What follows belongs to an exercise in optimizing a design on an open flow for small area, a short achievable clock period and few clock cycles; a production flow would make more cautious choices. Where RTL was checked, it was by simulation tests only, not by an equivalence proof against the original. Not every run is shown, and edits may drop behaviour that the tests do not exercise. For runs 4 to 12, only the layout was checked, not whether the RTL still works.

**flow/design.v**
```verilog
`timescale 1ns/10ps
module ELA(clk, rst, in_data, data_rd, req, wen, addr, data_wr, done);
	input				clk;
	input				rst;
	input		[7:0]	in_data;
	input		[7:0]	data_rd;
	output				req;
	output		reg		wen;
	output		reg[9:0]addr;
	output		reg[7:0]data_wr;
	output				done;
	reg [2:0]state, next_state;
	reg [7:0]buff[0:31];
	reg [4:0]row, col;
	reg [1:0]cnt;
	reg [7:0]tmp1, tmp2;
	wire [7:0] d1,d2,d3;
	wire [7:0] a,b,c,d,e,f;
	reg [8:0]out_tmp;
	assign a = buff[0];
	assign b = buff[1];
	assign c = buff[4];
	assign d = buff[2];
	assign e = buff[3];
	assign f = buff[5];
	parameter IDLE =    3'd0; 
	parameter ODD_RD_WR=3'd1; 
	parameter EVEN_RD = 3'd2; 
	parameter EVEN_WR = 3'd3; 
	parameter DONE =    3'd4; 
	always @(posedge clk or posedge rst) begin
		if(rst)
			state <= IDLE;
		else 
			state <= next_state;
	end
	always @(*) begin
		case(state)
			IDLE :begin
				next_state = ODD_RD_WR;
			end
			ODD_RD_WR :begin
				if(&col && row == 30)begin
					next_state = EVEN_RD;
				end
				else begin
					next_state = ODD_RD_WR;
				end
			end
			EVEN_RD :begin
				if((col == 0) && cnt == 3)
					next_state = EVEN_WR;
				else if((col != 0) && cnt == 2)
					next_state = EVEN_WR;
				else 
					next_state = EVEN_RD;
			end
			EVEN_WR :begin
				if(col == 31 && row == 30)
					next_state = DONE;
				else
					next_state = EVEN_RD;
			end
			DONE:
				next_state = DONE;
			default: next_state = IDLE;
		endcase
	end
	assign req = (state == ODD_RD_WR && cnt == 0)?1:0;
	always @(posedge clk) begin
		if(next_state == EVEN_RD || next_state == EVEN_WR)begin
			if(!col) begin
				buff[cnt - 1] <= data_rd;
			end
			else if (~col) begin
				buff[cnt + 3] <= data_rd;
				if(col != 1 && !cnt)begin
					buff[0] <= buff[1];
					buff[1] <= buff[4];
					buff[2] <= buff[3];
					buff[3] <= buff[5];
				end
			end
		end
	end
	always @(posedge clk or posedge rst) begin
		if(rst)begin
			cnt <= 0;
		end
		else if(state == EVEN_RD)begin
			cnt <= cnt + 1;
		end
		else if(state == EVEN_WR)begin
			cnt <= 0;
		end
	end
	always @(posedge clk or posedge rst) begin
		if(rst)begin
			addr <= 0;
		end
		else if(state == ODD_RD_WR)begin
			addr <= {row,col};
		end
		else if(state == EVEN_RD)begin
			if(col == 0)begin
				if(cnt == 0 || cnt == 1)
					addr <= {row,3'd0,cnt};
				else
					addr <= {row +5'd2,3'd0,cnt - 2'd2}; 
			end
			else begin
				if(cnt == 0)
					addr <= {row , col + 5'd1};
				else
					addr <= {row +5'd2, col + 5'd1};
			end
		end
		else if (state == EVEN_WR)begin
			addr <= {row + 5'd1,col};
		end
	end
	assign d1 = (a>f)?a-f:f-a;
	assign d2 = (b>e)?b-e:e-b;
	assign d3 = (c>d)?c-d:d-c;
	always @(*) begin
		if(!col) begin
			out_tmp = buff[0] + buff[2];
		end
		else if(&col)begin   
			out_tmp = (buff[4] + buff[5]);
		end
		else begin
			if(d2 <= d1 && d2 <= d3)
				out_tmp = (b+e);
			else if(d1 <= d2 && d1 <= d3)	
				out_tmp = (a+f);
			else
				out_tmp = (c+d);
		end
	end
	always @(posedge clk) begin
		if(state == ODD_RD_WR)
			data_wr <= in_data;
		else if(state == EVEN_WR)
			data_wr <= out_tmp[8:1];
	end
	always @(posedge clk or posedge rst) begin
		if(rst)
			wen <= 0;
		else if(state == ODD_RD_WR || state == EVEN_WR)
			wen <= 1;
		else
			wen <= 0;
	end
	always @(posedge clk or posedge rst) begin
		if(rst)begin  
			row <= 0;
			col <= 0;
		end
		else if(state == ODD_RD_WR)begin 
			if(col == 31 && state == ODD_RD_WR)
				row <= row + 2;
			col <= col +1;
		end
		else if(state == EVEN_WR)begin
			if(col == 31)begin
				row <= row + 2;
			end
			col <= col + 1;
		end
	end
	assign done = (state == DONE)?1:0;
endmodule
```
**flow/run.sh**
```bash
#!/bin/bash
# synth_recipe.tcl (not shown) runs the flow's synth.tcl, then flattens the netlist and writes it again
# the make line also repeats each setting of config.mk as NAME=value (left out here)
make -C /OpenROAD-flow-scripts/flow DESIGN_CONFIG=/design/flow/config.mk WORK_HOME=/design/flow/orfs CLKGATE_MAP_FILE= SYNTH_SCRIPT=/design/flow/synth_recipe.tcl finish
```
**flow/config.mk**
```make
export PLATFORM = sky130hd
export DESIGN_NAME = ELA
export DESIGN_NICKNAME = ELA
export VERILOG_FILES = /design/flow/design.v
export SDC_FILE = /design/flow/constraint.sdc
export NUM_CORES = 8
export LEC_CHECK = 0
export CAP_MARGIN = 20
export CORE_MARGIN = 2
export CORE_UTILIZATION = 40
export SLEW_MARGIN = 20
```
**flow/constraint.sdc**
```tcl
create_clock -name core_clock -period 7.0 [get_ports {clk}]
set_input_delay 1.4000 -clock core_clock [delete_from_list [all_inputs] [get_ports {clk}]]
set_output_delay 1.4000 -clock core_clock [all_outputs]
set_load 0.01 [all_outputs]
```
==> reports/metrics.cfg, run 1 <==
[worst_setup_path]
path_class = reg2reg
cp_cell_sequence = inv_1 -> ha_1 -> inv_1 -> fa_1 -> nand3_1 -> a21oi_1 -> o21ai_1 -> buf_4 -> mux2_2 -> a21oi_1 -> o21ai_0 -> a311oi_1 -> xnor2_1 -> ha_1 -> a21o_1 -> a21o_1 -> a21o_1 -> a211o_1 -> inv_1 -> a21bo_2 -> a31oi_1 -> or2_1 -> mux2i_1 -> o311a_1
worstSetupStartpointType = flop
end_kind = flop
arrival_ns = 5.94
crit_required_ns = 7.11

[sta]
timing.final.crit_share = 0.833
slew-limit-headroom = 0.422
rsz0062_at_grt = false
fmax_mhz = 171
slew_violations = 0
tightest_slew_ns = 0.862
setup_tns_ns = 0
setup_viol = 0

[yosys]
yosysMostFrequentCell = ha_1
ys_ff_latch = 81
ys_async_sr_fraction = 0.309
ys_top_cells_by_area = edfxtp_1 (22%), ha_1 (19%), dfrtp_1 (8.1%)
synth_cells = 848
ys.flop_type = edfxtp_1
yosys-top-cells-count = ha_1 (116), inv_1 (96), nand2_1 (78)
synth_area_um2 = 7690
synth_top_area_frac = 0.219
syn-num-nets = 993
yosys.area.top_type = edfxtp_1
synth-edff-count = 56

[clock_tree]
clkTransAtPathRegs_ns = 0.07
tritoncts = built
cts_root_buffer = clkbuf_16

[floorplanning]
num_io_pins = 39
initial_utilization = 0.410
dieWidth_um = 143

[route]
top_layer = met4
initialDrtViolationCount = 437
ant_nets = 0
wl_mm = 22.1
routedLengthMet1_mm = 9.82
wl_met2_mm = 10.5
vias = 6226
firstDrtPassIters = 4

[global_routing]
grt_overflow_total = 0
grt_max_degree = 43
grt_usage = 0.224
grt_pass1_wl_mm = 34.5

[finish]
area_delta_synth_final_pct = 12.2
nets = 1025
fill_cells = 1833
num_antenna_cells = 0

[job]
drv_cap = 0

[placement]
numPortBuffers = 38
dp_hpwl_mm = 18.0

[min_path]
hp-start = addr[9]$_DFFE_PP0P_

[run_status]
status = timing/DRC/antenna clean

Testbench counts for the RTL of run 1, summed over its fixed seeds: cycles 82,496.
run 1: per-layer routing:
| metal | up-vias | track usage |
|---|---|---|
| met5 | - | 0 |
| met4 | 0 | 0.0985 |
| met3 | 39 | 0.0312 |
| met2 | 158 | 0.370 |
| met1 | 2971 | 0.292 |
| li1 | 3058 | - |
run 1: registers in the layout (all words and copies together) (netlist names):
register / cells
state: 3
col: 5
data_wr: 8
buff: 48
wen: 1
cnt: 2
addr: 10
row: 4
run 1: through the flow:
stage          cells  area, µm²  utilization  hold slack, ns
5_1_grt         1119       8620        0.459           0.505
3_3_place_gp    1102       8300        0.442           0.464
6_report        1119       8620        0.459           0.479
2_1_floorplan    848       7690            -           0.474
3_5_place_dp    1102       8300        0.442           0.470
4_1_cts         1118       8590        0.458           0.486
run 1: worst max-delay path: cells and delay by family, from the launching register on:
kind | cells | cell delay (ns)
mux | 2 | 0.53
simple gates | 2 | 0.57
flops | 1 | 0.47
fa+ha+maj | 3 | 0.88
buf+inv | 4 | 0.46
compound gates | 12 | 2.45
xor+xnor | 1 | 0.24
run 1: kinds of logic (layout without fill, tap and decap cells):
family | count (synthesis) | in the layout | synth area share
flip-flops | 81 | 81 | 0.300
buffers and inverters | 121 | 158 | 0.0612
adder cells (fa/ha/maj) | 129 | 129 | 0.220
multiplexers | 27 | 27 | 0.0374
AO/OA/AOI/OAI | 231 | 231 | 0.193
XOR/XNOR | 56 | 56 | 0.0638
AND/OR/NAND/NOR | 203 | 203 | 0.124
run 1: placed cells by master, fill, tap and decap left out, types with 10 or more instances in the layout:
cell             count
mux2i_1             16
dfrtp_1             25
o21bai_1            18
inv_1               95
nor3_1              14
ha_1               116
mux2_2              10
edfxtp_1            56
nand4_1             11
nand2_1             78
nand3_1             11
clkdlybuf4s50_1     38
a21o_1              10
nor2_1              46
fa_1                11
a21oi_1             55
xnor2_1             47
o21ai_0             66
run 1: cell type report:
class	instances	area, µm²	area share
tap	234	293	0.0340
clock buffer	12	256	0.0298
multi-input combinational	646	4910	0.569
sequential	81	2310	0.268
clock inverter	4	35.0	0.00406
inverter	96	360	0.0418
timing repair buffer	46	460	0.0534
run 1: worst min path at each step:
stage / end / slack (ns) / cells past startpoint
2_1_floorplan: row[4]$_DFFE_PP0P_ / 0.47 / 1
3_5_place_dp: addr[9]$_DFFE_PP0P_ / 0.47 / 2
5_1_grt: addr[9]$_DFFE_PP0P_ / 0.50 / 2
6_report: addr[9]$_DFFE_PP0P_ / 0.48 / 2
3_3_place_gp: addr[9]$_DFFE_PP0P_ / 0.46 / 2
4_1_cts: addr[9]$_DFFE_PP0P_ / 0.49 / 2
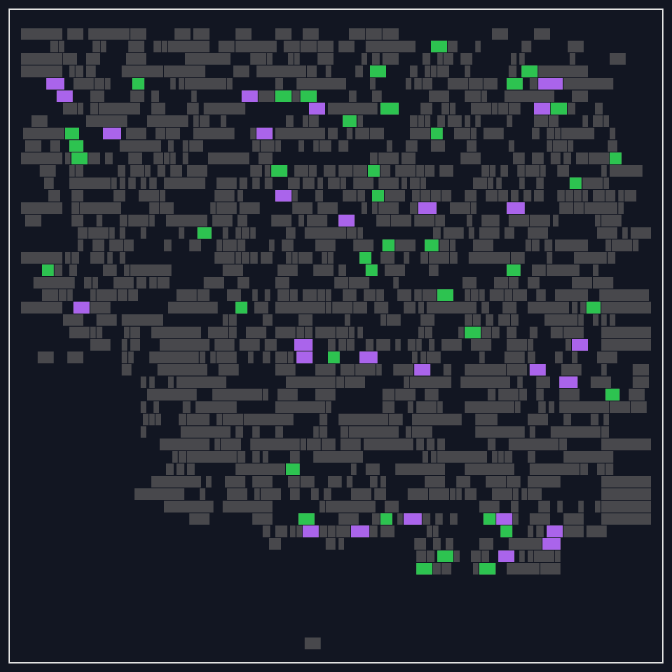
Fig. 1. Selected gate families (run 1).
mux cells: marked purple, cells 27, most used mux2i_1, where widely spread. non-inverting ao/oa cells: marked green, cells 40, most used a21o_1, where widely spread.

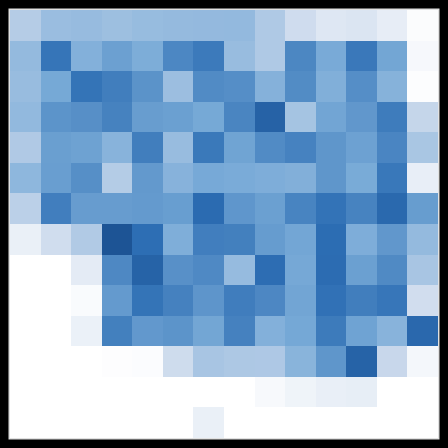
Fig. 2. Local utilization (run 1).
14 x 14 tiles, from white (low) to dark blue (high), 0 to 100% covered.
The fullest tile reaches 86%. 18% of the tiles are nearly empty. 5.1% of the tiles are over 75% full. The emptiest ninth of the die: south-west. The mean over all tiles is 41%.

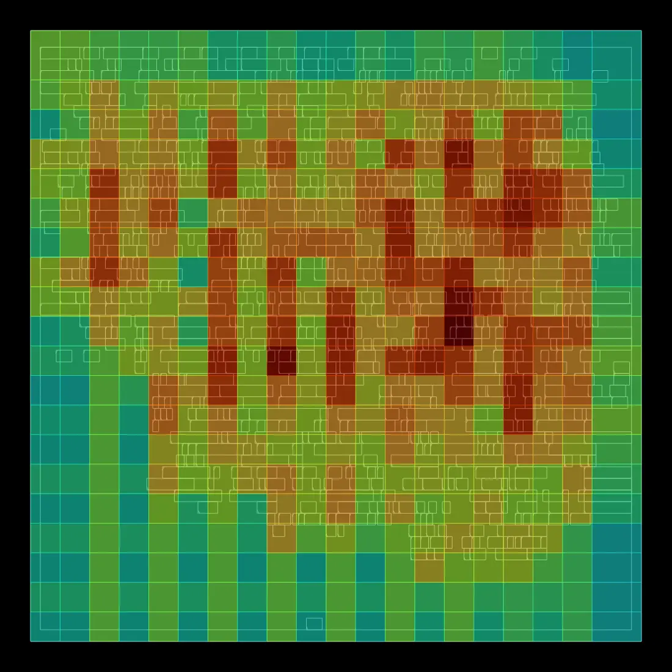
Fig. 3. Routing congestion (run 1).
M3 GR Usage: 0.0312
Top Usage Layer GRT: met2
DR WL/cell: 19.7 µm
met1 global-route usage: 0.292

==> inputs of run 2 (changes only) <==
==> flow/design.v (replaced) <==
`timescale 1ns/10ps
module ELA(clk, rst, in_data, data_rd, req, wen, addr, data_wr, done);
	input				clk;
	input				rst;
	input		[7:0]	in_data;
	input		[7:0]	data_rd;
	output				req;
	output	reg			wen;
	output	reg	[9:0]	addr;
	output	reg	[7:0]	data_wr;
	output				done;
	localparam S_W  = 2'd0;
	localparam S_RT = 2'd1;
	localparam S_RB = 2'd2;
	reg			interp, fin;
	reg	[1:0]	slot;
	reg	[8:0]	g;		 
	reg	[7:0]	t0, t1, t2, b0, b1, b2;
	reg	[1:0]	sel;
	assign req  = ~interp & ~fin;
	assign done = fin;
	wire [8:0] p = g - 9'd2;	 
	wire [7:0] d1 = (t0 > b2) ? t0 - b2 : b2 - t0;
	wire [7:0] d2 = (t1 > b1) ? t1 - b1 : b1 - t1;
	wire [7:0] d3 = (t2 > b0) ? t2 - b0 : b0 - t2;
	wire edge_col = (g[4:0] == 5'd1) || (g[4:0] == 5'd2);
	reg [1:0] sel_n;
	always @(*) begin
		if (edge_col || (d2 <= d1 && d2 <= d3))
			sel_n = 2'd0;
		else if (d1 <= d2 && d1 <= d3)
			sel_n = 2'd1;
		else
			sel_n = 2'd2;
	end
	always @(posedge clk)
		sel <= sel_n;
	reg [7:0] x, y;
	always @(*) begin
		case (sel)
			2'd1:    begin x = t0; y = b2; end
			2'd2:    begin x = t2; y = b0; end
			default: begin x = t1; y = b1; end
		endcase
	end
	wire [8:0] sum = x + y;
	always @(posedge clk or posedge rst) begin
		if (rst) begin
			interp <= 1'b0;
			fin <= 1'b0;
			slot <= S_W;
			g <= 9'd0;
			wen <= 1'b0;
		end else if (fin) begin
			wen <= 1'b0;
		end else if (!interp) begin
			wen <= 1'b1;
			g <= g + 9'd1;
			if (&g) begin
				interp <= 1'b1;
				slot <= S_W;
			end
		end else begin
			case (slot)
				S_W: begin
					slot <= S_RT;
					wen <= 1'b0;
				end
				S_RT: begin
					slot <= S_RB;
					wen <= 1'b0;
				end
				default: begin
					slot <= S_W;
					g <= g + 9'd1;
					wen <= ~(&p[8:1]);
					if (p == 9'd479)
						fin <= 1'b1;
				end
			endcase
		end
	end
	always @(posedge clk) begin
		if (!interp)
			addr <= {g[8:5], 1'b0, g[4:0]};
		else if (slot == S_W)
			addr <= {g[8:5], 1'b0, g[4:0]};
		else if (slot == S_RT)
			addr <= {g[8:5] + 4'd1, 1'b0, g[4:0]};
		else
			addr <= {p[8:5], 1'b1, p[4:0]};
	end
	always @(posedge clk) begin
		if (!interp)
			data_wr <= in_data;
		else if (slot == S_RT)
			data_wr <= sum[8:1];
	end
	always @(posedge clk) begin
		if (interp && slot == S_RT) begin
			t0 <= t1; t1 <= t2; t2 <= data_rd;
		end
		if (interp && slot == S_RB) begin
			b0 <= b1; b1 <= b2; b2 <= data_rd;
		end
	end
endmodule
--- a/flow/config.mk
+++ b/flow/config.mk
@@ -8,4 +8,5 @@
 export CAP_MARGIN = 20
 export CORE_MARGIN = 2
 export CORE_UTILIZATION = 40
+export SETUP_SLACK_MARGIN = 3
 export SLEW_MARGIN = 20
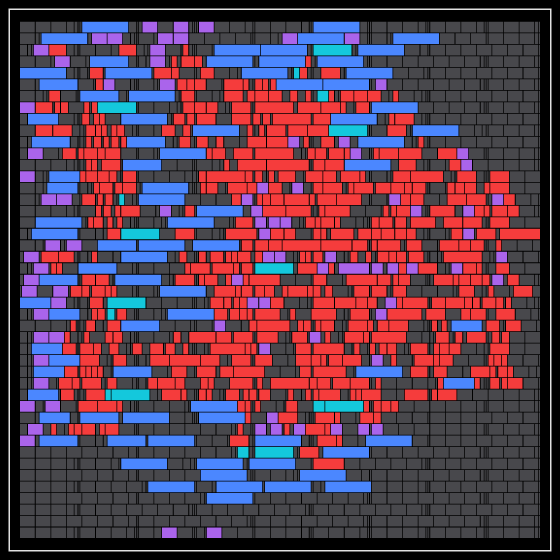
Fig. 4. Placement by cell class (run 2).
Fill, decap, tap and diode cells in gray.
remaining buffers and delay cells: marked purple, cells 86, share of their area 10%. combinational and other logic: marked red, cells 513, share of their area 56%. clock drivers and dummy loads: marked cyan, cells 16, share of their area 3.5%. sequential cells: marked blue, cells 82, share of their area 30%.

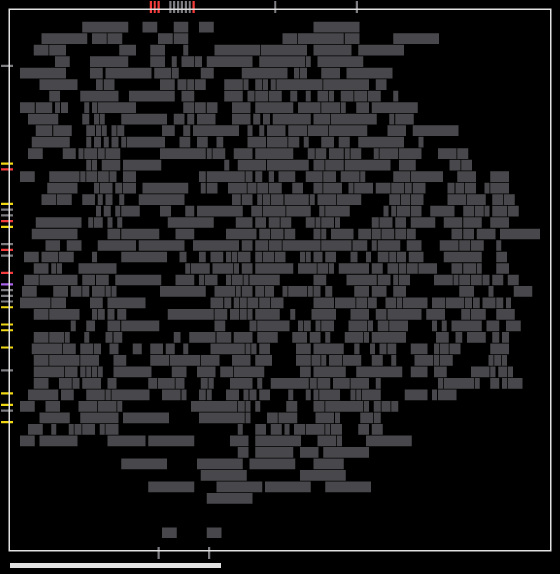
Fig. 5. Pin placement (run 2).
The bar under the picture is 50 µm long. Pins as bars across the die edge, other pins in gray.
done: marked purple, pins 1, direction output, edge west. in_data: marked red, pins 8, direction input, edge 4 west, 4 north. addr: marked yellow, pins 10, direction output, edge west.

==> run 2 against run 1 <==
  * Synthesized cell count decreased by 28%
  * Die area shrank 20%
  * Count of clock-buffer cells in the layout decreased by 1
  * Cell count shrank 21%
  * First-iteration DRC count down 43%
  * Non-clock buffer count is 40 higher
  * Sequential share of layout area grew 2.5 points
  * Largest cell class unchanged
==> reports/metrics.cfg, run 2 <==
[run_status]
status = timing/DRC/antenna clean

[finish]
final_area_um2 = 7750
final_common_cell = inv_1
largest_reg_flops = 10
nets = 798
num_antenna_cells = 0
fin_cells = 885
area_delta_synth_final_pct = 26.4
reg_top3 = addr: 10 flops, g: 9 flops

[placement]
numPortBuffers = 38

[worst_setup_path]
path_class = reg2reg
end_kind = flop
worstSetupStartpointType = flop
crit_required_ns = 7.24

[yosys]
yosys.area.top_type = edfxtp_1
ys.flop_type = edfxtp_1
ys_top_cells_by_area = edfxtp_1 (27%), ha_1 (17%), dfrtp_1 (5.7%)
synth_cells = 611

[route]
wl_mm = 15.9
firstDrtPassIters = 5

[clock_tree]
cts_root_buffer = clkbuf_16
tritoncts = built

[global_routing]
grt_pass1_wl_mm = 25.4

[sta]
rsz0062_at_grt = true
fmax_mhz = 236

Testbench counts for the RTL of run 2, summed over its fixed seeds: cycles 62,688.
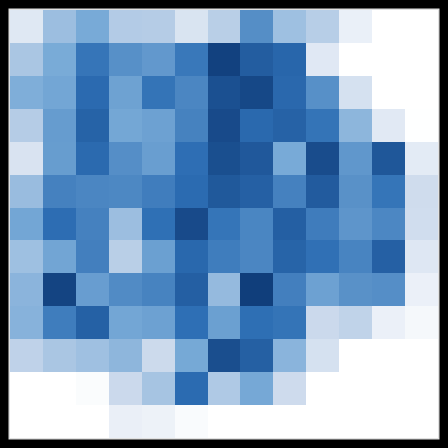
Fig. 6. Local utilization (run 2).
13 x 13 tiles, from white (low) to dark blue (high), 0 to 100% covered.
The mean over all tiles is 46%. The densest ninth of the die: center. The emptiest ninth of the die: south-east. The fullest tile reaches 95%.

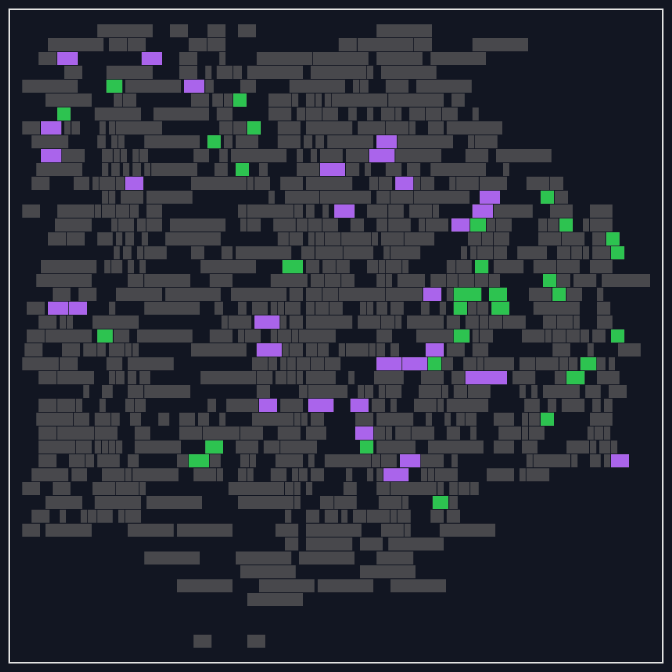
Fig. 7. Selected gate families (run 2).
mux cells: marked purple, cells 30, most used mux2_2. non-inverting ao/oa cells: marked green, cells 30, most used a21o_1.

## run 2: changes by cell type after synthesis, sizes merged, moves of 7 or more
cell,previous run,this run
dfrtp,25,14
nor3,14,7
xnor2,47,35
dfxtp,0,12
a21oi,57,46
a221oi,3,12
o21bai,18,4
a21o,10,17
nand2,78,34
nor2,46,28
inv,96,84
o21ai,68,22
ha,116,81
## run 2: cell families (layout without fill, tap and decap cells)
family,count (synthesis),after routing,synth area share
and+or+nand+nor,120,120,0.0979
AOI/OAI and AO/OA,141,143,0.155
buffers and inverters,102,186,0.0641
DFF,82,82,0.370
adders and majority gates,91,91,0.193
xor gates and xnor gates,45,45,0.0655
muxes,30,30,0.0532
## run 2: repair_timing
item | 4_1_cts | 5_1_grt
cloned | 2 | 0
resized for setup | 33 | 41
buffers inserted | 39 | 7
pin swaps | 22 | 19
endpoints found under the setup margin | 2 | 3
## run 2: cell type report
type / count / area, µm² / area share
sequential: 82 / 2270 / 0.293
inverter: 84 / 315 / 0.0407
timing repair buffer: 86 / 753 / 0.0972
clock inverter: 5 / 31.3 / 0.00403
tap: 188 / 235 / 0.0303
multi-input combinational: 429 / 3910 / 0.505
clock buffer: 11 / 233 / 0.0300
## run 2: routing by layer
layer / share of wire / up-vias / global-route usage / wire (µm)
met5: 0 / - / 0 / 0
met4: 0.017 / 0 / 0.0724 / 274
met3: 0.040 / 21 / 0.0246 / 633
met2: 0.49 / 128 / 0.339 / 7840
met1: 0.45 / 2440 / 0.265 / 7100
li1: - / 2336 / - / -
## run 2: critical path: stages (launching register included)
cell      delay, ns
edfxtp_1       0.44
inv_1          0.09
ha_2           0.18
inv_1          0.05
fa_2           0.36
nand3_4        0.09
a21oi_4        0.08
buf_4          0.15
o221a_2        0.28
a211oi_1       0.26
a31oi_1        0.10
o21ai_2        0.10
o21ai_1        0.10
a21oi_2        0.21
xnor2_2        0.14
ha_4           0.29
nand4_1        0.13
nor2_2         0.18
nor3_1         0.06
a211o_1        0.29
a221o_1        0.30
a21oi_2        0.16
a21oi_1        0.07
## run 2: path summary, 6_finish.rpt
| path | from | to | depth (start not counted) |
|---|---|---|---|
| min in group asynchronous | rst | g[5]$_DFFE_PP0P_ | 2 |
| max in group asynchronous | rst | fin$_DFF_PP0_ | 2 |
| worst min register to register | b1[7]$_DFFE_PP_ | b0[7]$_DFFE_PP_ | 0 |
| worst max register to register | t1[0]$_DFFE_PP_ | sel[1]$_SDFF_PP0_ | 22 |
| worst min-delay path | b1[7]$_DFFE_PP_ | b0[7]$_DFFE_PP_ | 0 |
| worst max-delay path | t1[0]$_DFFE_PP_ | sel[1]$_SDFF_PP0_ | 22 |
## run 2: metrics by stage
step	worst slack, ns
floorplan	3.02
global placement	2.26
detailed placement	2.18
CTS	2.79
global route	2.58
finish	2.76
==> inputs of run 3 (changes only) <==
--- a/flow/config.mk
+++ b/flow/config.mk
@@ -8,5 +8,4 @@
 export CAP_MARGIN = 20
 export CORE_MARGIN = 2
 export CORE_UTILIZATION = 40
-export SETUP_SLACK_MARGIN = 3
 export SLEW_MARGIN = 20
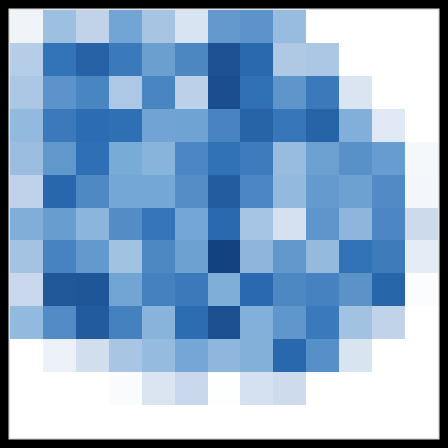
Fig. 8. Local utilization (run 3).
13 x 13 tiles, from white (low) to dark blue (high), 0 to 100% covered.
21% of the tiles are nearly empty. 11% of the tiles are over 75% full. The fullest tile reaches 93%. The mean over all tiles is 41%. The emptiest ninth of the die: south-east.

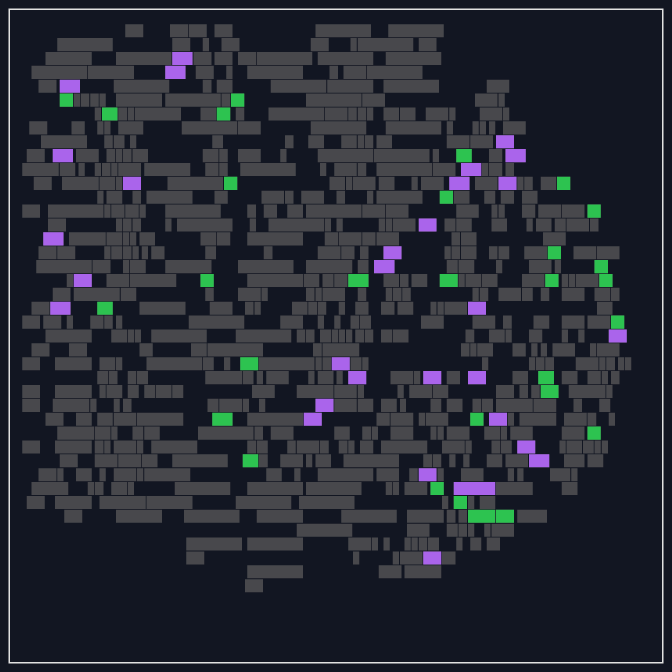
Fig. 9. Selected gate families (run 3).
mux cells: marked purple, cells 30, most used mux2i_1. non-inverting ao/oa cells: marked green, cells 29, most used a21o_1.

==> run 3 against run 2 <==
  * Still clean on timing, DRC and antenna
  * Cell count decreased by 5.4%
  * Hold slack improved by 0.022 ns
  * Wire length decreased by 9.6%
  * Critical path depth decreased by 1
  * Setup slack got worse by 0.53 ns
  * Sequential share of layout area increased by 3.3 points
  * Via count decreased by 7.1%
  * Critical path type unchanged
==> reports/metrics.cfg, run 3 <==
[yosys]
ys_top_cells_by_area = edfxtp_1 (27%), ha_1 (17%), dfrtp_1 (5.7%)
synth_cells = 611
syn-num-nets = 717
yosys-top-cells-count = inv_1 (84), ha_1 (81), edfxtp_1 (56)
synth_top_area_frac = 0.274
yosysMostFrequentCell = inv_1
ys_ff_latch = 82
yosys.area.top_type = edfxtp_1
ys.flop_type = edfxtp_1

[job]
drv_cap = 0

[worst_setup_path]
cp_cell_sequence = inv_1 -> ha_1 -> inv_1 -> fa_1 -> nand3_1 -> a21oi_1 -> o22ai_2 -> mux2i_1 -> nand3_1 -> o21ai_1 -> o21ai_1 -> a21oi_1 -> xnor2_1 -> ha_1 -> nand4_1 -> nor2_1 -> o21ai_2 -> a211o_1 -> a221o_1 -> a21oi_2 -> nor3b_2
cpPeakStageDelay_ns = 0.53
worstSetupStartpointType = flop
end_kind = flop
arrival_ns = 5.01
crit_slowest_cell = o22ai_2
crit_required_ns = 7.23

[finish]
nets = 750
num_antenna_cells = 0
largest_reg_flops = 10
final_common_cell = inv_1
regMostFlops = addr

[placement]
dp_hpwl_mm = 11.3
numPortBuffers = 38

[clock_tree]
post_cts_resize_count = 0
post-cts-setup-buffers = 0
tritoncts = built
cts_root_buffer = clkbuf_16

[global_routing]
grt_pass1_wl_mm = 23.6
grt_overflow_total = 0

[run_status]
status = timing/DRC/antenna clean

[sta]
timing.final.crit_share = 0.683
setup_tns_ns = 0
slew-limit-headroom = 0.341
rsz0062_at_grt = false
fmax_mhz = 209
hold_slack_ns = 0.476

[route]
wl_mm = 14.3
ant_nets = 0

[floorplanning]
num_io_pins = 39
dieWidth_um = 128

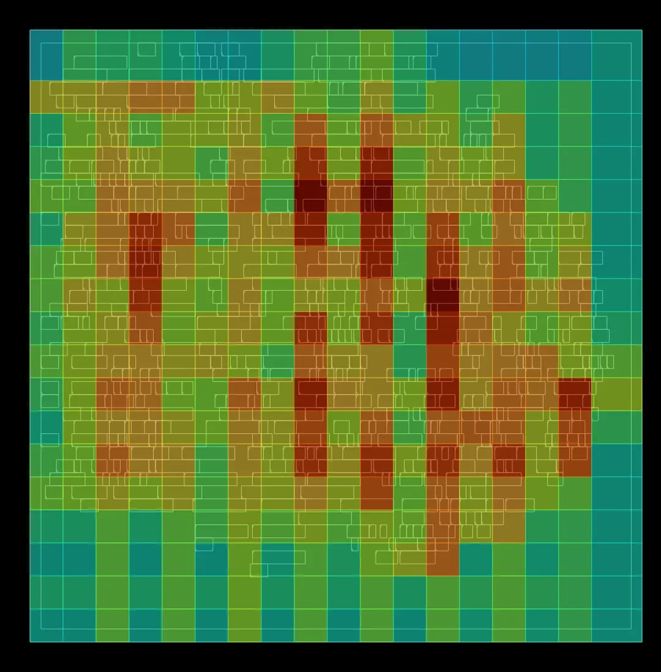
Fig. 10. Routing congestion (run 3).
Overall Global Routing Usage: 0.185
M3 GR Usage: 0.0280
DR WL/cell: 17.1 µm
Util after Layout: 0.462
met2 Use GR: 0.316

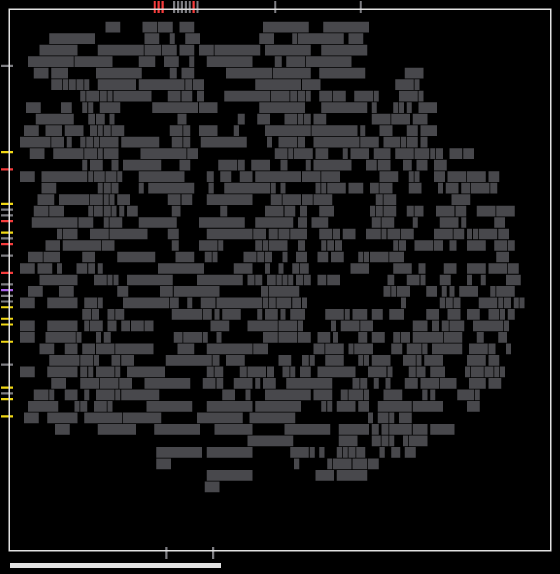
Fig. 11. Pin placement (run 3).
The bar under the picture is 50 µm long. Pins as bars across the die edge, other pins in gray.
addr: marked yellow, pins 10, direction output, edge west. in_data: marked red, pins 8, direction input, edge 4 west, 4 north. done: marked purple, pins 1, direction output, edge west.
All pins by edge: 25 west, 12 north, 2 south.

[run 3: changes by cell type in the layout (fill, tap and decap cells not counted), sizes merged]
cell,previous run,this run
clkinv,2,4
a21o,18,17
clkinvlp,3,1
o22ai,5,4
buf,48,2
[run 3: layout make-up]
class                   count  area, µm²
clock inverters             5       38.8
fillers                  1405       8110
repair buffers             40        395
clock buffers              11        243
flip-flops and latches     82       2270
inverters                  84        315
multi-input cells         427       3480
well taps                 188        235
[run 3: critical path, delay by kind of cell (launching register included)]
| kind | cells | cell delay (ns) |
|---|---|---|
| compound gates | 9 | 2.09 |
| xor+xnor | 1 | 0.12 |
| fa+ha+maj | 3 | 0.86 |
| buf+inv | 2 | 0.14 |
| flops | 1 | 0.45 |
| mux | 1 | 0.35 |
| simple gates | 5 | 0.66 |
[run 3: layer usage]
layer,wire length [µm],vias up,global-route usage,share of wire
met5,0,-,0,0
met4,348,0,0.0743,0.024
met3,674,23,0.0280,0.047
met2,6990,137,0.316,0.49
met1,6320,2184,0.235,0.44
li1,-,2232,-,-
[run 3: through the flow]
stage | worst slack [ns] | utilization | cell area (µm²) | cells
after floorplan | 2.83 | - | 6130 | 611
after detailed placement | 1.96 | 0.443 | 6690 | 821
final | 2.22 | 0.462 | 6980 | 837
after CTS | 1.94 | 0.462 | 6970 | 837
after global placement | 2.19 | 0.443 | 6690 | 821
after global routing | 1.84 | 0.462 | 6980 | 837
[run 3: path summary, 6_finish.rpt]
| path | startpoint | endpoint | slack, ns | cells after the start |
|---|---|---|---|---|
| hold / removal | b1[7]$_DFFE_PP_ | b0[7]$_DFFE_PP_ | 0.48 | 0 |
| hold reg to reg | b1[7]$_DFFE_PP_ | b0[7]$_DFFE_PP_ | 0.48 | 0 |
| max in group asynchronous | rst | wen$_DFF_PP0_ | 5.18 | 2 |
| setup / recovery | t1[0]$_DFFE_PP_ | sel[0]$_SDFF_PP0_ | 2.22 | 21 |
| min in group asynchronous | rst | fin$_DFF_PP0_ | 1.42 | 2 |
| setup reg to reg | t1[0]$_DFFE_PP_ | sel[0]$_SDFF_PP0_ | 2.22 | 21 |
[run 3: logic make-up after synthesis]
logic type                 after synthesis  synth area share
AOI/OAI and AO/OA                      141             0.155
muxes                                   30            0.0532
DFF                                     82             0.370
and+or+nand+nor                        120            0.0979
adders and majority gates               91             0.193
xor gates and xnor gates                45            0.0655
buffers and inverters                  102            0.0641
==> inputs of run 4 (changes only) <==
==> flow/design.v (replaced) <==
`timescale 1ns/10ps
module ELA(clk, rst, in_data, data_rd, req, wen, addr, data_wr, done);
	input				clk;
	input				rst;
	input		[7:0]	in_data;
	input		[7:0]	data_rd;
	output				req;
	output	reg			wen;
	output	reg	[9:0]	addr;
	output	reg	[7:0]	data_wr;
	output				done;
	localparam S_RT = 2'd0;
	localparam S_RB = 2'd1;
	localparam S_W  = 2'd2;
	reg			interp, fin;
	reg	[1:0]	slot;
	reg	[8:0]	g;		 
	reg	[7:0]	tn;		 
	reg	[7:0]	t0, t1, t2, b0, b1, b2;
	reg	[7:0]	d1, d2, d3;
	reg	[1:0]	sel;
	assign req  = ~interp & ~fin;
	assign done = fin;
	wire [8:0] p = g - 9'd2;	 
	always @(posedge clk) begin
		d1 <= (t0 > b2) ? t0 - b2 : b2 - t0;
		d2 <= (t1 > b1) ? t1 - b1 : b1 - t1;
		d3 <= (t2 > b0) ? t2 - b0 : b0 - t2;
	end
	wire edge_col = (g[4:0] == 5'd1) || (g[4:0] == 5'd2);
	always @(posedge clk) begin
		if (edge_col || (d2 <= d1 && d2 <= d3))
			sel <= 2'd0;
		else if (d1 <= d3)
			sel <= 2'd1;
		else
			sel <= 2'd2;
	end
	reg [7:0] x, y;
	always @(*) begin
		case (sel)
			2'd1:    begin x = t0; y = b2; end
			2'd2:    begin x = t2; y = b0; end
			default: begin x = t1; y = b1; end
		endcase
	end
	wire [8:0] sum = x + y;
	always @(posedge clk) begin
		if (!interp)
			data_wr <= in_data;
		else
			data_wr <= sum[8:1];
	end
	always @(posedge clk or posedge rst) begin
		if (rst) begin
			interp <= 1'b0;
			fin <= 1'b0;
			slot <= S_W;
			g <= 9'd0;
			wen <= 1'b0;
		end else if (fin) begin
			wen <= 1'b0;
		end else if (!interp) begin
			wen <= 1'b1;
			g <= g + 9'd1;
			if (&g)
				interp <= 1'b1;
		end else begin
			case (slot)
				S_RT: begin
					slot <= S_RB;
					wen <= 1'b0;
				end
				S_RB: begin
					slot <= S_W;
					g <= g + 9'd1;
					wen <= ~(&p[8:1]);
					if (p == 9'd479)
						fin <= 1'b1;
				end
				default: begin
					slot <= S_RT;
					wen <= 1'b0;
				end
			endcase
		end
	end
	always @(posedge clk) begin
		if (!interp || slot == S_W)
			addr <= {g[8:5], 1'b0, g[4:0]};
		else if (slot == S_RT)
			addr <= {g[8:5] + 4'd1, 1'b0, g[4:0]};
		else
			addr <= {p[8:5], 1'b1, p[4:0]};
	end
	always @(posedge clk) begin
		tn <= data_rd;
		if (interp && slot == S_RB) begin
			t0 <= t1; t1 <= t2; t2 <= tn;
			b0 <= b1; b1 <= b2; b2 <= data_rd;
		end
	end
endmodule
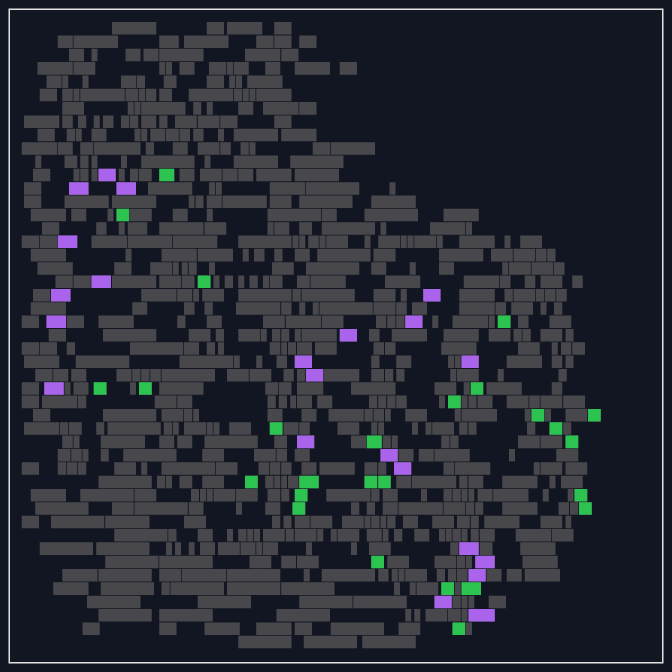
Fig. 12. Selected gate families (run 4).
mux cells: marked purple, cells 22, most used mux2i_1. non-inverting ao/oa cells: marked green, cells 26, most used a21o_1.

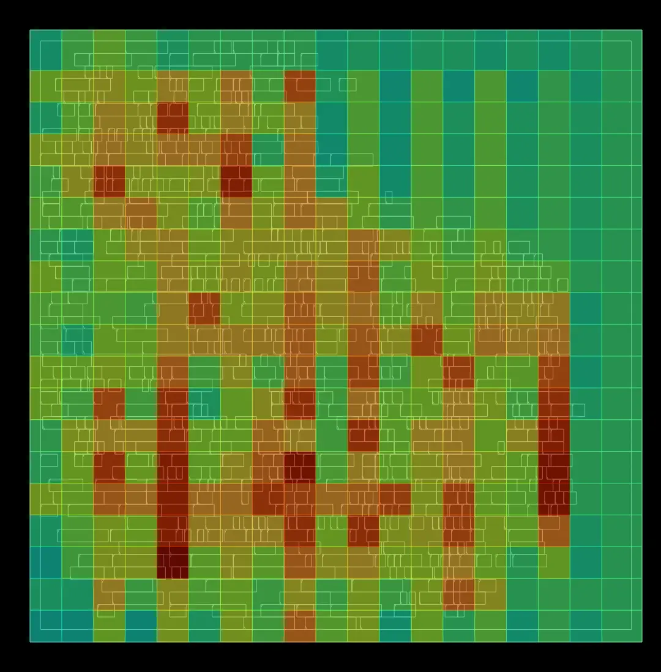
Fig. 13. Routing congestion (run 4).
Util after Layout: 0.478
DR WL/cell: 15.9 µm
Overall Global Routing Usage: 0.173
met1 global-route usage: 0.224

==> run 4 against run 3 <==
  * Still clean on timing, DRC and antenna
  * First-iteration DRC count increased by 7.4%
  * Hold slack got worse by 0.075 ns
  * Cell count increased by 9.9%
  * Critical endpoint is now data_wr[7]$_DFF_P_
  * Largest cell class unchanged
==> reports/metrics.cfg, run 4 <==
[clock_tree]
clkTransAtPathRegs_ns = 0.06
tritoncts = built
post-cts-setup-buffers = 0
post_cts_resize_count = 0

[route]
initialDrtViolationCount = 247
wl_mm = 14.6

[yosys]
ys_ff_latch = 114
synth-edff-count = 48
synth_top_area_frac = 0.217
yosys-top-cells-count = inv_1 (91), ha_1 (86), dfxtp_1 (52)
ys_top_cells_by_area = edfxtp_1 (22%), ha_1 (16%), dfxtp_1 (16%)
ys.flop_type = dfxtp_1
yosys.area.top_type = edfxtp_1

[worst_setup_path]
arrival_ns = 3.62
crit_required_ns = 7.29
worstSetupStartpointType = flop
end_kind = flop

[finish]
num_antenna_cells = 0
area_delta_synth_final_pct = 18.0
reg_top3 = addr: 10 flops, g: 9 flops
fin_cells = 920
layout_common_cells = inv_1 (91), ha_1 (86), dfxtp_1 (52), edfxtp_1 (48), a21oi_1 (46)
regMostFlops = addr

[sta]
rsz0062_at_grt = false
fmax_mhz = 301
tightest_slew_ns = 0.901
slew-limit-headroom = 0.399
worst_slack_ns = 3.68
timing.final.crit_share = 0.475
setup_viol = 0
slew_violations = 0
setup_tns_ns = 0

[job]
drv_cap = 0

[global_routing]
grt_max_degree = 49
grt_overflow_total = 0

[placement]
dpl_worst_slack_ns = 3.69
numPortBuffers = 38
placed_cells = 888

[floorplanning]
num_io_pins = 39
initial_utilization = 0.405

[run_status]
status = timing/DRC/antenna clean

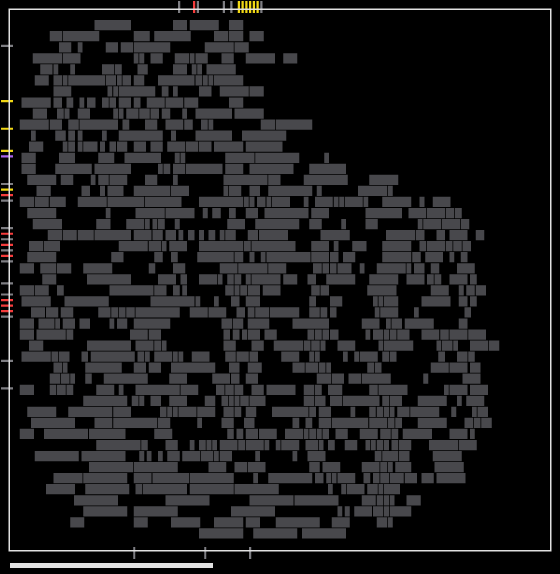
Fig. 14. Pin placement (run 4).
The bar under the picture is 50 µm long. Pins as bars across the die edge, other pins in gray.
done: marked purple, pins 1, direction output, edge west. addr: marked yellow, pins 10, direction output, edge 6 north, 4 west. in_data: marked red, pins 8, direction input, edge 7 west, 1 north.

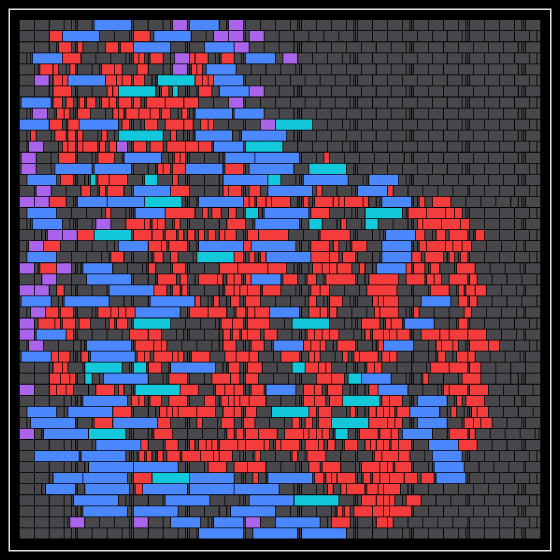
Fig. 15. Placement by cell class (run 4).
Fill, decap, tap and diode cells in gray.
sequential cells: marked blue, cells 114, share of their area 37%. remaining buffers and delay cells: marked purple, cells 39, share of their area 5.1%. clock drivers and dummy loads: marked cyan, cells 32, share of their area 8.0%. combinational and other logic: marked red, cells 515, share of their area 49%.

run 4: cell families after synthesis:
logic type	Yosys count	synth area share
buf+inv	110	0.0655
xor+xnor	40	0.0527
fa+ha+maj	93	0.183
compound gates	152	0.146
mux	22	0.0356
simple gates	115	0.0916
flops	114	0.426
run 4: area by class of cell:
type	count	area (µm²)
repair buffers	39	388
fillers	1466	8560
multi-input cells	422	3390
inverters	93	349
flip-flops and latches	114	2830
clock inverters	14	178
clock buffers	18	429
well taps	220	275
run 4: worst max-delay path, cell delays in order (launching register included):
cell       delay, ns
dfxtp_1         0.33
inv_1           0.05
ha_1            0.87
o41ai_1         0.18
a31oi_1         0.26
fa_1            0.27
nor2b_1         0.06
o21ai_1         0.15
nand2b_1        0.11
a21o_1          0.19
a21o_1          0.19
a2111oi_0       0.45
nor3_1          0.10
run 4: stage by stage:
step / instance area, µm²
6_report: 7850
5_1_grt: 7850
4_1_cts: 7840
3_5_place_dp: 7230
3_3_place_gp: 7230
2_1_floorplan: 6650
run 4: path summary, 6_finish.rpt:
check | cells past startpoint | startpoint | endpoint | slack (ns)
worst max-delay path | 12 | sel[0]$_SDFF_PP0_ | data_wr[7]$_DFF_P_ | 3.68
min in group asynchronous | 2 | rst | wen$_DFF_PP0_ | 1.32
worst min-delay path | 0 | tn[0]$_DFF_P_ | t2[0]$_DFFE_PP_ | 0.40
worst max register to register | 12 | sel[0]$_SDFF_PP0_ | data_wr[7]$_DFF_P_ | 3.68
max in group asynchronous | 2 | rst | g[0]$_DFFE_PP0P_ | 5.31
worst min register to register | 0 | tn[0]$_DFF_P_ | t2[0]$_DFFE_PP_ | 0.40
run 4: routing by layer:
layer  global-route usage  up-vias  routed length [µm]
met4               0.0603        0                 288
met1                0.224     2244                6850
met3               0.0452       26                 749
li1                     -     2340                   -
met5                    0        -                   0
met2                0.282      142                6730
==> inputs of run 5 (changes only) <==
--- a/flow/design.v
+++ b/flow/design.v
@@ -19,7 +19,8 @@
 	reg	[7:0]	t0, t1, t2, b0, b1, b2;
 	reg	[7:0]	d1, d2, d3;
 	reg	[1:0]	sel;
-	assign req  = ~interp & ~fin;
+	reg req_r;
+	assign req  = req_r;
 	assign done = fin;
 	wire [8:0] p = g - 9'd2;	 
 	always @(posedge clk) begin
@@ -54,6 +55,7 @@
 	always @(posedge clk or posedge rst) begin
 		if (rst) begin
 			interp <= 1'b0;
+			req_r <= 1'b1;
 			fin <= 1'b0;
 			slot <= S_W;
 			g <= 9'd0;
@@ -63,8 +65,10 @@
 		end else if (!interp) begin
 			wen <= 1'b1;
 			g <= g + 9'd1;
-			if (&g)
+			if (&g) begin
 				interp <= 1'b1;
+				req_r <= 1'b0;
+			end
 		end else begin
 			case (slot)
 				S_RT: begin
--- a/flow/config.mk
+++ b/flow/config.mk
@@ -8,4 +8,7 @@
 export CAP_MARGIN = 20
 export CORE_MARGIN = 2
 export CORE_UTILIZATION = 40
+export CTS_BUF_LIST = sky130_fd_sc_hd__clkbuf_4
+export CTS_CLUSTER_DIAMETER = 100
+export CTS_CLUSTER_SIZE = 40
 export SLEW_MARGIN = 20
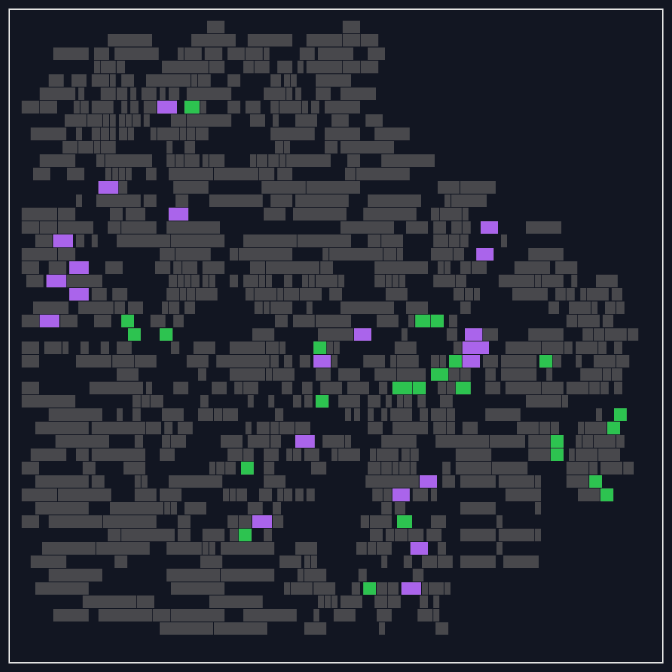
Fig. 16. Selected gate families (run 5).
non-inverting ao/oa cells: marked green, cells 24, most used a21o_1. mux cells: marked purple, cells 21, most used mux2_2.

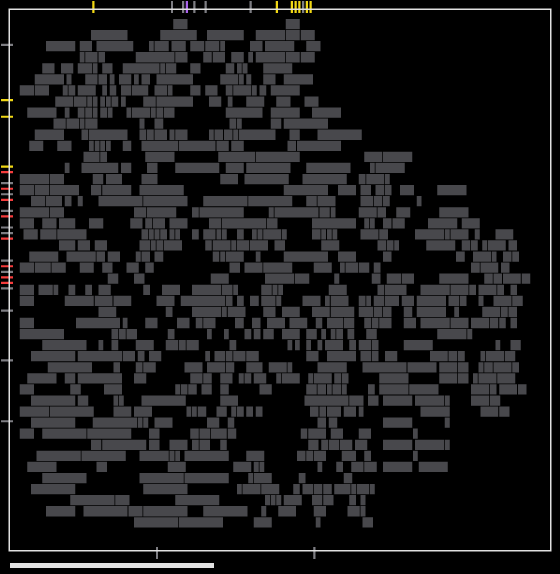
Fig. 17. Pin placement (run 5).
The bar under the picture is 50 µm long. Pins as bars across the die edge, other pins in gray.
addr: marked yellow, pins 10, direction output, edge 7 north, 3 west. done: marked purple, pins 1, direction output, edge north. in_data: marked red, pins 8, direction input, edge west.
All pins by edge: 23 west, 14 north, 2 south.

==> run 5 against run 4 <==
  * Sequential cell count grew 1
  * Hold slack improved by 0.011 ns
  * Non-clock buffer count did not move
  * Setup slack got worse by 0.047 ns
  * Cell count fell by 0.98%
  * Wire length grew 0.91%
  * Fmax fell by 1.4%
  * Still clean on timing, DRC and antenna
==> reports/metrics.cfg, run 5 <==
[route]
wl_per_cell_um = 16.2
wl_mm = 14.8

[worst_setup_path]
crit_slowest_cell = ha_1
end_kind = flop
cpPeakStageDelay_ns = 0.82

[run_status]
status = timing/DRC/antenna clean

[placement]
dp_hpwl_mm = 11.6
numPortBuffers = 38

[yosys]
yosys-top-cells-count = inv_1 (87), ha_1 (86), dfxtp_1 (52)
ys_async_sr_fraction = 0.130
ys_ff_latch = 115
yosys.area.top_type = edfxtp_1
ys_top_cells_by_area = edfxtp_1 (22%), ha_1 (16%), dfxtp_1 (16%)

[global_routing]
grt_pass1_wl_mm = 23.8

[floorplanning]
initial_utilization = 0.403

[finish]
reg_top3 = addr: 10 flops, g: 9 flops
area_delta_synth_final_pct = 14.2

[clock_tree]
clkTransAtPathRegs_ns = 0.11

[sta]
fmax_mhz = 297
rsz0062_at_grt = false
setup_tns_ns = 0
slew_violations = 0

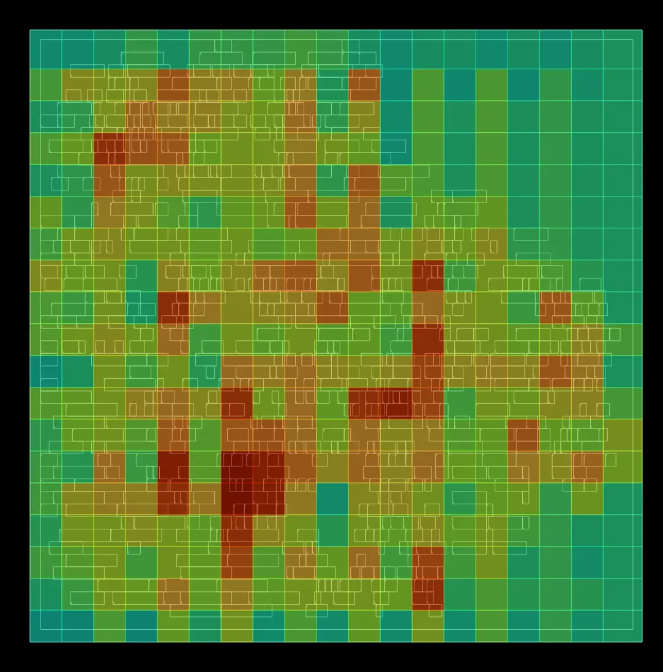
Fig. 18. Routing congestion (run 5).
Overall Global Routing Usage: 0.173
M3 GR Usage: 0.0406
met1 global-route usage: 0.238
met2 Use GR: 0.264
Util after Layout: 0.461

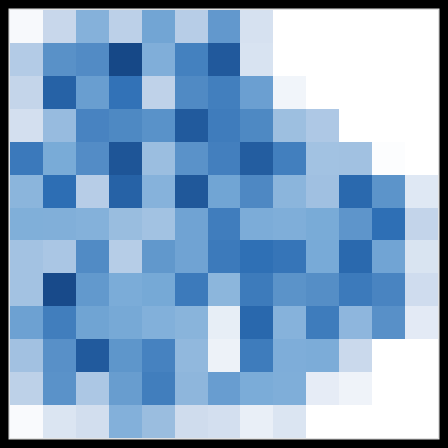
Fig. 19. Local utilization (run 5).
13 x 13 tiles, from white (low) to dark blue (high), 0 to 100% covered.
16% of the tiles are nearly empty. The densest ninth of the die: center. The mean over all tiles is 41%. 8.3% of the tiles are over 75% full. The emptiest ninth of the die: north-east. The fullest tile reaches 90%.

[run 5: cell count changes in the layout (fill, tap and decap cells not counted), sizes merged, moves of 4 or more]
cell,change
nand2b,+7
nand2,+5
inv,-9
nor2,-8
nand3,-4
a211oi,+4
a21oi,-6
[run 5: through the flow]
| step | std cells | area, µm² | worst slack [ns] | utilization |
|---|---|---|---|---|
| 6_report | 911 | 7560 | 3.63 | 0.461 |
| 3_3_place_gp | 878 | 7220 | 3.91 | 0.440 |
| 2_1_floorplan | 636 | 6620 | 3.76 | - |
| 4_1_cts | 910 | 7560 | 3.66 | 0.461 |
| 5_1_grt | 911 | 7560 | 3.34 | 0.461 |
| 3_5_place_dp | 878 | 7220 | 3.66 | 0.440 |
[run 5: logic make-up (layout without fill, tap and decap cells)]
family,Yosys count,after routing,share of synthesized area
and+or+nand+nor,115,115,0.0911
xor gates and xnor gates,42,42,0.0556
buffers and inverters,105,159,0.0609
AOI/OAI and AO/OA,145,145,0.142
muxes,21,21,0.0346
adders and majority gates,93,93,0.184
DFF,115,115,0.432
other,0,1,0
[run 5: per-layer routing]
layer  vias up  routed length [µm]  GRT usage
li1       2310                   -          -
met2       123                6620      0.264
met5         -                   0          0
met3        26                 737     0.0406
met4         0                 284     0.0681
met1      2219                7110      0.238
[run 5: final timing paths]
check / start / to / slack [ns] / cells past startpoint
max in group asynchronous: rst / g[2]$_DFFE_PP0P_ / 5.41 / 2
min reg2reg: tn[4]$_DFF_P_ / t2[4]$_DFFE_PP_ / 0.41 / 0
max: sel[0]$_SDFF_PP0_ / data_wr[7]$_DFF_P_ / 3.63 / 12
max reg2reg: sel[0]$_SDFF_PP0_ / data_wr[7]$_DFF_P_ / 3.63 / 12
min: tn[4]$_DFF_P_ / t2[4]$_DFFE_PP_ / 0.41 / 0
min in group asynchronous: rst / slot[0]$_DFFE_PP0P_ / 1.21 / 2
[run 5: area by class of cell]
class	count	area (µm²)
Fill cell	1483	8850
Multi-Input combinational cell	416	3360
Sequential cell	115	2860
Timing Repair Buffer	39	388
Inverter	88	330
Tap cell	220	275
Clock inverter	11	183
Clock buffer	21	158
Antenna cell	1	2.50
[run 5: worst max-delay path, delay by kind of cell, from the launching register on]
family,cells,cell delay (ns)
AO/OA/AOI/OAI,6,1.50
adder cells (fa/ha/maj),2,1.09
buffers and inverters,1,0.05
flip-flops,1,0.35
AND/OR/NAND/NOR,3,0.27
==> inputs of run 6 (changes only) <==
--- a/flow/config.mk
+++ b/flow/config.mk
@@ -11,4 +11,5 @@
 export CTS_BUF_LIST = sky130_fd_sc_hd__clkbuf_4
 export CTS_CLUSTER_DIAMETER = 100
 export CTS_CLUSTER_SIZE = 40
+export SETUP_SLACK_MARGIN = 4.3
 export SLEW_MARGIN = 20
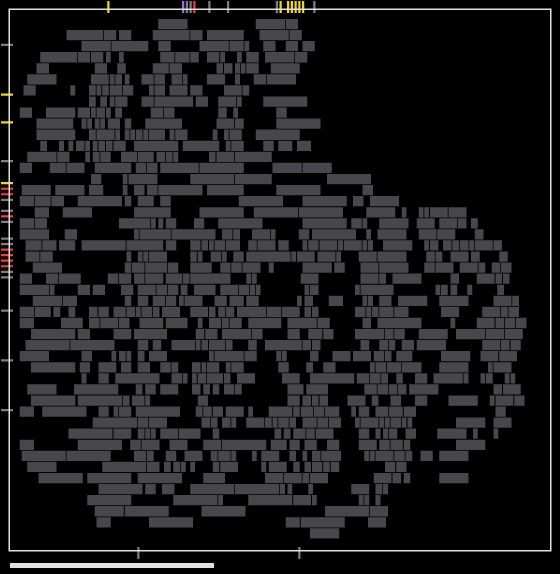
Fig. 20. Pin placement (run 6).
The bar under the picture is 50 µm long. Pins as bars across the die edge, other pins in gray.
done: marked purple, pins 1, direction output, edge north. addr: marked yellow, pins 10, direction output, edge 7 north, 3 west. in_data: marked red, pins 8, direction input, edge 7 west, 1 north.
All pins by edge: 22 west, 15 north, 2 south.

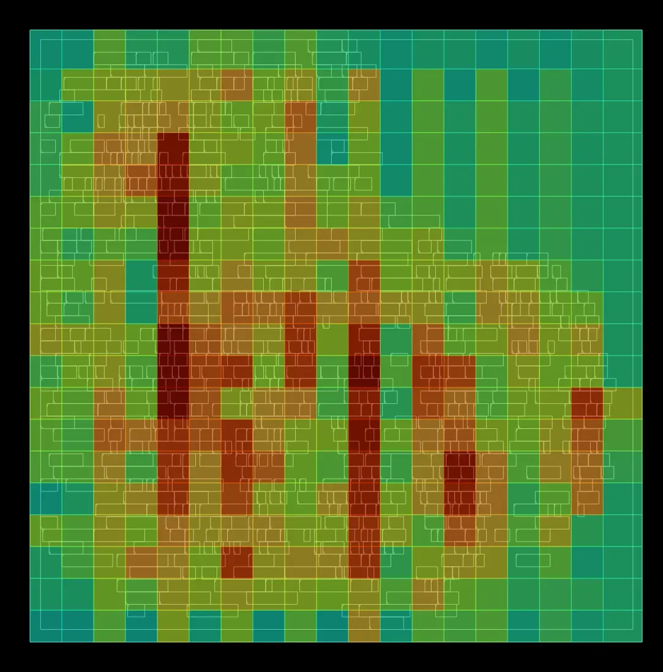
Fig. 21. Routing congestion (run 6).
met2 Use GR: 0.280
Util after Layout: 0.489

==> run 6 against run 5 <==
  * Global-route usage grew 0.58 points
  * Cell area is 6.2% higher
  * Sequential cell count stayed put
  * Critical path type unchanged
==> reports/metrics.cfg, run 6 <==
[run_status]
status = timing/DRC/antenna clean

[clock_tree]
cts_root_buffer = clkbuf_4
tritoncts = built

[yosys]
syn-num-nets = 747
ys_ff_latch = 115
ys_async_sr_fraction = 0.130
synth_cells = 636
synth_top_area_frac = 0.218
yosys-top-cells-count = inv_1 (87), ha_1 (86), dfxtp_1 (52)
synth_area_um2 = 6620
ys_top_cells_by_area = edfxtp_1 (22%), ha_1 (16%), dfxtp_1 (16%)
yosys.area.top_type = edfxtp_1

[worst_setup_path]
worstSetupStartpointType = flop
r2r-end = data_wr[5]$_DFF_P_
end_kind = flop
worst_r2r_path_depth = 14
cpPeakStageDelay_ns = 0.41
cp-startpoint = sel[0]$_SDFF_PP0_
r2r_slack_ns = 4.32

[sta]
slew-limit-headroom = 0.456
slew_violations = 0
rsz0062_at_grt = true
setup_tns_ns = 0
tightest_slew_ns = 0.816
timing.final.crit_share = 0.383
worst_slack_ns = 4.32

[finish]
area_delta_synth_final_pct = 21.3
largest_reg_flops = 10
layout_common_cells = inv_1 (85), ha_1 (82), dfxtp_1 (50), edfxtp_1 (48), a21oi_1 (38)
nets = 823
regMostFlops = addr
reg_top3 = addr: 10 flops, g: 9 flops

[min_path]
hp-start = tn[4]$_DFF_P_

[placement]
numPortBuffers = 38
dp_hpwl_mm = 11.4
dpl_worst_slack_ns = 3.79

[floorplanning]
initial_utilization = 0.403
num_io_pins = 39

[route]
firstDrtPassIters = 5
initialDrtViolationCount = 414
wl_mm = 15.5

[global_routing]
grt_pass1_wl_mm = 24.6
grt_overflow_total = 0

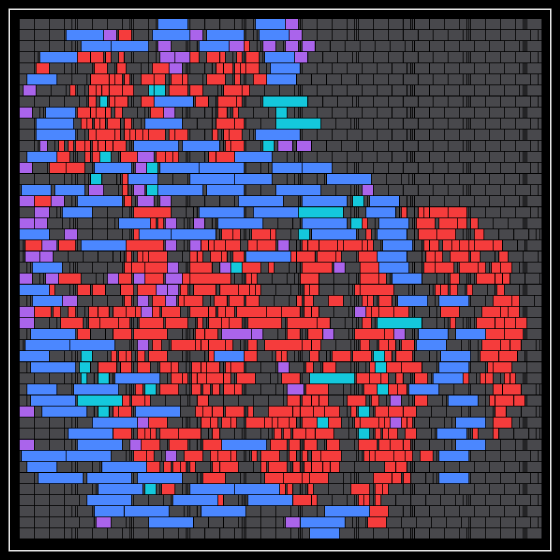
Fig. 22. Placement by cell class (run 6).
Fill, decap, tap and diode cells in gray.
sequential cells: marked blue, cells 115, share of their area 37%. remaining buffers and delay cells: marked purple, cells 74, share of their area 8.4%. clock drivers and dummy loads: marked cyan, cells 32, share of their area 4.7%. combinational and other logic: marked red, cells 504, share of their area 50%.

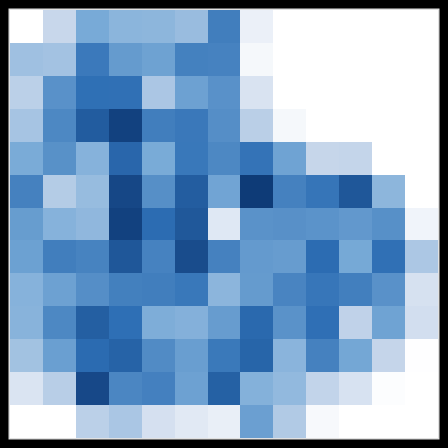
Fig. 23. Local utilization (run 6).
13 x 13 tiles, from white (low) to dark blue (high), 0 to 100% covered.
18% of the tiles are nearly empty. The emptiest ninth of the die: north-east. The fullest tile reaches 96%. The mean over all tiles is 44%. 12% of the tiles are over 75% full.

==> run 6: area by class of cell <==
cell class | count | area [µm²]
diodes | 1 | 2.50
clock buffers | 21 | 158
clock inverters | 11 | 208
fillers | 1489 | 8380
inverters | 88 | 330
multi-input cells | 416 | 3540
flip-flops and latches | 115 | 2860
well taps | 220 | 275
repair buffers | 74 | 649
==> run 6: worst max path at each step <==
stage | to | slack, ns
floorplan | data_wr[6]$_DFF_P_ | 4.31
global placement | data_wr[5]$_DFF_P_ | 3.99
detailed placement | data_wr[5]$_DFF_P_ | 3.79
CTS | data_wr[5]$_DFF_P_ | 4.14
finish | data_wr[5]$_DFF_P_ | 4.32
global route | data_wr[7]$_DFF_P_ | 4.22
==> run 6: timing repair <==
item,CTS,global route
setup buffers,8,27
pin swaps,7,22
resized for setup,39,28
setup endpoints to repair,31,18
cloned,0,0
==> run 6: layer usage <==
metal  GRT usage  up-vias  routed length [µm]
met4      0.0854        0                 310
met1       0.237     2385                7220
li1            -     2384                   -
met3      0.0372       26                 664
met5           0        -                   0
met2       0.280      132                7270
==> run 6: cell families (layout without fill, tap and decap cells) <==
kind of cell / count (synthesis) / after routing / share of synthesized area
fa+ha+maj: 93 / 93 / 0.184
compound gates: 145 / 145 / 0.142
mux: 21 / 21 / 0.0346
xor+xnor: 42 / 42 / 0.0556
simple gates: 115 / 115 / 0.0911
other cells: 0 / 1 / 0
flops: 115 / 115 / 0.432
buf+inv: 105 / 194 / 0.0609
==> run 6: worst max-delay path: cells and delay by family (launching register included) <==
kind                     cells  cell delay, ns
XOR/XNOR                     1            0.08
AND/OR/NAND/NOR              2            0.20
multiplexers                 1            0.27
adder cells (fa/ha/maj)      2            0.61
flip-flops                   1            0.35
AO/OA/AOI/OAI                5            0.63
buffers and inverters        3            0.45
==> run 6: through the flow <==
step	area (µm²)	util	std cells	hold slack, ns
floorplan	6680	-	636	0.386
global placement	7250	0.442	878	0.386
detailed placement	7250	0.442	878	0.389
CTS	7700	0.469	918	0.411
global route	8030	0.489	946	0.410
finish	8030	0.489	946	0.402
==> inputs of run 7 (changes only) <==
--- a/flow/config.mk
+++ b/flow/config.mk
@@ -8,8 +8,5 @@
 export CAP_MARGIN = 20
 export CORE_MARGIN = 2
 export CORE_UTILIZATION = 40
-export CTS_BUF_LIST = sky130_fd_sc_hd__clkbuf_4
-export CTS_CLUSTER_DIAMETER = 100
-export CTS_CLUSTER_SIZE = 40
 export SETUP_SLACK_MARGIN = 4.3
 export SLEW_MARGIN = 20
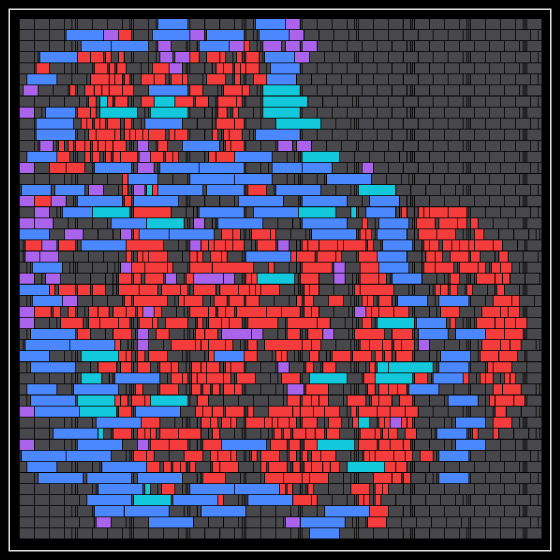
Fig. 24. Placement by cell class (run 7).
Fill, decap, tap and diode cells in gray.
combinational and other logic: marked red, cells 504, share of their area 48%. remaining buffers and delay cells: marked purple, cells 65, share of their area 7.8%. sequential cells: marked blue, cells 115, share of their area 36%. clock drivers and dummy loads: marked cyan, cells 32, share of their area 8.2%.

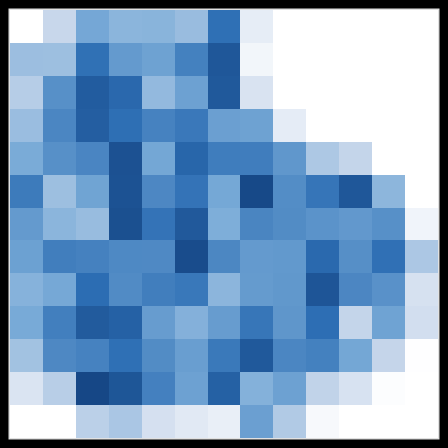
Fig. 25. Local utilization (run 7).
13 x 13 tiles, from white (low) to dark blue (high), 0 to 100% covered.
The fullest tile reaches 91%. 18% of the tiles are nearly empty. The emptiest ninth of the die: north-east. 14% of the tiles are over 75% full. The mean over all tiles is 45%.

==> run 7 against run 6 <==
  * Die area did not move
  * Non-clock buffer count fell by 9
  * Register-to-register slack got worse by 0.06 ns
  * Wire length barely moved
  * Hold slack got worse by 0.0011 ns
  * Sequential cell count did not move
  * Area after synthesis did not move
  * Utilization rose by 1.5 points
  * Count of clock-buffer cells in the layout rose by 5
  * Global-route usage rose by 0.14 points
  * Setup slack got worse by 0.059 ns
  * Critical path type unchanged
  * Critical endpoint is now data_wr[6]$_DFF_P_
==> reports/metrics.cfg, run 7 <==
[route]
wl_mm = 15.5
initialDrtViolationCount = 414
vias = 4832
ant_nets = 0

[finish]
area_delta_synth_final_pct = 24.9
fill_cells = 1438
multiInputGateArea_um2 = 3520
largest_reg_flops = 10
num_antenna_cells = 0
regMostFlops = addr
reg_top3 = addr: 10 flops, g: 9 flops
fin_util = 0.504
layout_common_cells = inv_1 (85), ha_1 (81), dfxtp_1 (51), edfxtp_1 (48), a21oi_1 (38)

[worst_setup_path]
crit_required_ns = 7.30
path_buf_inv = 2
crit_slowest_cell = ha_1
end_kind = flop
r2r-start = sel[0]$_SDFF_PP0_

[placement]
dp_hpwl_mm = 11.4

[sta]
worst_slack_ns = 4.26
setup_tns_ns = 0
fmax_mhz = 365
tightest_slew_ns = 0.819

[yosys]
synth-edff-count = 48
ys_async_sr_fraction = 0.130
yosysMostFrequentCell = inv_1
ys_ff_latch = 115

[global_routing]
grt_usage = 0.180

[job]
drv_cap = 0

[run_status]
status = timing/DRC/antenna clean

[floorplanning]
num_io_pins = 39
initial_utilization = 0.403

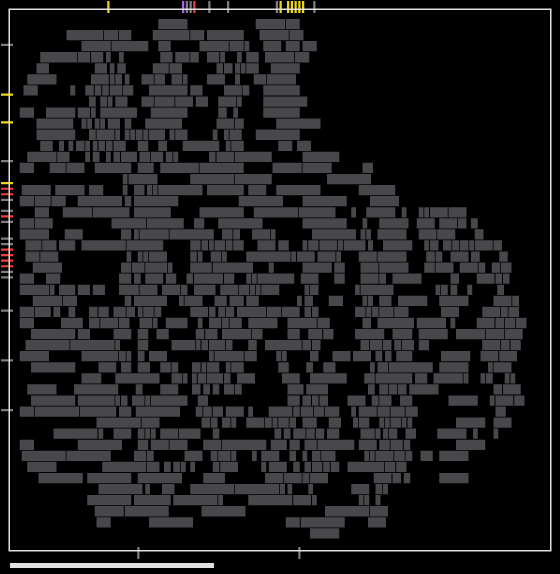
Fig. 26. Pin placement (run 7).
The bar under the picture is 50 µm long. Pins as bars across the die edge, other pins in gray.
in_data: marked red, pins 8, direction input, edge 7 west, 1 north. addr: marked yellow, pins 10, direction output, edge 7 north, 3 west. done: marked purple, pins 1, direction output, edge north.

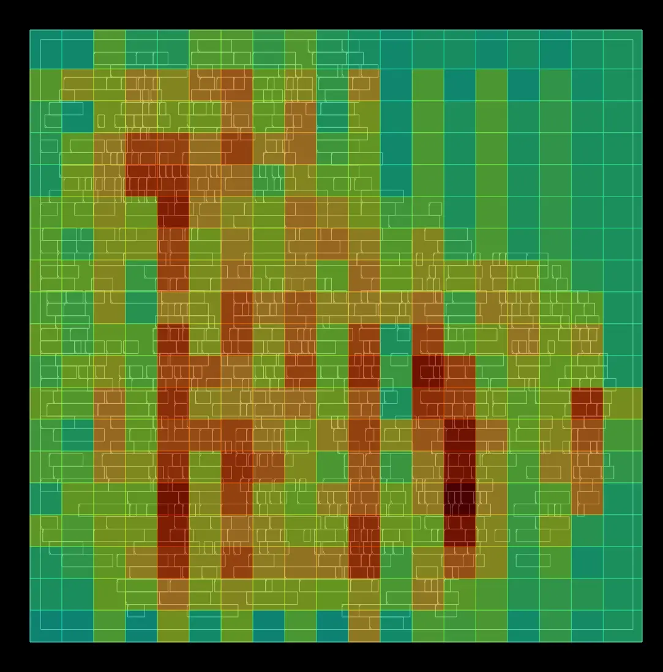
Fig. 27. Routing congestion (run 7).
M3 GR Usage: 0.0464
met1 global-route usage: 0.237

-- run 7: cell counts after synthesis --
No cell type changed its count.
-- run 7: cells by family after synthesis --
| logic type | count (synthesis) | share of synthesized area |
|---|---|---|
| AO/OA/AOI/OAI | 145 | 0.142 |
| AND/OR/NAND/NOR | 115 | 0.0911 |
| flip-flops | 115 | 0.432 |
| buffers and inverters | 105 | 0.0609 |
| adder cells (fa/ha/maj) | 93 | 0.184 |
| XOR/XNOR | 42 | 0.0556 |
| multiplexers | 21 | 0.0346 |
-- run 7: worst reg2reg max path, stage by stage, from the launching register on --
cell      delay [ns]
dfxtp_4         0.36
inv_2           0.05
ha_4            0.27
buf_4           0.15
a221oi_2        0.16
a21oi_1         0.07
ha_1            0.37
a21oi_2         0.19
nand2_1         0.11
a311oi_2        0.23
a211oi_2        0.09
a31oi_1         0.23
xnor2_1         0.09
mux2_2          0.26
-- run 7: repair_timing --
| action | in CTS | in global routing |
|---|---|---|
| buffers inserted | 4 | 22 |
| gates resized for setup | 13 | 30 |
| setup endpoints to repair | 14 | 24 |
| pin swaps | 3 | 14 |
-- run 7: per-layer routing --
metal / share of wire / GRT usage
met4: 0.019 / 0.0753
met5: 0 / 0
met2: 0.47 / 0.283
met3: 0.040 / 0.0464
met1: 0.47 / 0.237
-- run 7: layout make-up --
type | count | area share
multi-input combinational | 416 | 0.426
inverter | 88 | 0.0399
tap | 220 | 0.0333
timing repair buffer | 65 | 0.0750
clock inverter | 6 | 0.0133
sequential | 115 | 0.346
clock buffer | 26 | 0.0657
-- run 7: path summary, 6_finish.rpt --
path	to	slack, ns	cells past startpoint
worst max-delay path	data_wr[6]$_DFF_P_	4.26	13
worst min-delay path	t2[4]$_DFFE_PP_	0.40	0
worst max register to register	data_wr[6]$_DFF_P_	4.26	13
worst min register to register	t2[4]$_DFFE_PP_	0.40	0
max in group asynchronous	fin$_DFF_PP0_	5.18	2
min in group asynchronous	g[3]$_DFFE_PP0P_	1.37	2
-- run 7: per-stage QoR --
stage / instances / instance area [µm²] / hold slack, ns
after floorplan: 636 / 6680 / 0.386
after detailed placement: 878 / 7250 / 0.389
final: 936 / 8270 / 0.400
after global routing: 936 / 8270 / 0.400
after global placement: 878 / 7250 / 0.386
after CTS: 914 / 7980 / 0.400
==> inputs of run 8 (changes only) <==
--- a/flow/config.mk
+++ b/flow/config.mk
@@ -8,5 +8,4 @@
 export CAP_MARGIN = 20
 export CORE_MARGIN = 2
 export CORE_UTILIZATION = 40
-export SETUP_SLACK_MARGIN = 4.3
 export SLEW_MARGIN = 20
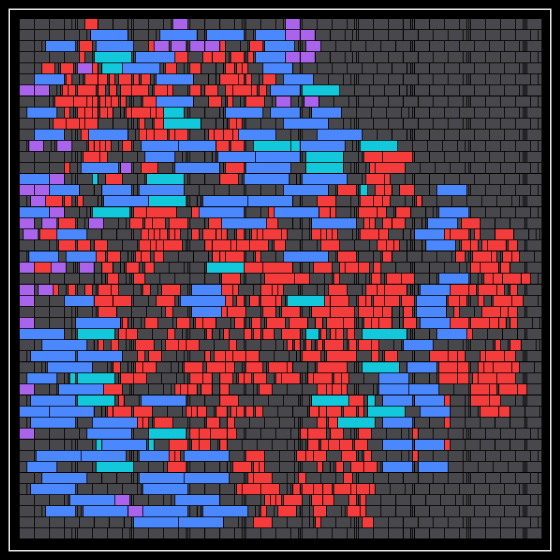
Fig. 28. Placement by cell class (run 8).
Fill, decap, tap and diode cells in gray.
sequential cells: marked blue, cells 115, share of their area 38%. combinational and other logic: marked red, cells 504, share of their area 49%. remaining buffers and delay cells: marked purple, cells 39, share of their area 5.1%. clock drivers and dummy loads: marked cyan, cells 32, share of their area 8.2%.

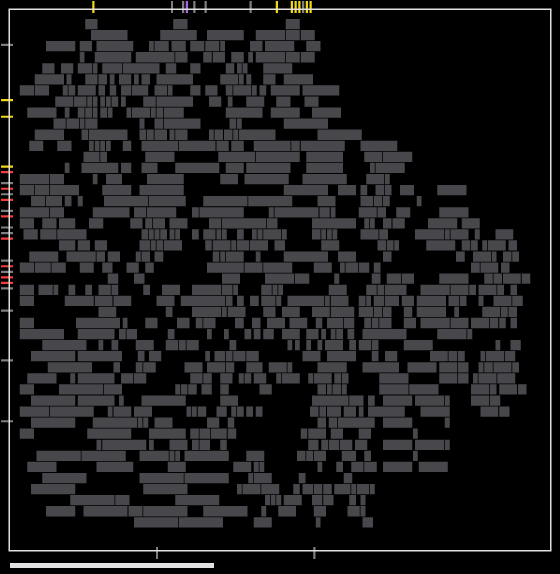
Fig. 29. Pin placement (run 8).
The bar under the picture is 50 µm long. Pins as bars across the die edge, other pins in gray.
addr: marked yellow, pins 10, direction output, edge 7 north, 3 west. in_data: marked red, pins 8, direction input, edge west. done: marked purple, pins 1, direction output, edge north.

==> run 8 against run 7 <==
  * Non-clock buffer count fell by 26
  * Clock skew rose by 0.0018 ns
  * Sequential cell count did not move
  * Wire length fell by 3.7%
  * Global-route usage fell by 0.51 points
  * Die area did not move
  * Cell count fell by 2.8%
  * Setup slack got worse by 0.61 ns
==> reports/metrics.cfg, run 8 <==
[run_status]
status = timing/DRC/antenna clean

[clock_tree]
post_cts_resize_count = 0
clkTransAtPathRegs_ns = 0.05
tritoncts = built

[finish]
fill_cells = 1453
largest_reg_flops = 10
layout_common_cells = inv_1 (87), ha_1 (86), dfxtp_1 (52), edfxtp_1 (48), a21oi_1 (40)
final_common_cell = inv_1
regMostFlops = addr
area_delta_synth_final_pct = 18.4
nets = 788

[worst_setup_path]
r2r-end = data_wr[7]$_DFF_P_
end_kind = flop
arrival_ns = 3.64
worst_r2r_path_depth = 12
cp_cell_sequence = inv_1 -> ha_1 -> o41ai_1 -> a31oi_1 -> fa_1 -> nor2b_1 -> o21ai_0 -> nand2b_1 -> a21o_1 -> a21o_1 -> a2111oi_0 -> nor3_1
crit_path_end = data_wr[7]$_DFF_P_
crit_family = compound AO/OA/AOI/OAI gates
worstSetupStartpointType = flop

[sta]
fmax_mhz = 298
hold_slack_ns = 0.402
timing.final.crit_share = 0.479
slew_violations = 0
rsz0062_at_grt = false
tightest_slew_ns = 0.830

[yosys]
ys.flop_type = dfxtp_1
synth_cells = 636
yosysMostFrequentCell = inv_1
ys_ff_latch = 115
synth-edff-count = 48

[route]
firstDrtPassIters = 5
top_layer = met4
dr_wl_met3_um = 673
vias = 4670
wl_mm = 14.9
ant_nets = 0

[job]
drv_cap = 0

[min_path]
hp-start = tn[4]$_DFF_P_

[floorplanning]
initial_utilization = 0.403

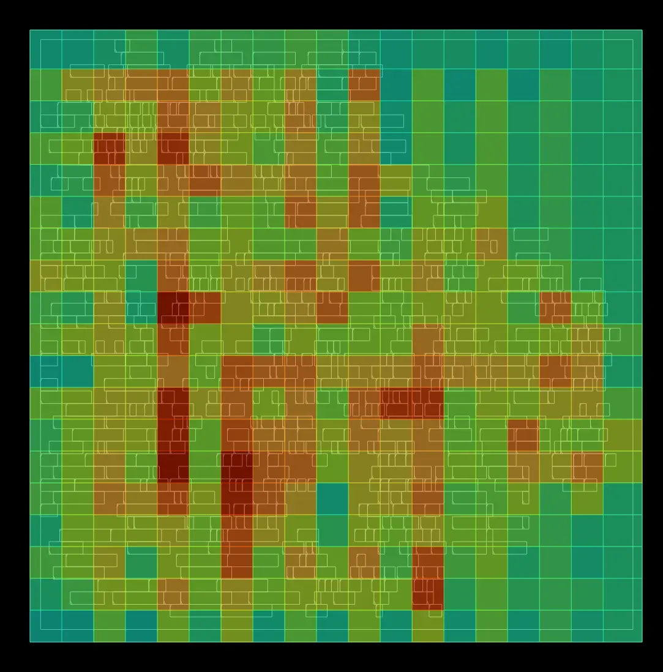
Fig. 30. Routing congestion (run 8).
Overall Global Routing Usage: 0.175
met1 global-route usage: 0.242
Util after Layout: 0.478

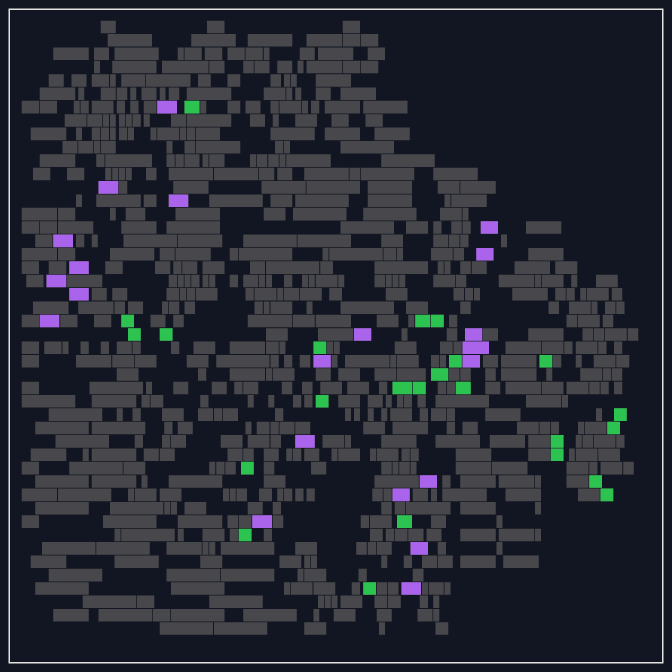
Fig. 31. Selected gate families (run 8).
non-inverting ao/oa cells: marked green, cells 24, most used a21o_1. mux cells: marked purple, cells 21, most used mux2_2.

## run 8: cell counts after synthesis
Identical to the previous run, type by type.
## run 8: layer usage
| layer | track usage | up-vias |
|---|---|---|
| li1 | - | 2307 |
| met1 | 0.242 | 2236 |
| met2 | 0.266 | 108 |
| met3 | 0.0429 | 19 |
| met4 | 0.0675 | 0 |
| met5 | 0 | - |
## run 8: logic make-up (layout without fill, tap and decap cells)
| family | Yosys count | in the layout | synth area share |
|---|---|---|---|
| muxes | 21 | 21 | 0.0346 |
| adders and majority gates | 93 | 93 | 0.184 |
| and+or+nand+nor | 115 | 115 | 0.0911 |
| buffers and inverters | 105 | 159 | 0.0609 |
| xor gates and xnor gates | 42 | 42 | 0.0556 |
| DFF | 115 | 115 | 0.432 |
| AOI/OAI and AO/OA | 145 | 145 | 0.142 |
## run 8: area by class of cell
| type | count | area (µm²) | share of cell area |
|---|---|---|---|
| Clock buffer | 27 | 568 | 0.0724 |
| Clock inverter | 5 | 55.1 | 0.00702 |
| Inverter | 88 | 330 | 0.0421 |
| Multi-Input combinational cell | 416 | 3360 | 0.429 |
| Sequential cell | 115 | 2860 | 0.365 |
| Tap cell | 220 | 275 | 0.0351 |
| Timing Repair Buffer | 39 | 388 | 0.0495 |
## run 8: worst min-delay path by stage
stage	end	slack, ns	cells past startpoint
after floorplan	t2[0]$_DFFE_PP_	0.39	0
after global placement	t2[3]$_DFFE_PP_	0.39	0
after detailed placement	t2[7]$_DFFE_PP_	0.39	0
final	t2[4]$_DFFE_PP_	0.40	0
after global routing	t2[5]$_DFFE_PP_	0.41	0
after CTS	t2[4]$_DFFE_PP_	0.40	0
## run 8: per-stage QoR
step,util,cells,setup slack (ns)
3_3_place_gp,0.440,878,3.91
3_5_place_dp,0.440,878,3.66
2_1_floorplan,-,636,3.76
4_1_cts,0.478,910,3.66
6_report,0.478,910,3.65
5_1_grt,0.478,910,3.31
==> inputs of run 9 (changes only) <==
--- a/flow/design.v
+++ b/flow/design.v
@@ -12,21 +12,30 @@
 	localparam S_RT = 2'd0;
 	localparam S_RB = 2'd1;
 	localparam S_W  = 2'd2;
-	reg			interp, fin;
+	reg			interp, fin, req_r;
 	reg	[1:0]	slot;
 	reg	[8:0]	g;		 
 	reg	[7:0]	tn;		 
 	reg	[7:0]	t0, t1, t2, b0, b1, b2;
 	reg	[7:0]	d1, d2, d3;
 	reg	[1:0]	sel;
-	reg req_r;
 	assign req  = req_r;
 	assign done = fin;
 	wire [8:0] p = g - 9'd2;	 
+	wire [8:0] g_inc = g + 9'd1;
+	wire [3:0] r_inc = g[8:5] + 4'd1;
+	function [7:0] absd;
+		input [7:0] x, y;
+		reg [8:0] u;
+		begin
+			u = {1'b0, x} - {1'b0, y};
+			absd = u[8] ? -u[7:0] : u[7:0];
+		end
+	endfunction
 	always @(posedge clk) begin
-		d1 <= (t0 > b2) ? t0 - b2 : b2 - t0;
-		d2 <= (t1 > b1) ? t1 - b1 : b1 - t1;
-		d3 <= (t2 > b0) ? t2 - b0 : b0 - t2;
+		d1 <= absd(t0, b2);
+		d2 <= absd(t1, b1);
+		d3 <= absd(t2, b0);
 	end
 	wire edge_col = (g[4:0] == 5'd1) || (g[4:0] == 5'd2);
 	always @(posedge clk) begin
@@ -37,20 +46,15 @@
 		else
 			sel <= 2'd2;
 	end
-	reg [7:0] x, y;
-	always @(*) begin
-		case (sel)
-			2'd1:    begin x = t0; y = b2; end
-			2'd2:    begin x = t2; y = b0; end
-			default: begin x = t1; y = b1; end
-		endcase
-	end
+	wire [7:0] x = sel == 2'd1 ? t0 : sel == 2'd2 ? t2 : t1;
+	wire [7:0] y = sel == 2'd1 ? b2 : sel == 2'd2 ? b0 : b1;
 	wire [8:0] sum = x + y;
+	wire [7:0] avg = sum[8:1];
 	always @(posedge clk) begin
 		if (!interp)
 			data_wr <= in_data;
 		else
-			data_wr <= sum[8:1];
+			data_wr <= avg;
 	end
 	always @(posedge clk or posedge rst) begin
 		if (rst) begin
@@ -64,7 +68,7 @@
 			wen <= 1'b0;
 		end else if (!interp) begin
 			wen <= 1'b1;
-			g <= g + 9'd1;
+			g <= g_inc;
 			if (&g) begin
 				interp <= 1'b1;
 				req_r <= 1'b0;
@@ -77,7 +81,7 @@
 				end
 				S_RB: begin
 					slot <= S_W;
-					g <= g + 9'd1;
+					g <= g_inc;
 					wen <= ~(&p[8:1]);
 					if (p == 9'd479)
 						fin <= 1'b1;
@@ -93,7 +97,7 @@
 		if (!interp || slot == S_W)
 			addr <= {g[8:5], 1'b0, g[4:0]};
 		else if (slot == S_RT)
-			addr <= {g[8:5] + 4'd1, 1'b0, g[4:0]};
+			addr <= {r_inc, 1'b0, g[4:0]};
 		else
 			addr <= {p[8:5], 1'b1, p[4:0]};
 	end
--- a/flow/config.mk
+++ b/flow/config.mk
@@ -8,4 +8,8 @@
 export CAP_MARGIN = 20
 export CORE_MARGIN = 2
 export CORE_UTILIZATION = 40
+export CTS_BUF_LIST = sky130_fd_sc_hd__clkbuf_4
+export CTS_CLUSTER_DIAMETER = 100
+export CTS_CLUSTER_SIZE = 40
+export SETUP_SLACK_MARGIN = 4.3
 export SLEW_MARGIN = 20
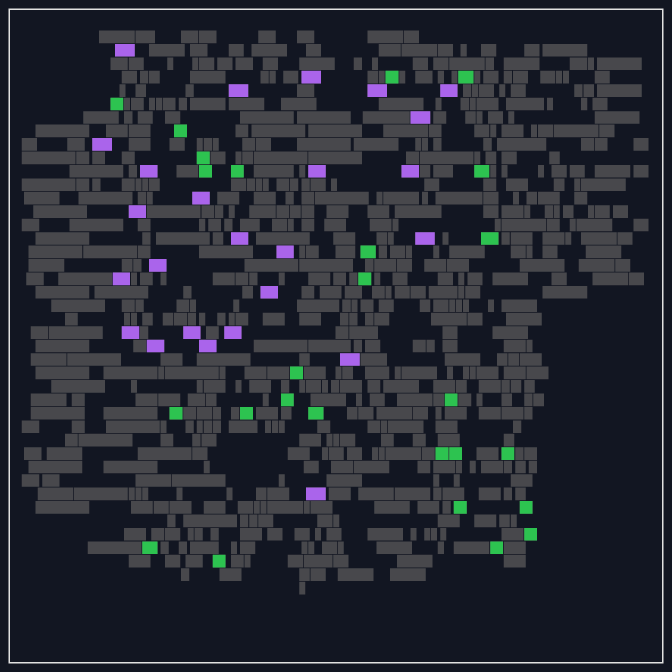
Fig. 32. Selected gate families (run 9).
non-inverting ao/oa cells: marked green, cells 26. mux cells: marked purple, cells 25, most used mux2i_1.

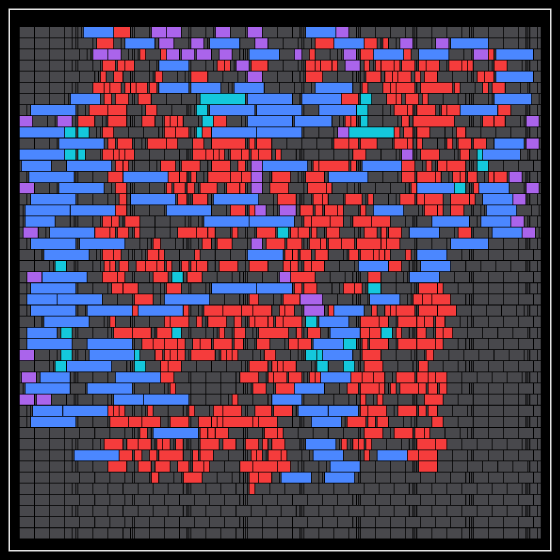
Fig. 33. Placement by cell class (run 9).
Fill, decap, tap and diode cells in gray.
clock drivers and dummy loads: marked cyan, cells 32, share of their area 3.7%. sequential cells: marked blue, cells 115, share of their area 40%. combinational and other logic: marked red, cells 480, share of their area 50%. remaining buffers and delay cells: marked purple, cells 49, share of their area 6.3%.

==> run 9 against run 8 <==
  * Hold slack better by 0.0072 ns
  * Critical path depth is 11 lower
  * Critical endpoint is now req
  * Still clean
  * Cell area is 5.1% lower
  * Fmax is 29% higher
  * First-iteration DRC count is 5.8% higher
  * Highest routed layer unchanged
  * Wire length is 6.9% lower
  * Clock skew is 0.0098 ns higher
  * Utilization is 1.1 points lower
==> reports/metrics.cfg, run 9 <==
[placement]
placed_cells = 850

[sta]
worst_slack_ns = 4.40
setup_viol = 0
fmax_mhz = 385
setup_tns_ns = 0

[route]
wl_mm = 13.9
vias = 4524
firstDrtPassIters = 4

[worst_setup_path]
cp_cell_sequence = buf_2
worstSetupStartpointType = flop
path_class = reg2out
crit_required_ns = 5.60

[yosys]
ys_async_sr_fraction = 0.130
syn-num-nets = 701
ys.flop_type = dfxtp_1
synth_cells = 613
yosys-top-cells-count = ha_1 (66), inv_1 (61), dfxtp_1 (52)
yosys.area_share.simple = 0.118
synth-compound-area-share = 0.145

[finish]
area_delta_synth_final_pct = 13.7
layout_common_cells = ha_1 (66), inv_1 (60), dfxtp_1 (50), nor2_1 (48), edfxtp_1 (48)
final_common_cell = ha_1

[min_path]
hold_depth = 0

[global_routing]
grt_usage = 0.164
grt_overflow_total = 0

[job]
drv_cap = 0

[run_status]
status = timing/DRC/antenna clean

[floorplanning]
dieWidth_um = 132

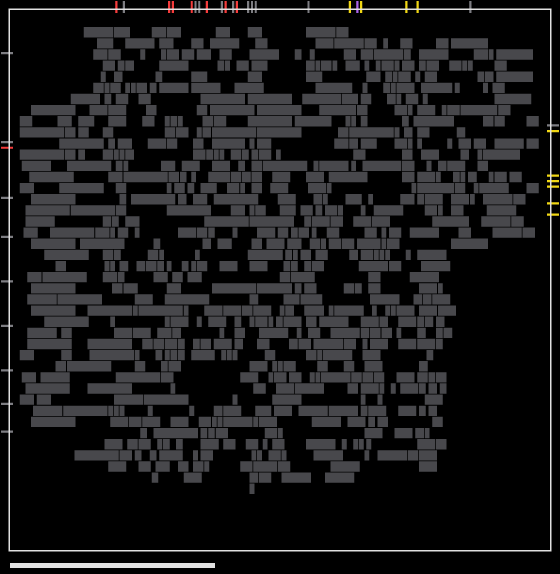
Fig. 34. Pin placement (run 9).
The bar under the picture is 50 µm long. Pins as bars across the die edge, other pins in gray.
in_data: marked red, pins 8, direction input, edge 7 north, 1 west. addr: marked yellow, pins 10, direction output, edge 6 east, 4 north. done: marked purple, pins 1, direction output, edge north.
All pins by edge: 22 north, 10 west, 7 east.

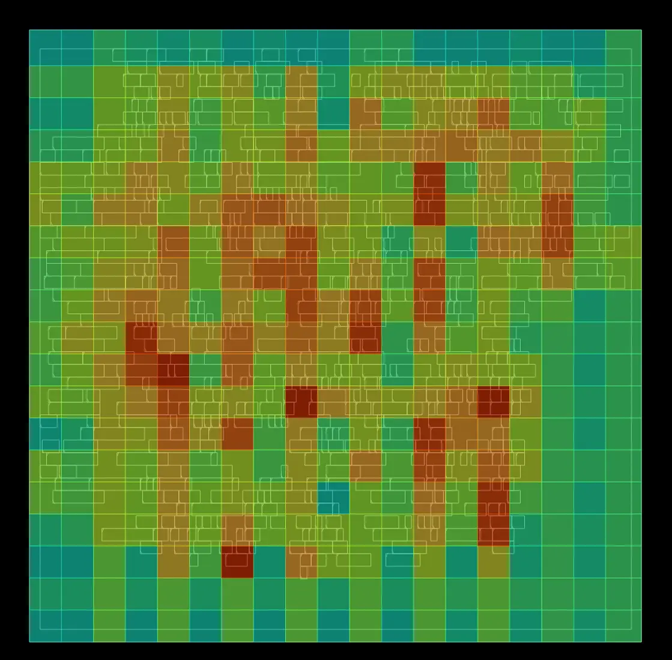
Fig. 35. Routing congestion (run 9).
DR WL/cell: 15.6 µm
met1 global-route usage: 0.207
Util after Layout: 0.467

==> run 9: final cells by class <==
cell class                 instances  area share
multi-input combinational        419       0.451
sequential                       115       0.385
timing repair buffer              49      0.0607
tap                              216      0.0363
inverter                          61      0.0308
clock buffer                      20      0.0202
clock inverter                    12      0.0156
==> run 9: per-layer routing <==
metal  GRT usage  wire [µm]  part of all wire  up-vias
li1            -          -                 -     2272
met1       0.207       6350              0.46     2169
met2       0.269       6720              0.48       69
met3      0.0438        479             0.035       14
met4      0.0652        328             0.024        0
met5           0          0                 0        -
==> run 9: what timing repair did <==
| action | CTS | global route |
|---|---|---|
| resized for setup | 29 | 5 |
| pin swaps | 0 | 1 |
| setup buffers | 2 | 8 |
| setup endpoints to repair | 27 | 3 |
| hold buffers | 0 | 0 |
| hold endpoints to repair | 0 | 0 |
==> run 9: final timing paths <==
kind / start / endpoint / slack [ns]
hold reg to reg: tn[0]$_DFF_P_ / t2[0]$_DFFE_PP_ / 0.41
max in group asynchronous: rst / fin$_DFF_PP0_ / 5.36
setup reg to reg: t0[0]$_DFFE_PP_ / d1[1]$_DFF_P_ / 4.46
setup / recovery: req_r$_DFFE_PP1P_ / req / 4.40
min in group asynchronous: rst / interp$_DFFE_PP0N_ / 1.23
hold / removal: tn[0]$_DFF_P_ / t2[0]$_DFFE_PP_ / 0.41
==> run 9: cells by family (layout without fill, tap and decap cells) <==
logic type      count (synthesis)  count (layout)
simple gates                  141             141
compound gates                131             131
flops                         115             115
buf+inv                        79             142
fa+ha+maj                      70              70
xor+xnor                       52              52
mux                            25              25
==> inputs of run 10 (changes only) <==
--- a/flow/design.v
+++ b/flow/design.v
@@ -21,16 +21,37 @@
 	reg	[1:0]	sel;
 	assign req  = req_r;
 	assign done = fin;
-	wire [8:0] p = g - 9'd2;	 
-	wire [8:0] g_inc = g + 9'd1;
-	wire [3:0] r_inc = g[8:5] + 4'd1;
+	function [8:0] inc9;
+		input [8:0] v;
+		integer i; reg c;
+		begin
+			c = 1'b1;
+			for (i = 0; i < 9; i = i + 1) begin inc9[i] = v[i] ^ c; c = c & v[i]; end
+		end
+	endfunction
+	function [3:0] inc4;
+		input [3:0] v;
+		integer i; reg c;
+		begin
+			c = 1'b1;
+			for (i = 0; i < 4; i = i + 1) begin inc4[i] = v[i] ^ c; c = c & v[i]; end
+		end
+	endfunction
+	function [8:0] dec2;
+		input [8:0] v;
+		integer i; reg b;
+		begin
+			dec2[0] = v[0];
+			b = 1'b1;
+			for (i = 1; i < 9; i = i + 1) begin dec2[i] = v[i] ^ b; b = b & ~v[i]; end
+		end
+	endfunction
+	wire [8:0] p = dec2(g);		 
+	wire [8:0] g_inc = inc9(g);
+	wire [3:0] r_inc = inc4(g[8:5]);
 	function [7:0] absd;
 		input [7:0] x, y;
-		reg [8:0] u;
-		begin
-			u = {1'b0, x} - {1'b0, y};
-			absd = u[8] ? -u[7:0] : u[7:0];
-		end
+		absd = (x > y) ? x - y : y - x;
 	endfunction
 	always @(posedge clk) begin
 		d1 <= absd(t0, b2);
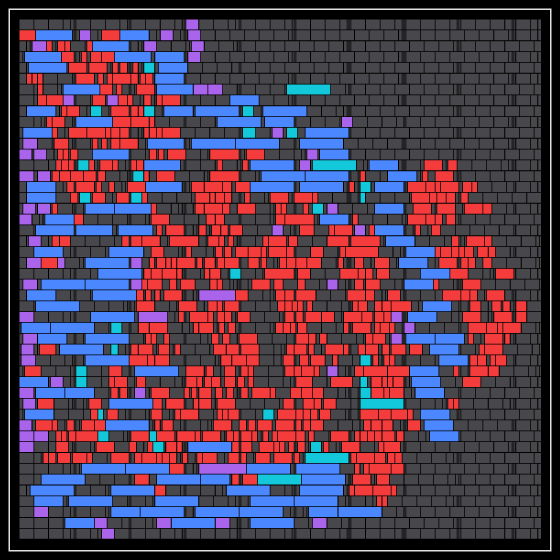
Fig. 36. Placement by cell class (run 10).
Fill, decap, tap and diode cells in gray.
combinational and other logic: marked red, cells 552, share of their area 52%. remaining buffers and delay cells: marked purple, cells 59, share of their area 7.2%. sequential cells: marked blue, cells 115, share of their area 37%. clock drivers and dummy loads: marked cyan, cells 32, share of their area 4.4%.

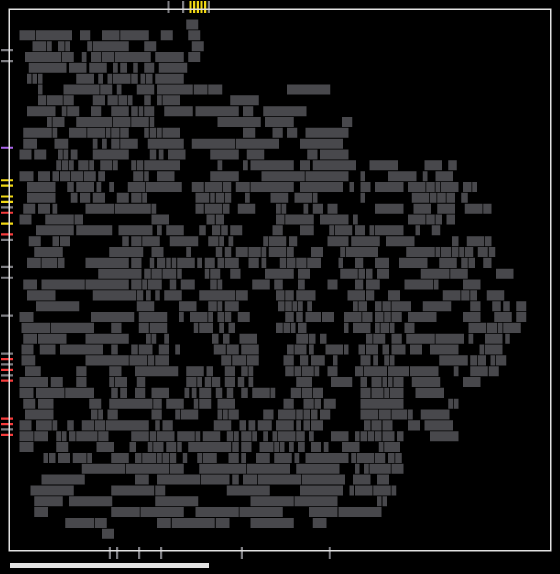
Fig. 37. Pin placement (run 10).
The bar under the picture is 50 µm long. Pins as bars across the die edge, other pins in gray.
addr: marked yellow, pins 10, direction output, edge 5 north, 5 west. done: marked purple, pins 1, direction output, edge west. in_data: marked red, pins 8, direction input, edge west.
All pins by edge: 25 west, 8 north, 6 south.

==> run 10 against run 9 <==
  * Wire length increased by 11%
  * Sequential cell count unchanged
  * Die area increased by 5.6%
  * Fmax decreased by 1.1%
  * Global-route usage is 1.2 points higher
  * Cell count grew 10%
  * Register-to-register slack worse by 0.06 ns
  * Highest routed layer unchanged
  * Still clean
  * Clock skew grew 0.0040 ns
==> reports/metrics.cfg, run 10 <==
[run_status]
status = timing/DRC/antenna clean

[route]
firstDrtPassIters = 5
vias = 5150
initialDrtViolationCount = 311

[finish]
reg_top3 = addr: 10 flops, g: 9 flops
regMostFlops = addr
final_common_cell = ha_1
largest_reg_flops = 10

[placement]
dp_hpwl_mm = 11.5

[sta]
worst_slack_ns = 4.37
slew_violations = 0
slew-limit-headroom = 0.547
setup_tns_ns = 0
tightest_slew_ns = 0.680
fmax_mhz = 381
timing.final.crit_share = 0.375

[global_routing]
grt_pass1_wl_mm = 25.0
grt_overflow_total = 0

[floorplanning]
dieWidth_um = 136
num_io_pins = 39

[yosys]
ys_ff_latch = 115
ys_top_cells_by_area = edfxtp_1 (21%), ha_1 (17%), dfxtp_1 (15%)
yosys.area.top_type = edfxtp_1
synth_cells = 688
ys_async_sr_fraction = 0.130
ys.flop_type = dfxtp_1
syn-num-nets = 807
yosys-top-cells-count = ha_1 (94), inv_1 (84), dfxtp_1 (52)

[worst_setup_path]
arrival_ns = 1.23
crit_slowest_cell = dfstp_2
worstSetupStartpointType = flop
cp_cell_sequence = clkbuf_2
end_kind = primary output
crit_required_ns = 5.60

[clock_tree]
cts_root_buffer = clkbuf_4
tritoncts = built

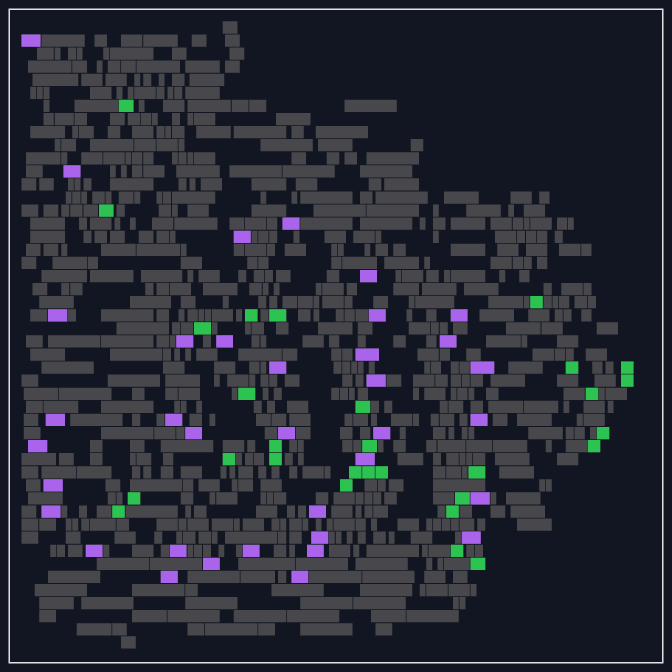
Fig. 38. Selected gate families (run 10).
mux cells: marked purple, cells 36, most used mux2i_1. non-inverting ao/oa cells: marked green, cells 29, most used a21o_1.

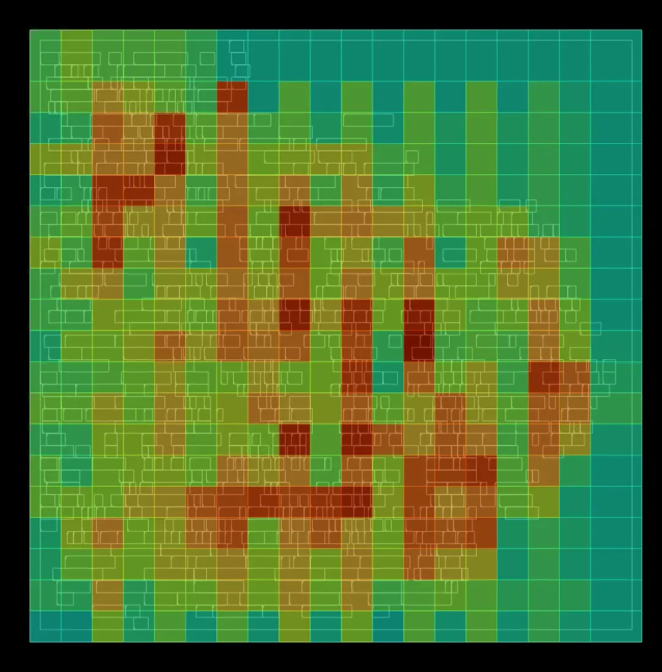
Fig. 39. Routing congestion (run 10).
met1 global-route usage: 0.234
met2 Use GR: 0.281
Overall Global Routing Usage: 0.176

[run 10: per-stage QoR]
| step | cell area [µm²] | hold slack, ns | cells | utilization |
|---|---|---|---|---|
| after floorplan | 6930 | 0.386 | 688 | - |
| after global placement | 7500 | 0.386 | 932 | 0.438 |
| after detailed placement | 7500 | 0.389 | 932 | 0.438 |
| after CTS | 7930 | 0.410 | 973 | 0.464 |
| after global routing | 8070 | 0.424 | 984 | 0.472 |
| final | 8070 | 0.410 | 984 | 0.472 |
[run 10: routing by layer]
layer  global-route usage  wire length (µm)  up-vias
li1                     -                 -     2517
met1                0.234              7190     2468
met2                0.281              7200      143
met3               0.0355               816       22
met4               0.0689               231        0
met5                    0                 0        -
[run 10: worst reg2reg max path: cells and delay by family, from the launching register on]
kind,cells,cell delay (ns)
and+or+nand+nor,3,0.43
AOI/OAI and AO/OA,3,0.75
muxes,1,0.27
buffers and inverters,1,0.06
adders and majority gates,2,0.61
DFF,1,0.43
[run 10: kinds of logic after synthesis]
family | after synthesis | synth area share
compound gates | 159 | 0.142
simple gates | 144 | 0.105
flops | 115 | 0.413
buf+inv | 106 | 0.0616
fa+ha+maj | 101 | 0.190
mux | 36 | 0.0539
xor+xnor | 27 | 0.0342
[run 10: what timing repair did]
action | CTS | global route
setup buffers | 8 | 9
gates resized for setup | 31 | 16
hold buffers | 0 | 0
pin swaps | 1 | 4
endpoints found under the setup margin | 27 | 12
gates cloned | 1 | 1
[run 10: path summary, 6_finish.rpt]
check,cells past startpoint,slack (ns),from,to
hold / removal,0,0.41,tn[4]$_DFF_P_,t2[4]$_DFFE_PP_
setup reg to reg,10,4.40,t1[0]$_DFFE_PP_,d2[5]$_DFF_P_
min in group asynchronous,2,1.19,rst,g[1]$_DFFE_PP0P_
max in group asynchronous,2,5.40,rst,g[5]$_DFFE_PP0P_
setup / recovery,1,4.37,req_r$_DFFE_PP1P_,req
hold reg to reg,0,0.41,tn[4]$_DFF_P_,t2[4]$_DFFE_PP_
[run 10: layout make-up]
cell class	count	area [µm²]
inverters	85	319
multi-input cells	467	3700
fillers	1593	9040
repair buffers	59	564
diodes	1	2.50
well taps	225	282
clock buffers	20	150
clock inverters	12	189
flip-flops and latches	115	2870
==> inputs of run 11 (changes only) <==
--- a/flow/design.v
+++ b/flow/design.v
@@ -18,37 +18,12 @@
 	reg	[7:0]	tn;		 
 	reg	[7:0]	t0, t1, t2, b0, b1, b2;
 	reg	[7:0]	d1, d2, d3;
-	reg	[1:0]	sel;
+	reg			sel_af, sel_cd;
 	assign req  = req_r;
 	assign done = fin;
-	function [8:0] inc9;
-		input [8:0] v;
-		integer i; reg c;
-		begin
-			c = 1'b1;
-			for (i = 0; i < 9; i = i + 1) begin inc9[i] = v[i] ^ c; c = c & v[i]; end
-		end
-	endfunction
-	function [3:0] inc4;
-		input [3:0] v;
-		integer i; reg c;
-		begin
-			c = 1'b1;
-			for (i = 0; i < 4; i = i + 1) begin inc4[i] = v[i] ^ c; c = c & v[i]; end
-		end
-	endfunction
-	function [8:0] dec2;
-		input [8:0] v;
-		integer i; reg b;
-		begin
-			dec2[0] = v[0];
-			b = 1'b1;
-			for (i = 1; i < 9; i = i + 1) begin dec2[i] = v[i] ^ b; b = b & ~v[i]; end
-		end
-	endfunction
-	wire [8:0] p = dec2(g);		 
-	wire [8:0] g_inc = inc9(g);
-	wire [3:0] r_inc = inc4(g[8:5]);
+	wire [8:0] p = g - 9'd2;	 
+	wire [8:0] g_inc = g + 9'd1;
+	wire [3:0] r_inc = g[8:5] + 4'd1;
 	function [7:0] absd;
 		input [7:0] x, y;
 		absd = (x > y) ? x - y : y - x;
@@ -59,16 +34,15 @@
 		d3 <= absd(t2, b0);
 	end
 	wire edge_col = (g[4:0] == 5'd1) || (g[4:0] == 5'd2);
+	wire be = edge_col || (d2 <= d1 && d2 <= d3);
+	wire af = d1 <= d3;
 	always @(posedge clk) begin
-		if (edge_col || (d2 <= d1 && d2 <= d3))
-			sel <= 2'd0;
-		else if (d1 <= d3)
-			sel <= 2'd1;
-		else
-			sel <= 2'd2;
+		sel_af <= ~be & af;
+		sel_cd <= ~be & ~af;
 	end
-	wire [7:0] x = sel == 2'd1 ? t0 : sel == 2'd2 ? t2 : t1;
-	wire [7:0] y = sel == 2'd1 ? b2 : sel == 2'd2 ? b0 : b1;
+	wire sel_be = ~sel_af & ~sel_cd;
+	wire [7:0] x = ({8{sel_af}} & t0) | ({8{sel_cd}} & t2) | ({8{sel_be}} & t1);
+	wire [7:0] y = ({8{sel_af}} & b2) | ({8{sel_cd}} & b0) | ({8{sel_be}} & b1);
 	wire [8:0] sum = x + y;
 	wire [7:0] avg = sum[8:1];
 	always @(posedge clk) begin
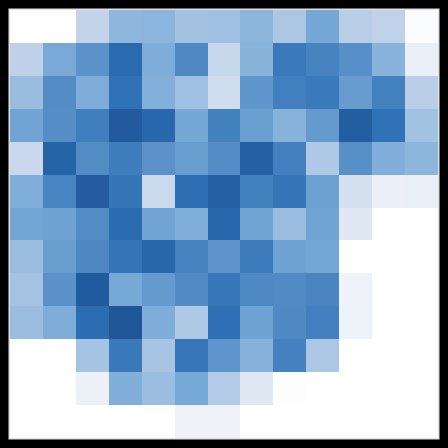
Fig. 40. Local utilization (run 11).
13 x 13 tiles, from white (low) to dark blue (high), 0 to 100% covered.
8.3% of the tiles are over 75% full. 21% of the tiles are nearly empty. The fullest tile reaches 85%. The mean over all tiles is 41%. The emptiest ninth of the die: south-east.

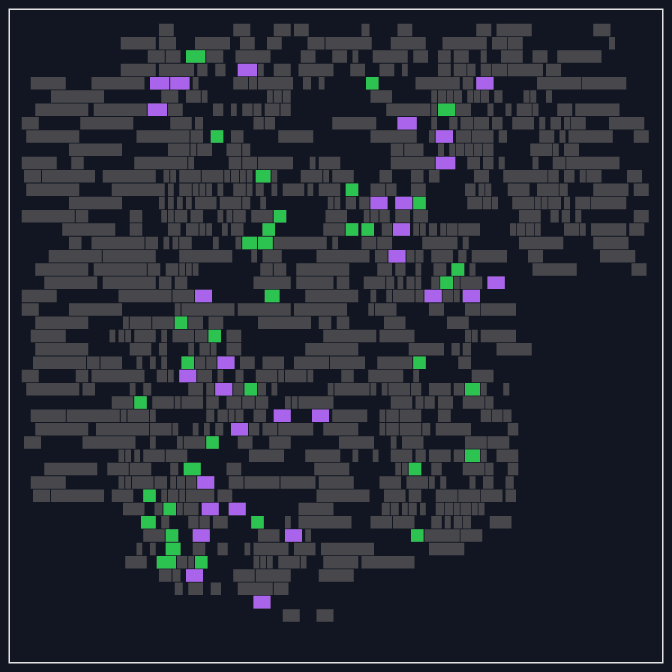
Fig. 41. Selected gate families (run 11).
mux cells: marked purple, cells 29, most used mux2i_1. non-inverting ao/oa cells: marked green, cells 36, most used a21o_1.

==> run 11 against run 10 <==
  * Still clean
  * Sequential share of layout area rose by 2.1 points
  * Via count fell by 7.5%
  * Area after synthesis down 3.4%
  * Global-route usage shrank 0.37 points
  * Largest cell class unchanged
==> reports/metrics.cfg, run 11 <==
[route]
wl_per_cell_um = 15.6
firstDrtPassIters = 4
vias = 4765
initialDrtViolationCount = 303
ant_nets = 0

[floorplanning]
initial_utilization = 0.406
num_io_pins = 39

[placement]
place_area_um2 = 7270

[sta]
tightest_slew_ns = 0.666
rsz0062_at_grt = false
slew-limit-headroom = 0.556
timing.final.crit_share = 0.370
setup_viol = 0
slew_violations = 0
setup_tns_ns = 0

[finish]
largest_reg_flops = 10
layout_common_cells = inv_1 (87), ha_1 (84), nand2_1 (55), dfxtp_1 (50), edfxtp_1 (48)
regMostFlops = addr
final_area_um2 = 7610
multiInputGateArea_um2 = 3420
reg_top3 = addr: 10 flops, g: 9 flops

[yosys]
synth_area_um2 = 6690
synth_top_area_frac = 0.216
synth-edff-count = 48
yosys.area.top_type = edfxtp_1
yosys-top-cells-count = inv_1 (87), ha_1 (84), nand2_1 (55)
ys_ff_latch = 115
synth_cells = 653
yosysMostFrequentCell = inv_1

[clock_tree]
cts_hold_buf = 0
clkTransAtPathRegs_ns = 0.11
tritoncts = built
cts_root_buffer = clkbuf_4

[worst_setup_path]
worst_r2r_path_depth = 10
worstSetupStartpointType = flop
cpPeakStageDelay_ns = 0.39
arrival_ns = 1.19
path_buf_inv = 1
path_class = reg2out
crit_slowest_cell = dfrtp_1

[global_routing]
grt_pass1_wl_mm = 23.8
grt_overflow_total = 0

[run_status]
status = timing/DRC/antenna clean

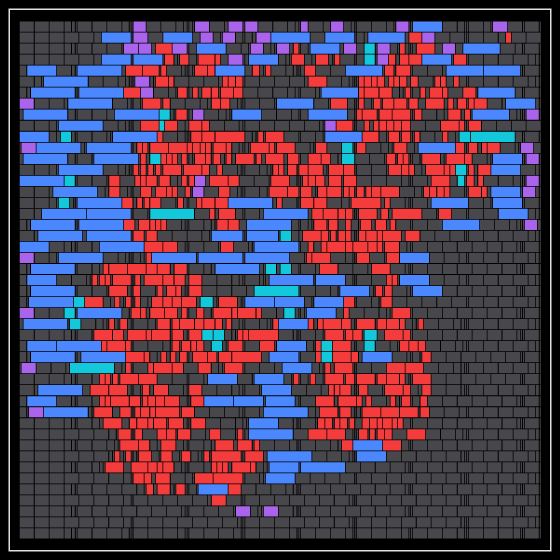
Fig. 42. Placement by cell class (run 11).
Fill, decap, tap and diode cells in gray.
remaining buffers and delay cells: marked purple, cells 43, share of their area 5.3%. clock drivers and dummy loads: marked cyan, cells 32, share of their area 4.5%. sequential cells: marked blue, cells 115, share of their area 39%. combinational and other logic: marked red, cells 521, share of their area 51%.

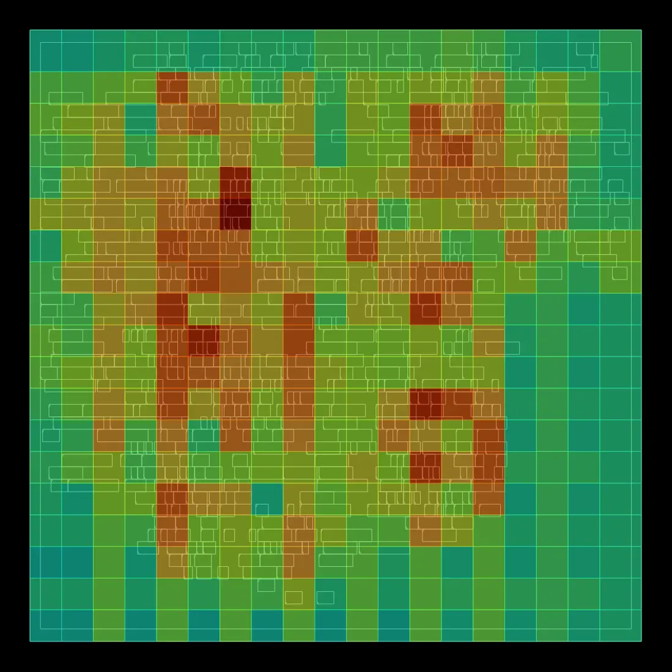
Fig. 43. Routing congestion (run 11).
Overall Global Routing Usage: 0.172
met2 Use GR: 0.281
Util after Layout: 0.462

==> run 11: cell type report <==
| cell class | instances | area share |
|---|---|---|
| well taps | 220 | 0.0362 |
| inverters | 88 | 0.0434 |
| flip-flops and latches | 115 | 0.376 |
| multi-input cells | 433 | 0.450 |
| clock buffers | 19 | 0.0188 |
| diodes | 1 | 0.000329 |
| repair buffers | 43 | 0.0510 |
| clock inverters | 13 | 0.0243 |
==> run 11: kinds of logic (layout without fill, tap and decap cells) <==
kind of cell | count (synthesis) | after routing | synth area share
xor gates and xnor gates | 38 | 38 | 0.0498
and+or+nand+nor | 136 | 136 | 0.0979
buffers and inverters | 105 | 163 | 0.0619
other | 0 | 1 | 0
DFF | 115 | 115 | 0.428
adders and majority gates | 91 | 91 | 0.178
AOI/OAI and AO/OA | 139 | 139 | 0.140
muxes | 29 | 29 | 0.0445
==> run 11: timing repair <==
| item | CTS | global route |
|---|---|---|
| gates resized for setup | 21 | 4 |
| buffers inserted | 1 | 3 |
| endpoints found under the setup margin | 21 | 4 |
| pin swaps | 0 | 1 |
==> run 11: routing by layer <==
layer / GRT usage / wire (µm) / vias up
met5: 0 / 0 / -
met4: 0.0650 / 273 / 0
met3: 0.0354 / 567 / 18
met2: 0.281 / 6970 / 99
met1: 0.226 / 6740 / 2281
li1: - / - / 2367
==> run 11: stage by stage <==
stage	cells	setup WS (ns)	utilization	hold slack [ns]
global placement	895	4.52	0.442	0.387
detailed placement	895	4.36	0.442	0.391
global route	932	4.33	0.462	0.421
CTS	928	4.24	0.460	0.405
floorplan	653	4.49	-	0.386
finish	932	4.41	0.462	0.410
==> run 11: path summary, 6_finish.rpt <==
path                                start                   to
min                         tn[0]$_DFF_P_      t2[0]$_DFFE_PP_
max in group asynchronous             rst  slot[0]$_DFFE_PP0P_
max reg2reg                sel_cd$_DFF_P_   data_wr[5]$_DFF_P_
min reg2reg                 tn[0]$_DFF_P_      t2[0]$_DFFE_PP_
min in group asynchronous             rst        wen$_DFF_PP0_
max                         fin$_DFF_PP0_                 done
==> inputs of run 12 (changes only) <==
--- a/flow/design.v
+++ b/flow/design.v
@@ -26,7 +26,11 @@
 	wire [3:0] r_inc = g[8:5] + 4'd1;
 	function [7:0] absd;
 		input [7:0] x, y;
-		absd = (x > y) ? x - y : y - x;
+		reg [8:0] u;
+		begin
+			u = {1'b0, x} - {1'b0, y};
+			absd = u[8] ? y - x : u[7:0];
+		end
 	endfunction
 	always @(posedge clk) begin
 		d1 <= absd(t0, b2);
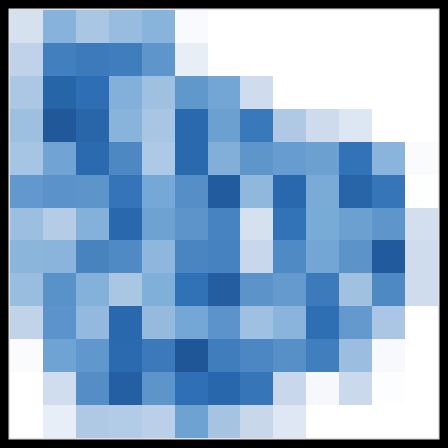
Fig. 44. Local utilization (run 12).
13 x 13 tiles, from white (low) to dark blue (high), 0 to 100% covered.
The fullest tile reaches 85%. The emptiest ninth of the die: north-east. 11% of the tiles are over 75% full. The mean over all tiles is 41%.

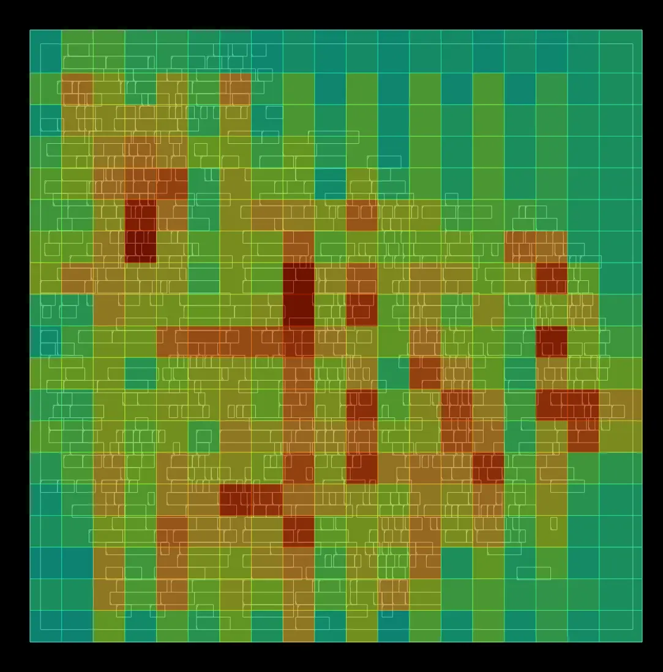
Fig. 45. Routing congestion (run 12).
Overall Global Routing Usage: 0.170
Util after Layout: 0.459
met2 Use GR: 0.275
DR WL/cell: 15.5 µm

==> run 12 against run 11 <==
  * Global-route usage decreased by 0.23 points
  * Hold slack worse by 0.00051 ns
  * Wire length rose by 0.72%
  * Clock skew shrank 0.0046 ns
  * Sequential share of layout area is 0.14 points higher
  * Count of clock-buffer cells in the layout did not move
  * Cell area is 0.38% lower
==> reports/metrics.cfg, run 12 <==
[run_status]
status = timing/DRC/antenna clean

[yosys]
muxShareOfSynthArea = 0.0387
yosys-top-cells-count = inv_1 (88), ha_1 (84), dfxtp_1 (52)
synth_top_family_by_area = adder cells
ys.flop_type = dfxtp_1
synthAdderAreaFrac = 0.177
synth-compound-area-share = 0.142
synth_xor_area_frac = 0.0456
yosys.area_share.simple = 0.111
syn-num-nets = 775
ys_ff_latch = 115
synth_top_area_frac = 0.215

[clock_tree]
cts_hold_buf = 0
clkTransAtPathRegs_ns = 0.11
tritoncts = built
cts_root_buffer = clkbuf_4

[finish]
layout_common_cells = inv_1 (88), ha_1 (84), nand2_1 (51), dfxtp_1 (50), edfxtp_1 (48)
fin_cells = 943
area_delta_synth_final_pct = 12.8
regMostFlops = addr
largest_reg_flops = 10

[worst_setup_path]
r2r-start = sel_af$_DFF_P_
crit_slowest_cell = dfstp_2
crit_required_ns = 5.60
end_kind = primary output
crit_family = flip-flops
path_buf_inv = 1
path_class = reg2out
worst_r2r_path_depth = 10
cp-startpoint = req_r$_DFFE_PP1P_
cpPeakStageDelay_ns = 0.55
worstSetupStartpointType = flop
cp.depth = 1

[placement]
dp_hpwl_mm = 11.4
numPortBuffers = 38

[floorplanning]
initial_utilization = 0.406
num_io_pins = 39

[sta]
rsz0062_at_grt = false
timing.final.crit_share = 0.371
fmax_mhz = 385
setup_tns_ns = 0
hold_slack_ns = 0.409
tightest_slew_ns = 0.782
setup_viol = 0
slew-limit-headroom = 0.479
slew_violations = 0

[route]
vias = 4870
firstDrtPassIters = 5
ant_nets = 0

[global_routing]
grt_overflow_total = 0
grt_max_degree = 50

[min_path]
hold_depth = 0

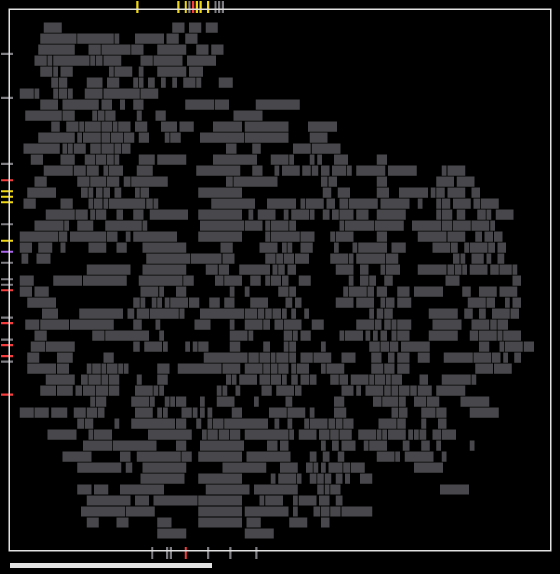
Fig. 46. Pin placement (run 12).
The bar under the picture is 50 µm long. Pins as bars across the die edge, other pins in gray.
in_data: marked red, pins 8, direction input, edge 6 west, 1 north, 1 south. addr: marked yellow, pins 10, direction output, edge 6 north, 4 west. done: marked purple, pins 1, direction output, edge west.

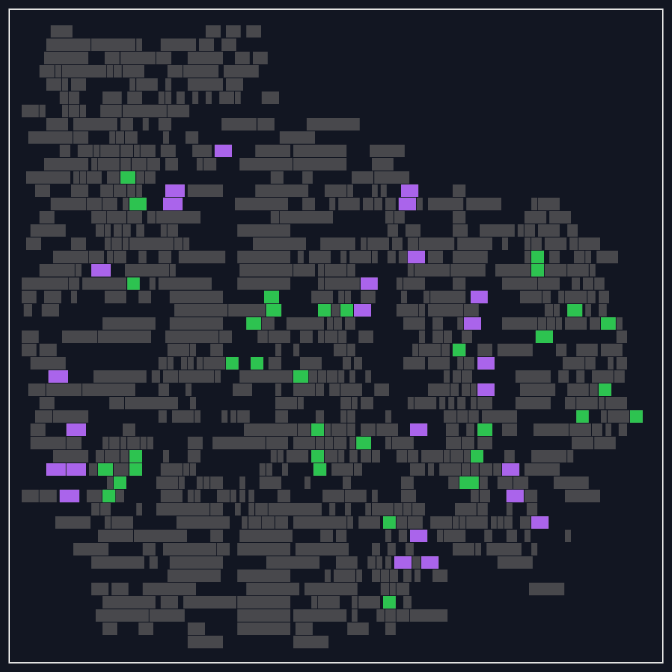
Fig. 47. Selected gate families (run 12).
non-inverting ao/oa cells: marked green, cells 34, most used a21o_1. mux cells: marked purple, cells 25, most used mux2i_1.

run 12: cell types whose count changed after synthesis, moves of 5 or more:
cell | before | now
clkbuf_1 | 7 | 13
nor2b_1 | 13 | 18
o21ai_1 | 1 | 7
buf_2 | 6 | 1
mux2i_1 | 23 | 17
nand2b_1 | 7 | 12
a21oi_1 | 30 | 41
run 12: per-layer routing:
metal	GRT usage	share of wire	vias up	wire, µm
li1	-	-	2398	-
met1	0.217	0.46	2315	6790
met2	0.275	0.46	142	6790
met3	0.0540	0.061	15	892
met4	0.0526	0.012	0	178
met5	0	0	-	0
run 12: metrics by stage:
| step | area, µm² | utilization | setup WS, ns |
|---|---|---|---|
| 2_1_floorplan | 6720 | - | 4.39 |
| 3_3_place_gp | 7320 | 0.443 | 4.12 |
| 3_5_place_dp | 7320 | 0.443 | 3.96 |
| 4_1_cts | 7560 | 0.457 | 4.29 |
| 5_1_grt | 7580 | 0.459 | 4.31 |
| 6_report | 7580 | 0.459 | 4.40 |
run 12: cell type report:
class | instances | area (µm²)
well taps | 220 | 275
repair buffers | 40 | 367
multi-input cells | 447 | 3490
diodes | 1 | 2.50
clock buffers | 19 | 143
inverters | 88 | 330
clock inverters | 13 | 111
flip-flops and latches | 115 | 2860
fillers | 1556 | 8950
run 12: kinds of logic (layout without fill, tap and decap cells):
kind of cell | Yosys count | after routing
AOI/OAI and AO/OA | 148 | 148
and+or+nand+nor | 148 | 148
DFF | 115 | 115
buffers and inverters | 104 | 160
adders and majority gates | 91 | 91
xor gates and xnor gates | 35 | 35
muxes | 25 | 25
other | 0 | 1
run 12: timing repair:
item,4_1_cts,5_1_grt
hold endpoints to repair,0,0
buffers inserted,1,0
endpoints found under the setup margin,26,8
resized for setup,26,5
run 12: worst min-delay path by stage:
stage / from / end / slack (ns)
2_1_floorplan: tn[0]$_DFF_P_ / t2[0]$_DFFE_PP_ / 0.39
3_3_place_gp: tn[7]$_DFF_P_ / t2[7]$_DFFE_PP_ / 0.39
3_5_place_dp: tn[2]$_DFF_P_ / t2[2]$_DFFE_PP_ / 0.39
4_1_cts: tn[0]$_DFF_P_ / t2[0]$_DFFE_PP_ / 0.41
5_1_grt: tn[2]$_DFF_P_ / t2[2]$_DFFE_PP_ / 0.42
6_report: tn[5]$_DFF_P_ / t2[5]$_DFFE_PP_ / 0.41

## port drivers added, routing unchanged
No port has a modelled driver above. Below, the same layouts with a new extraction and two added sets of constraints. Step 1, drivers: a clkbuf_16 drives clk and a buf_2 each remaining input, both assumed. Step 2, shift: input delay + t, output delay - t, t = (earliest + latest rising clock arrival at the registers) / 2. This alone moves slack from input paths to output paths. a / b / c = no drivers / after step 1 / after step 2; a / b = the first two.
run	shift t [ns]	setup WS [ns]	worst setup path at the end
run 1	0.394	1.167 / 1.167 / 1.167	register to register
run 2	0.390	2.755 / 2.755 / 2.755	register to register
run 3	0.387	2.222 / 2.222 / 2.222	register to register
run 4	0.456	3.676 / 3.676 / 3.676	register to register
run 5	0.568	3.629 / 3.629 / 3.629	register to register
run 6	0.573	4.320 / 4.320 / 4.320	register to register
run 7	0.456	4.260 / 4.260 / 4.260	register to register
run 8	0.455	3.649 / 3.649 / 3.649	register to register
run 9	0.550	4.403 / 4.368 / 4.459	register to register
run 10	0.583	4.374 / 4.340 / 4.400	register to register
run 11	0.549	4.412 / 4.376 / 4.568	register to register
run 12	0.569	4.401 / 4.361 / 4.491	register to register
After both steps setup and hold are still met in every run listed.
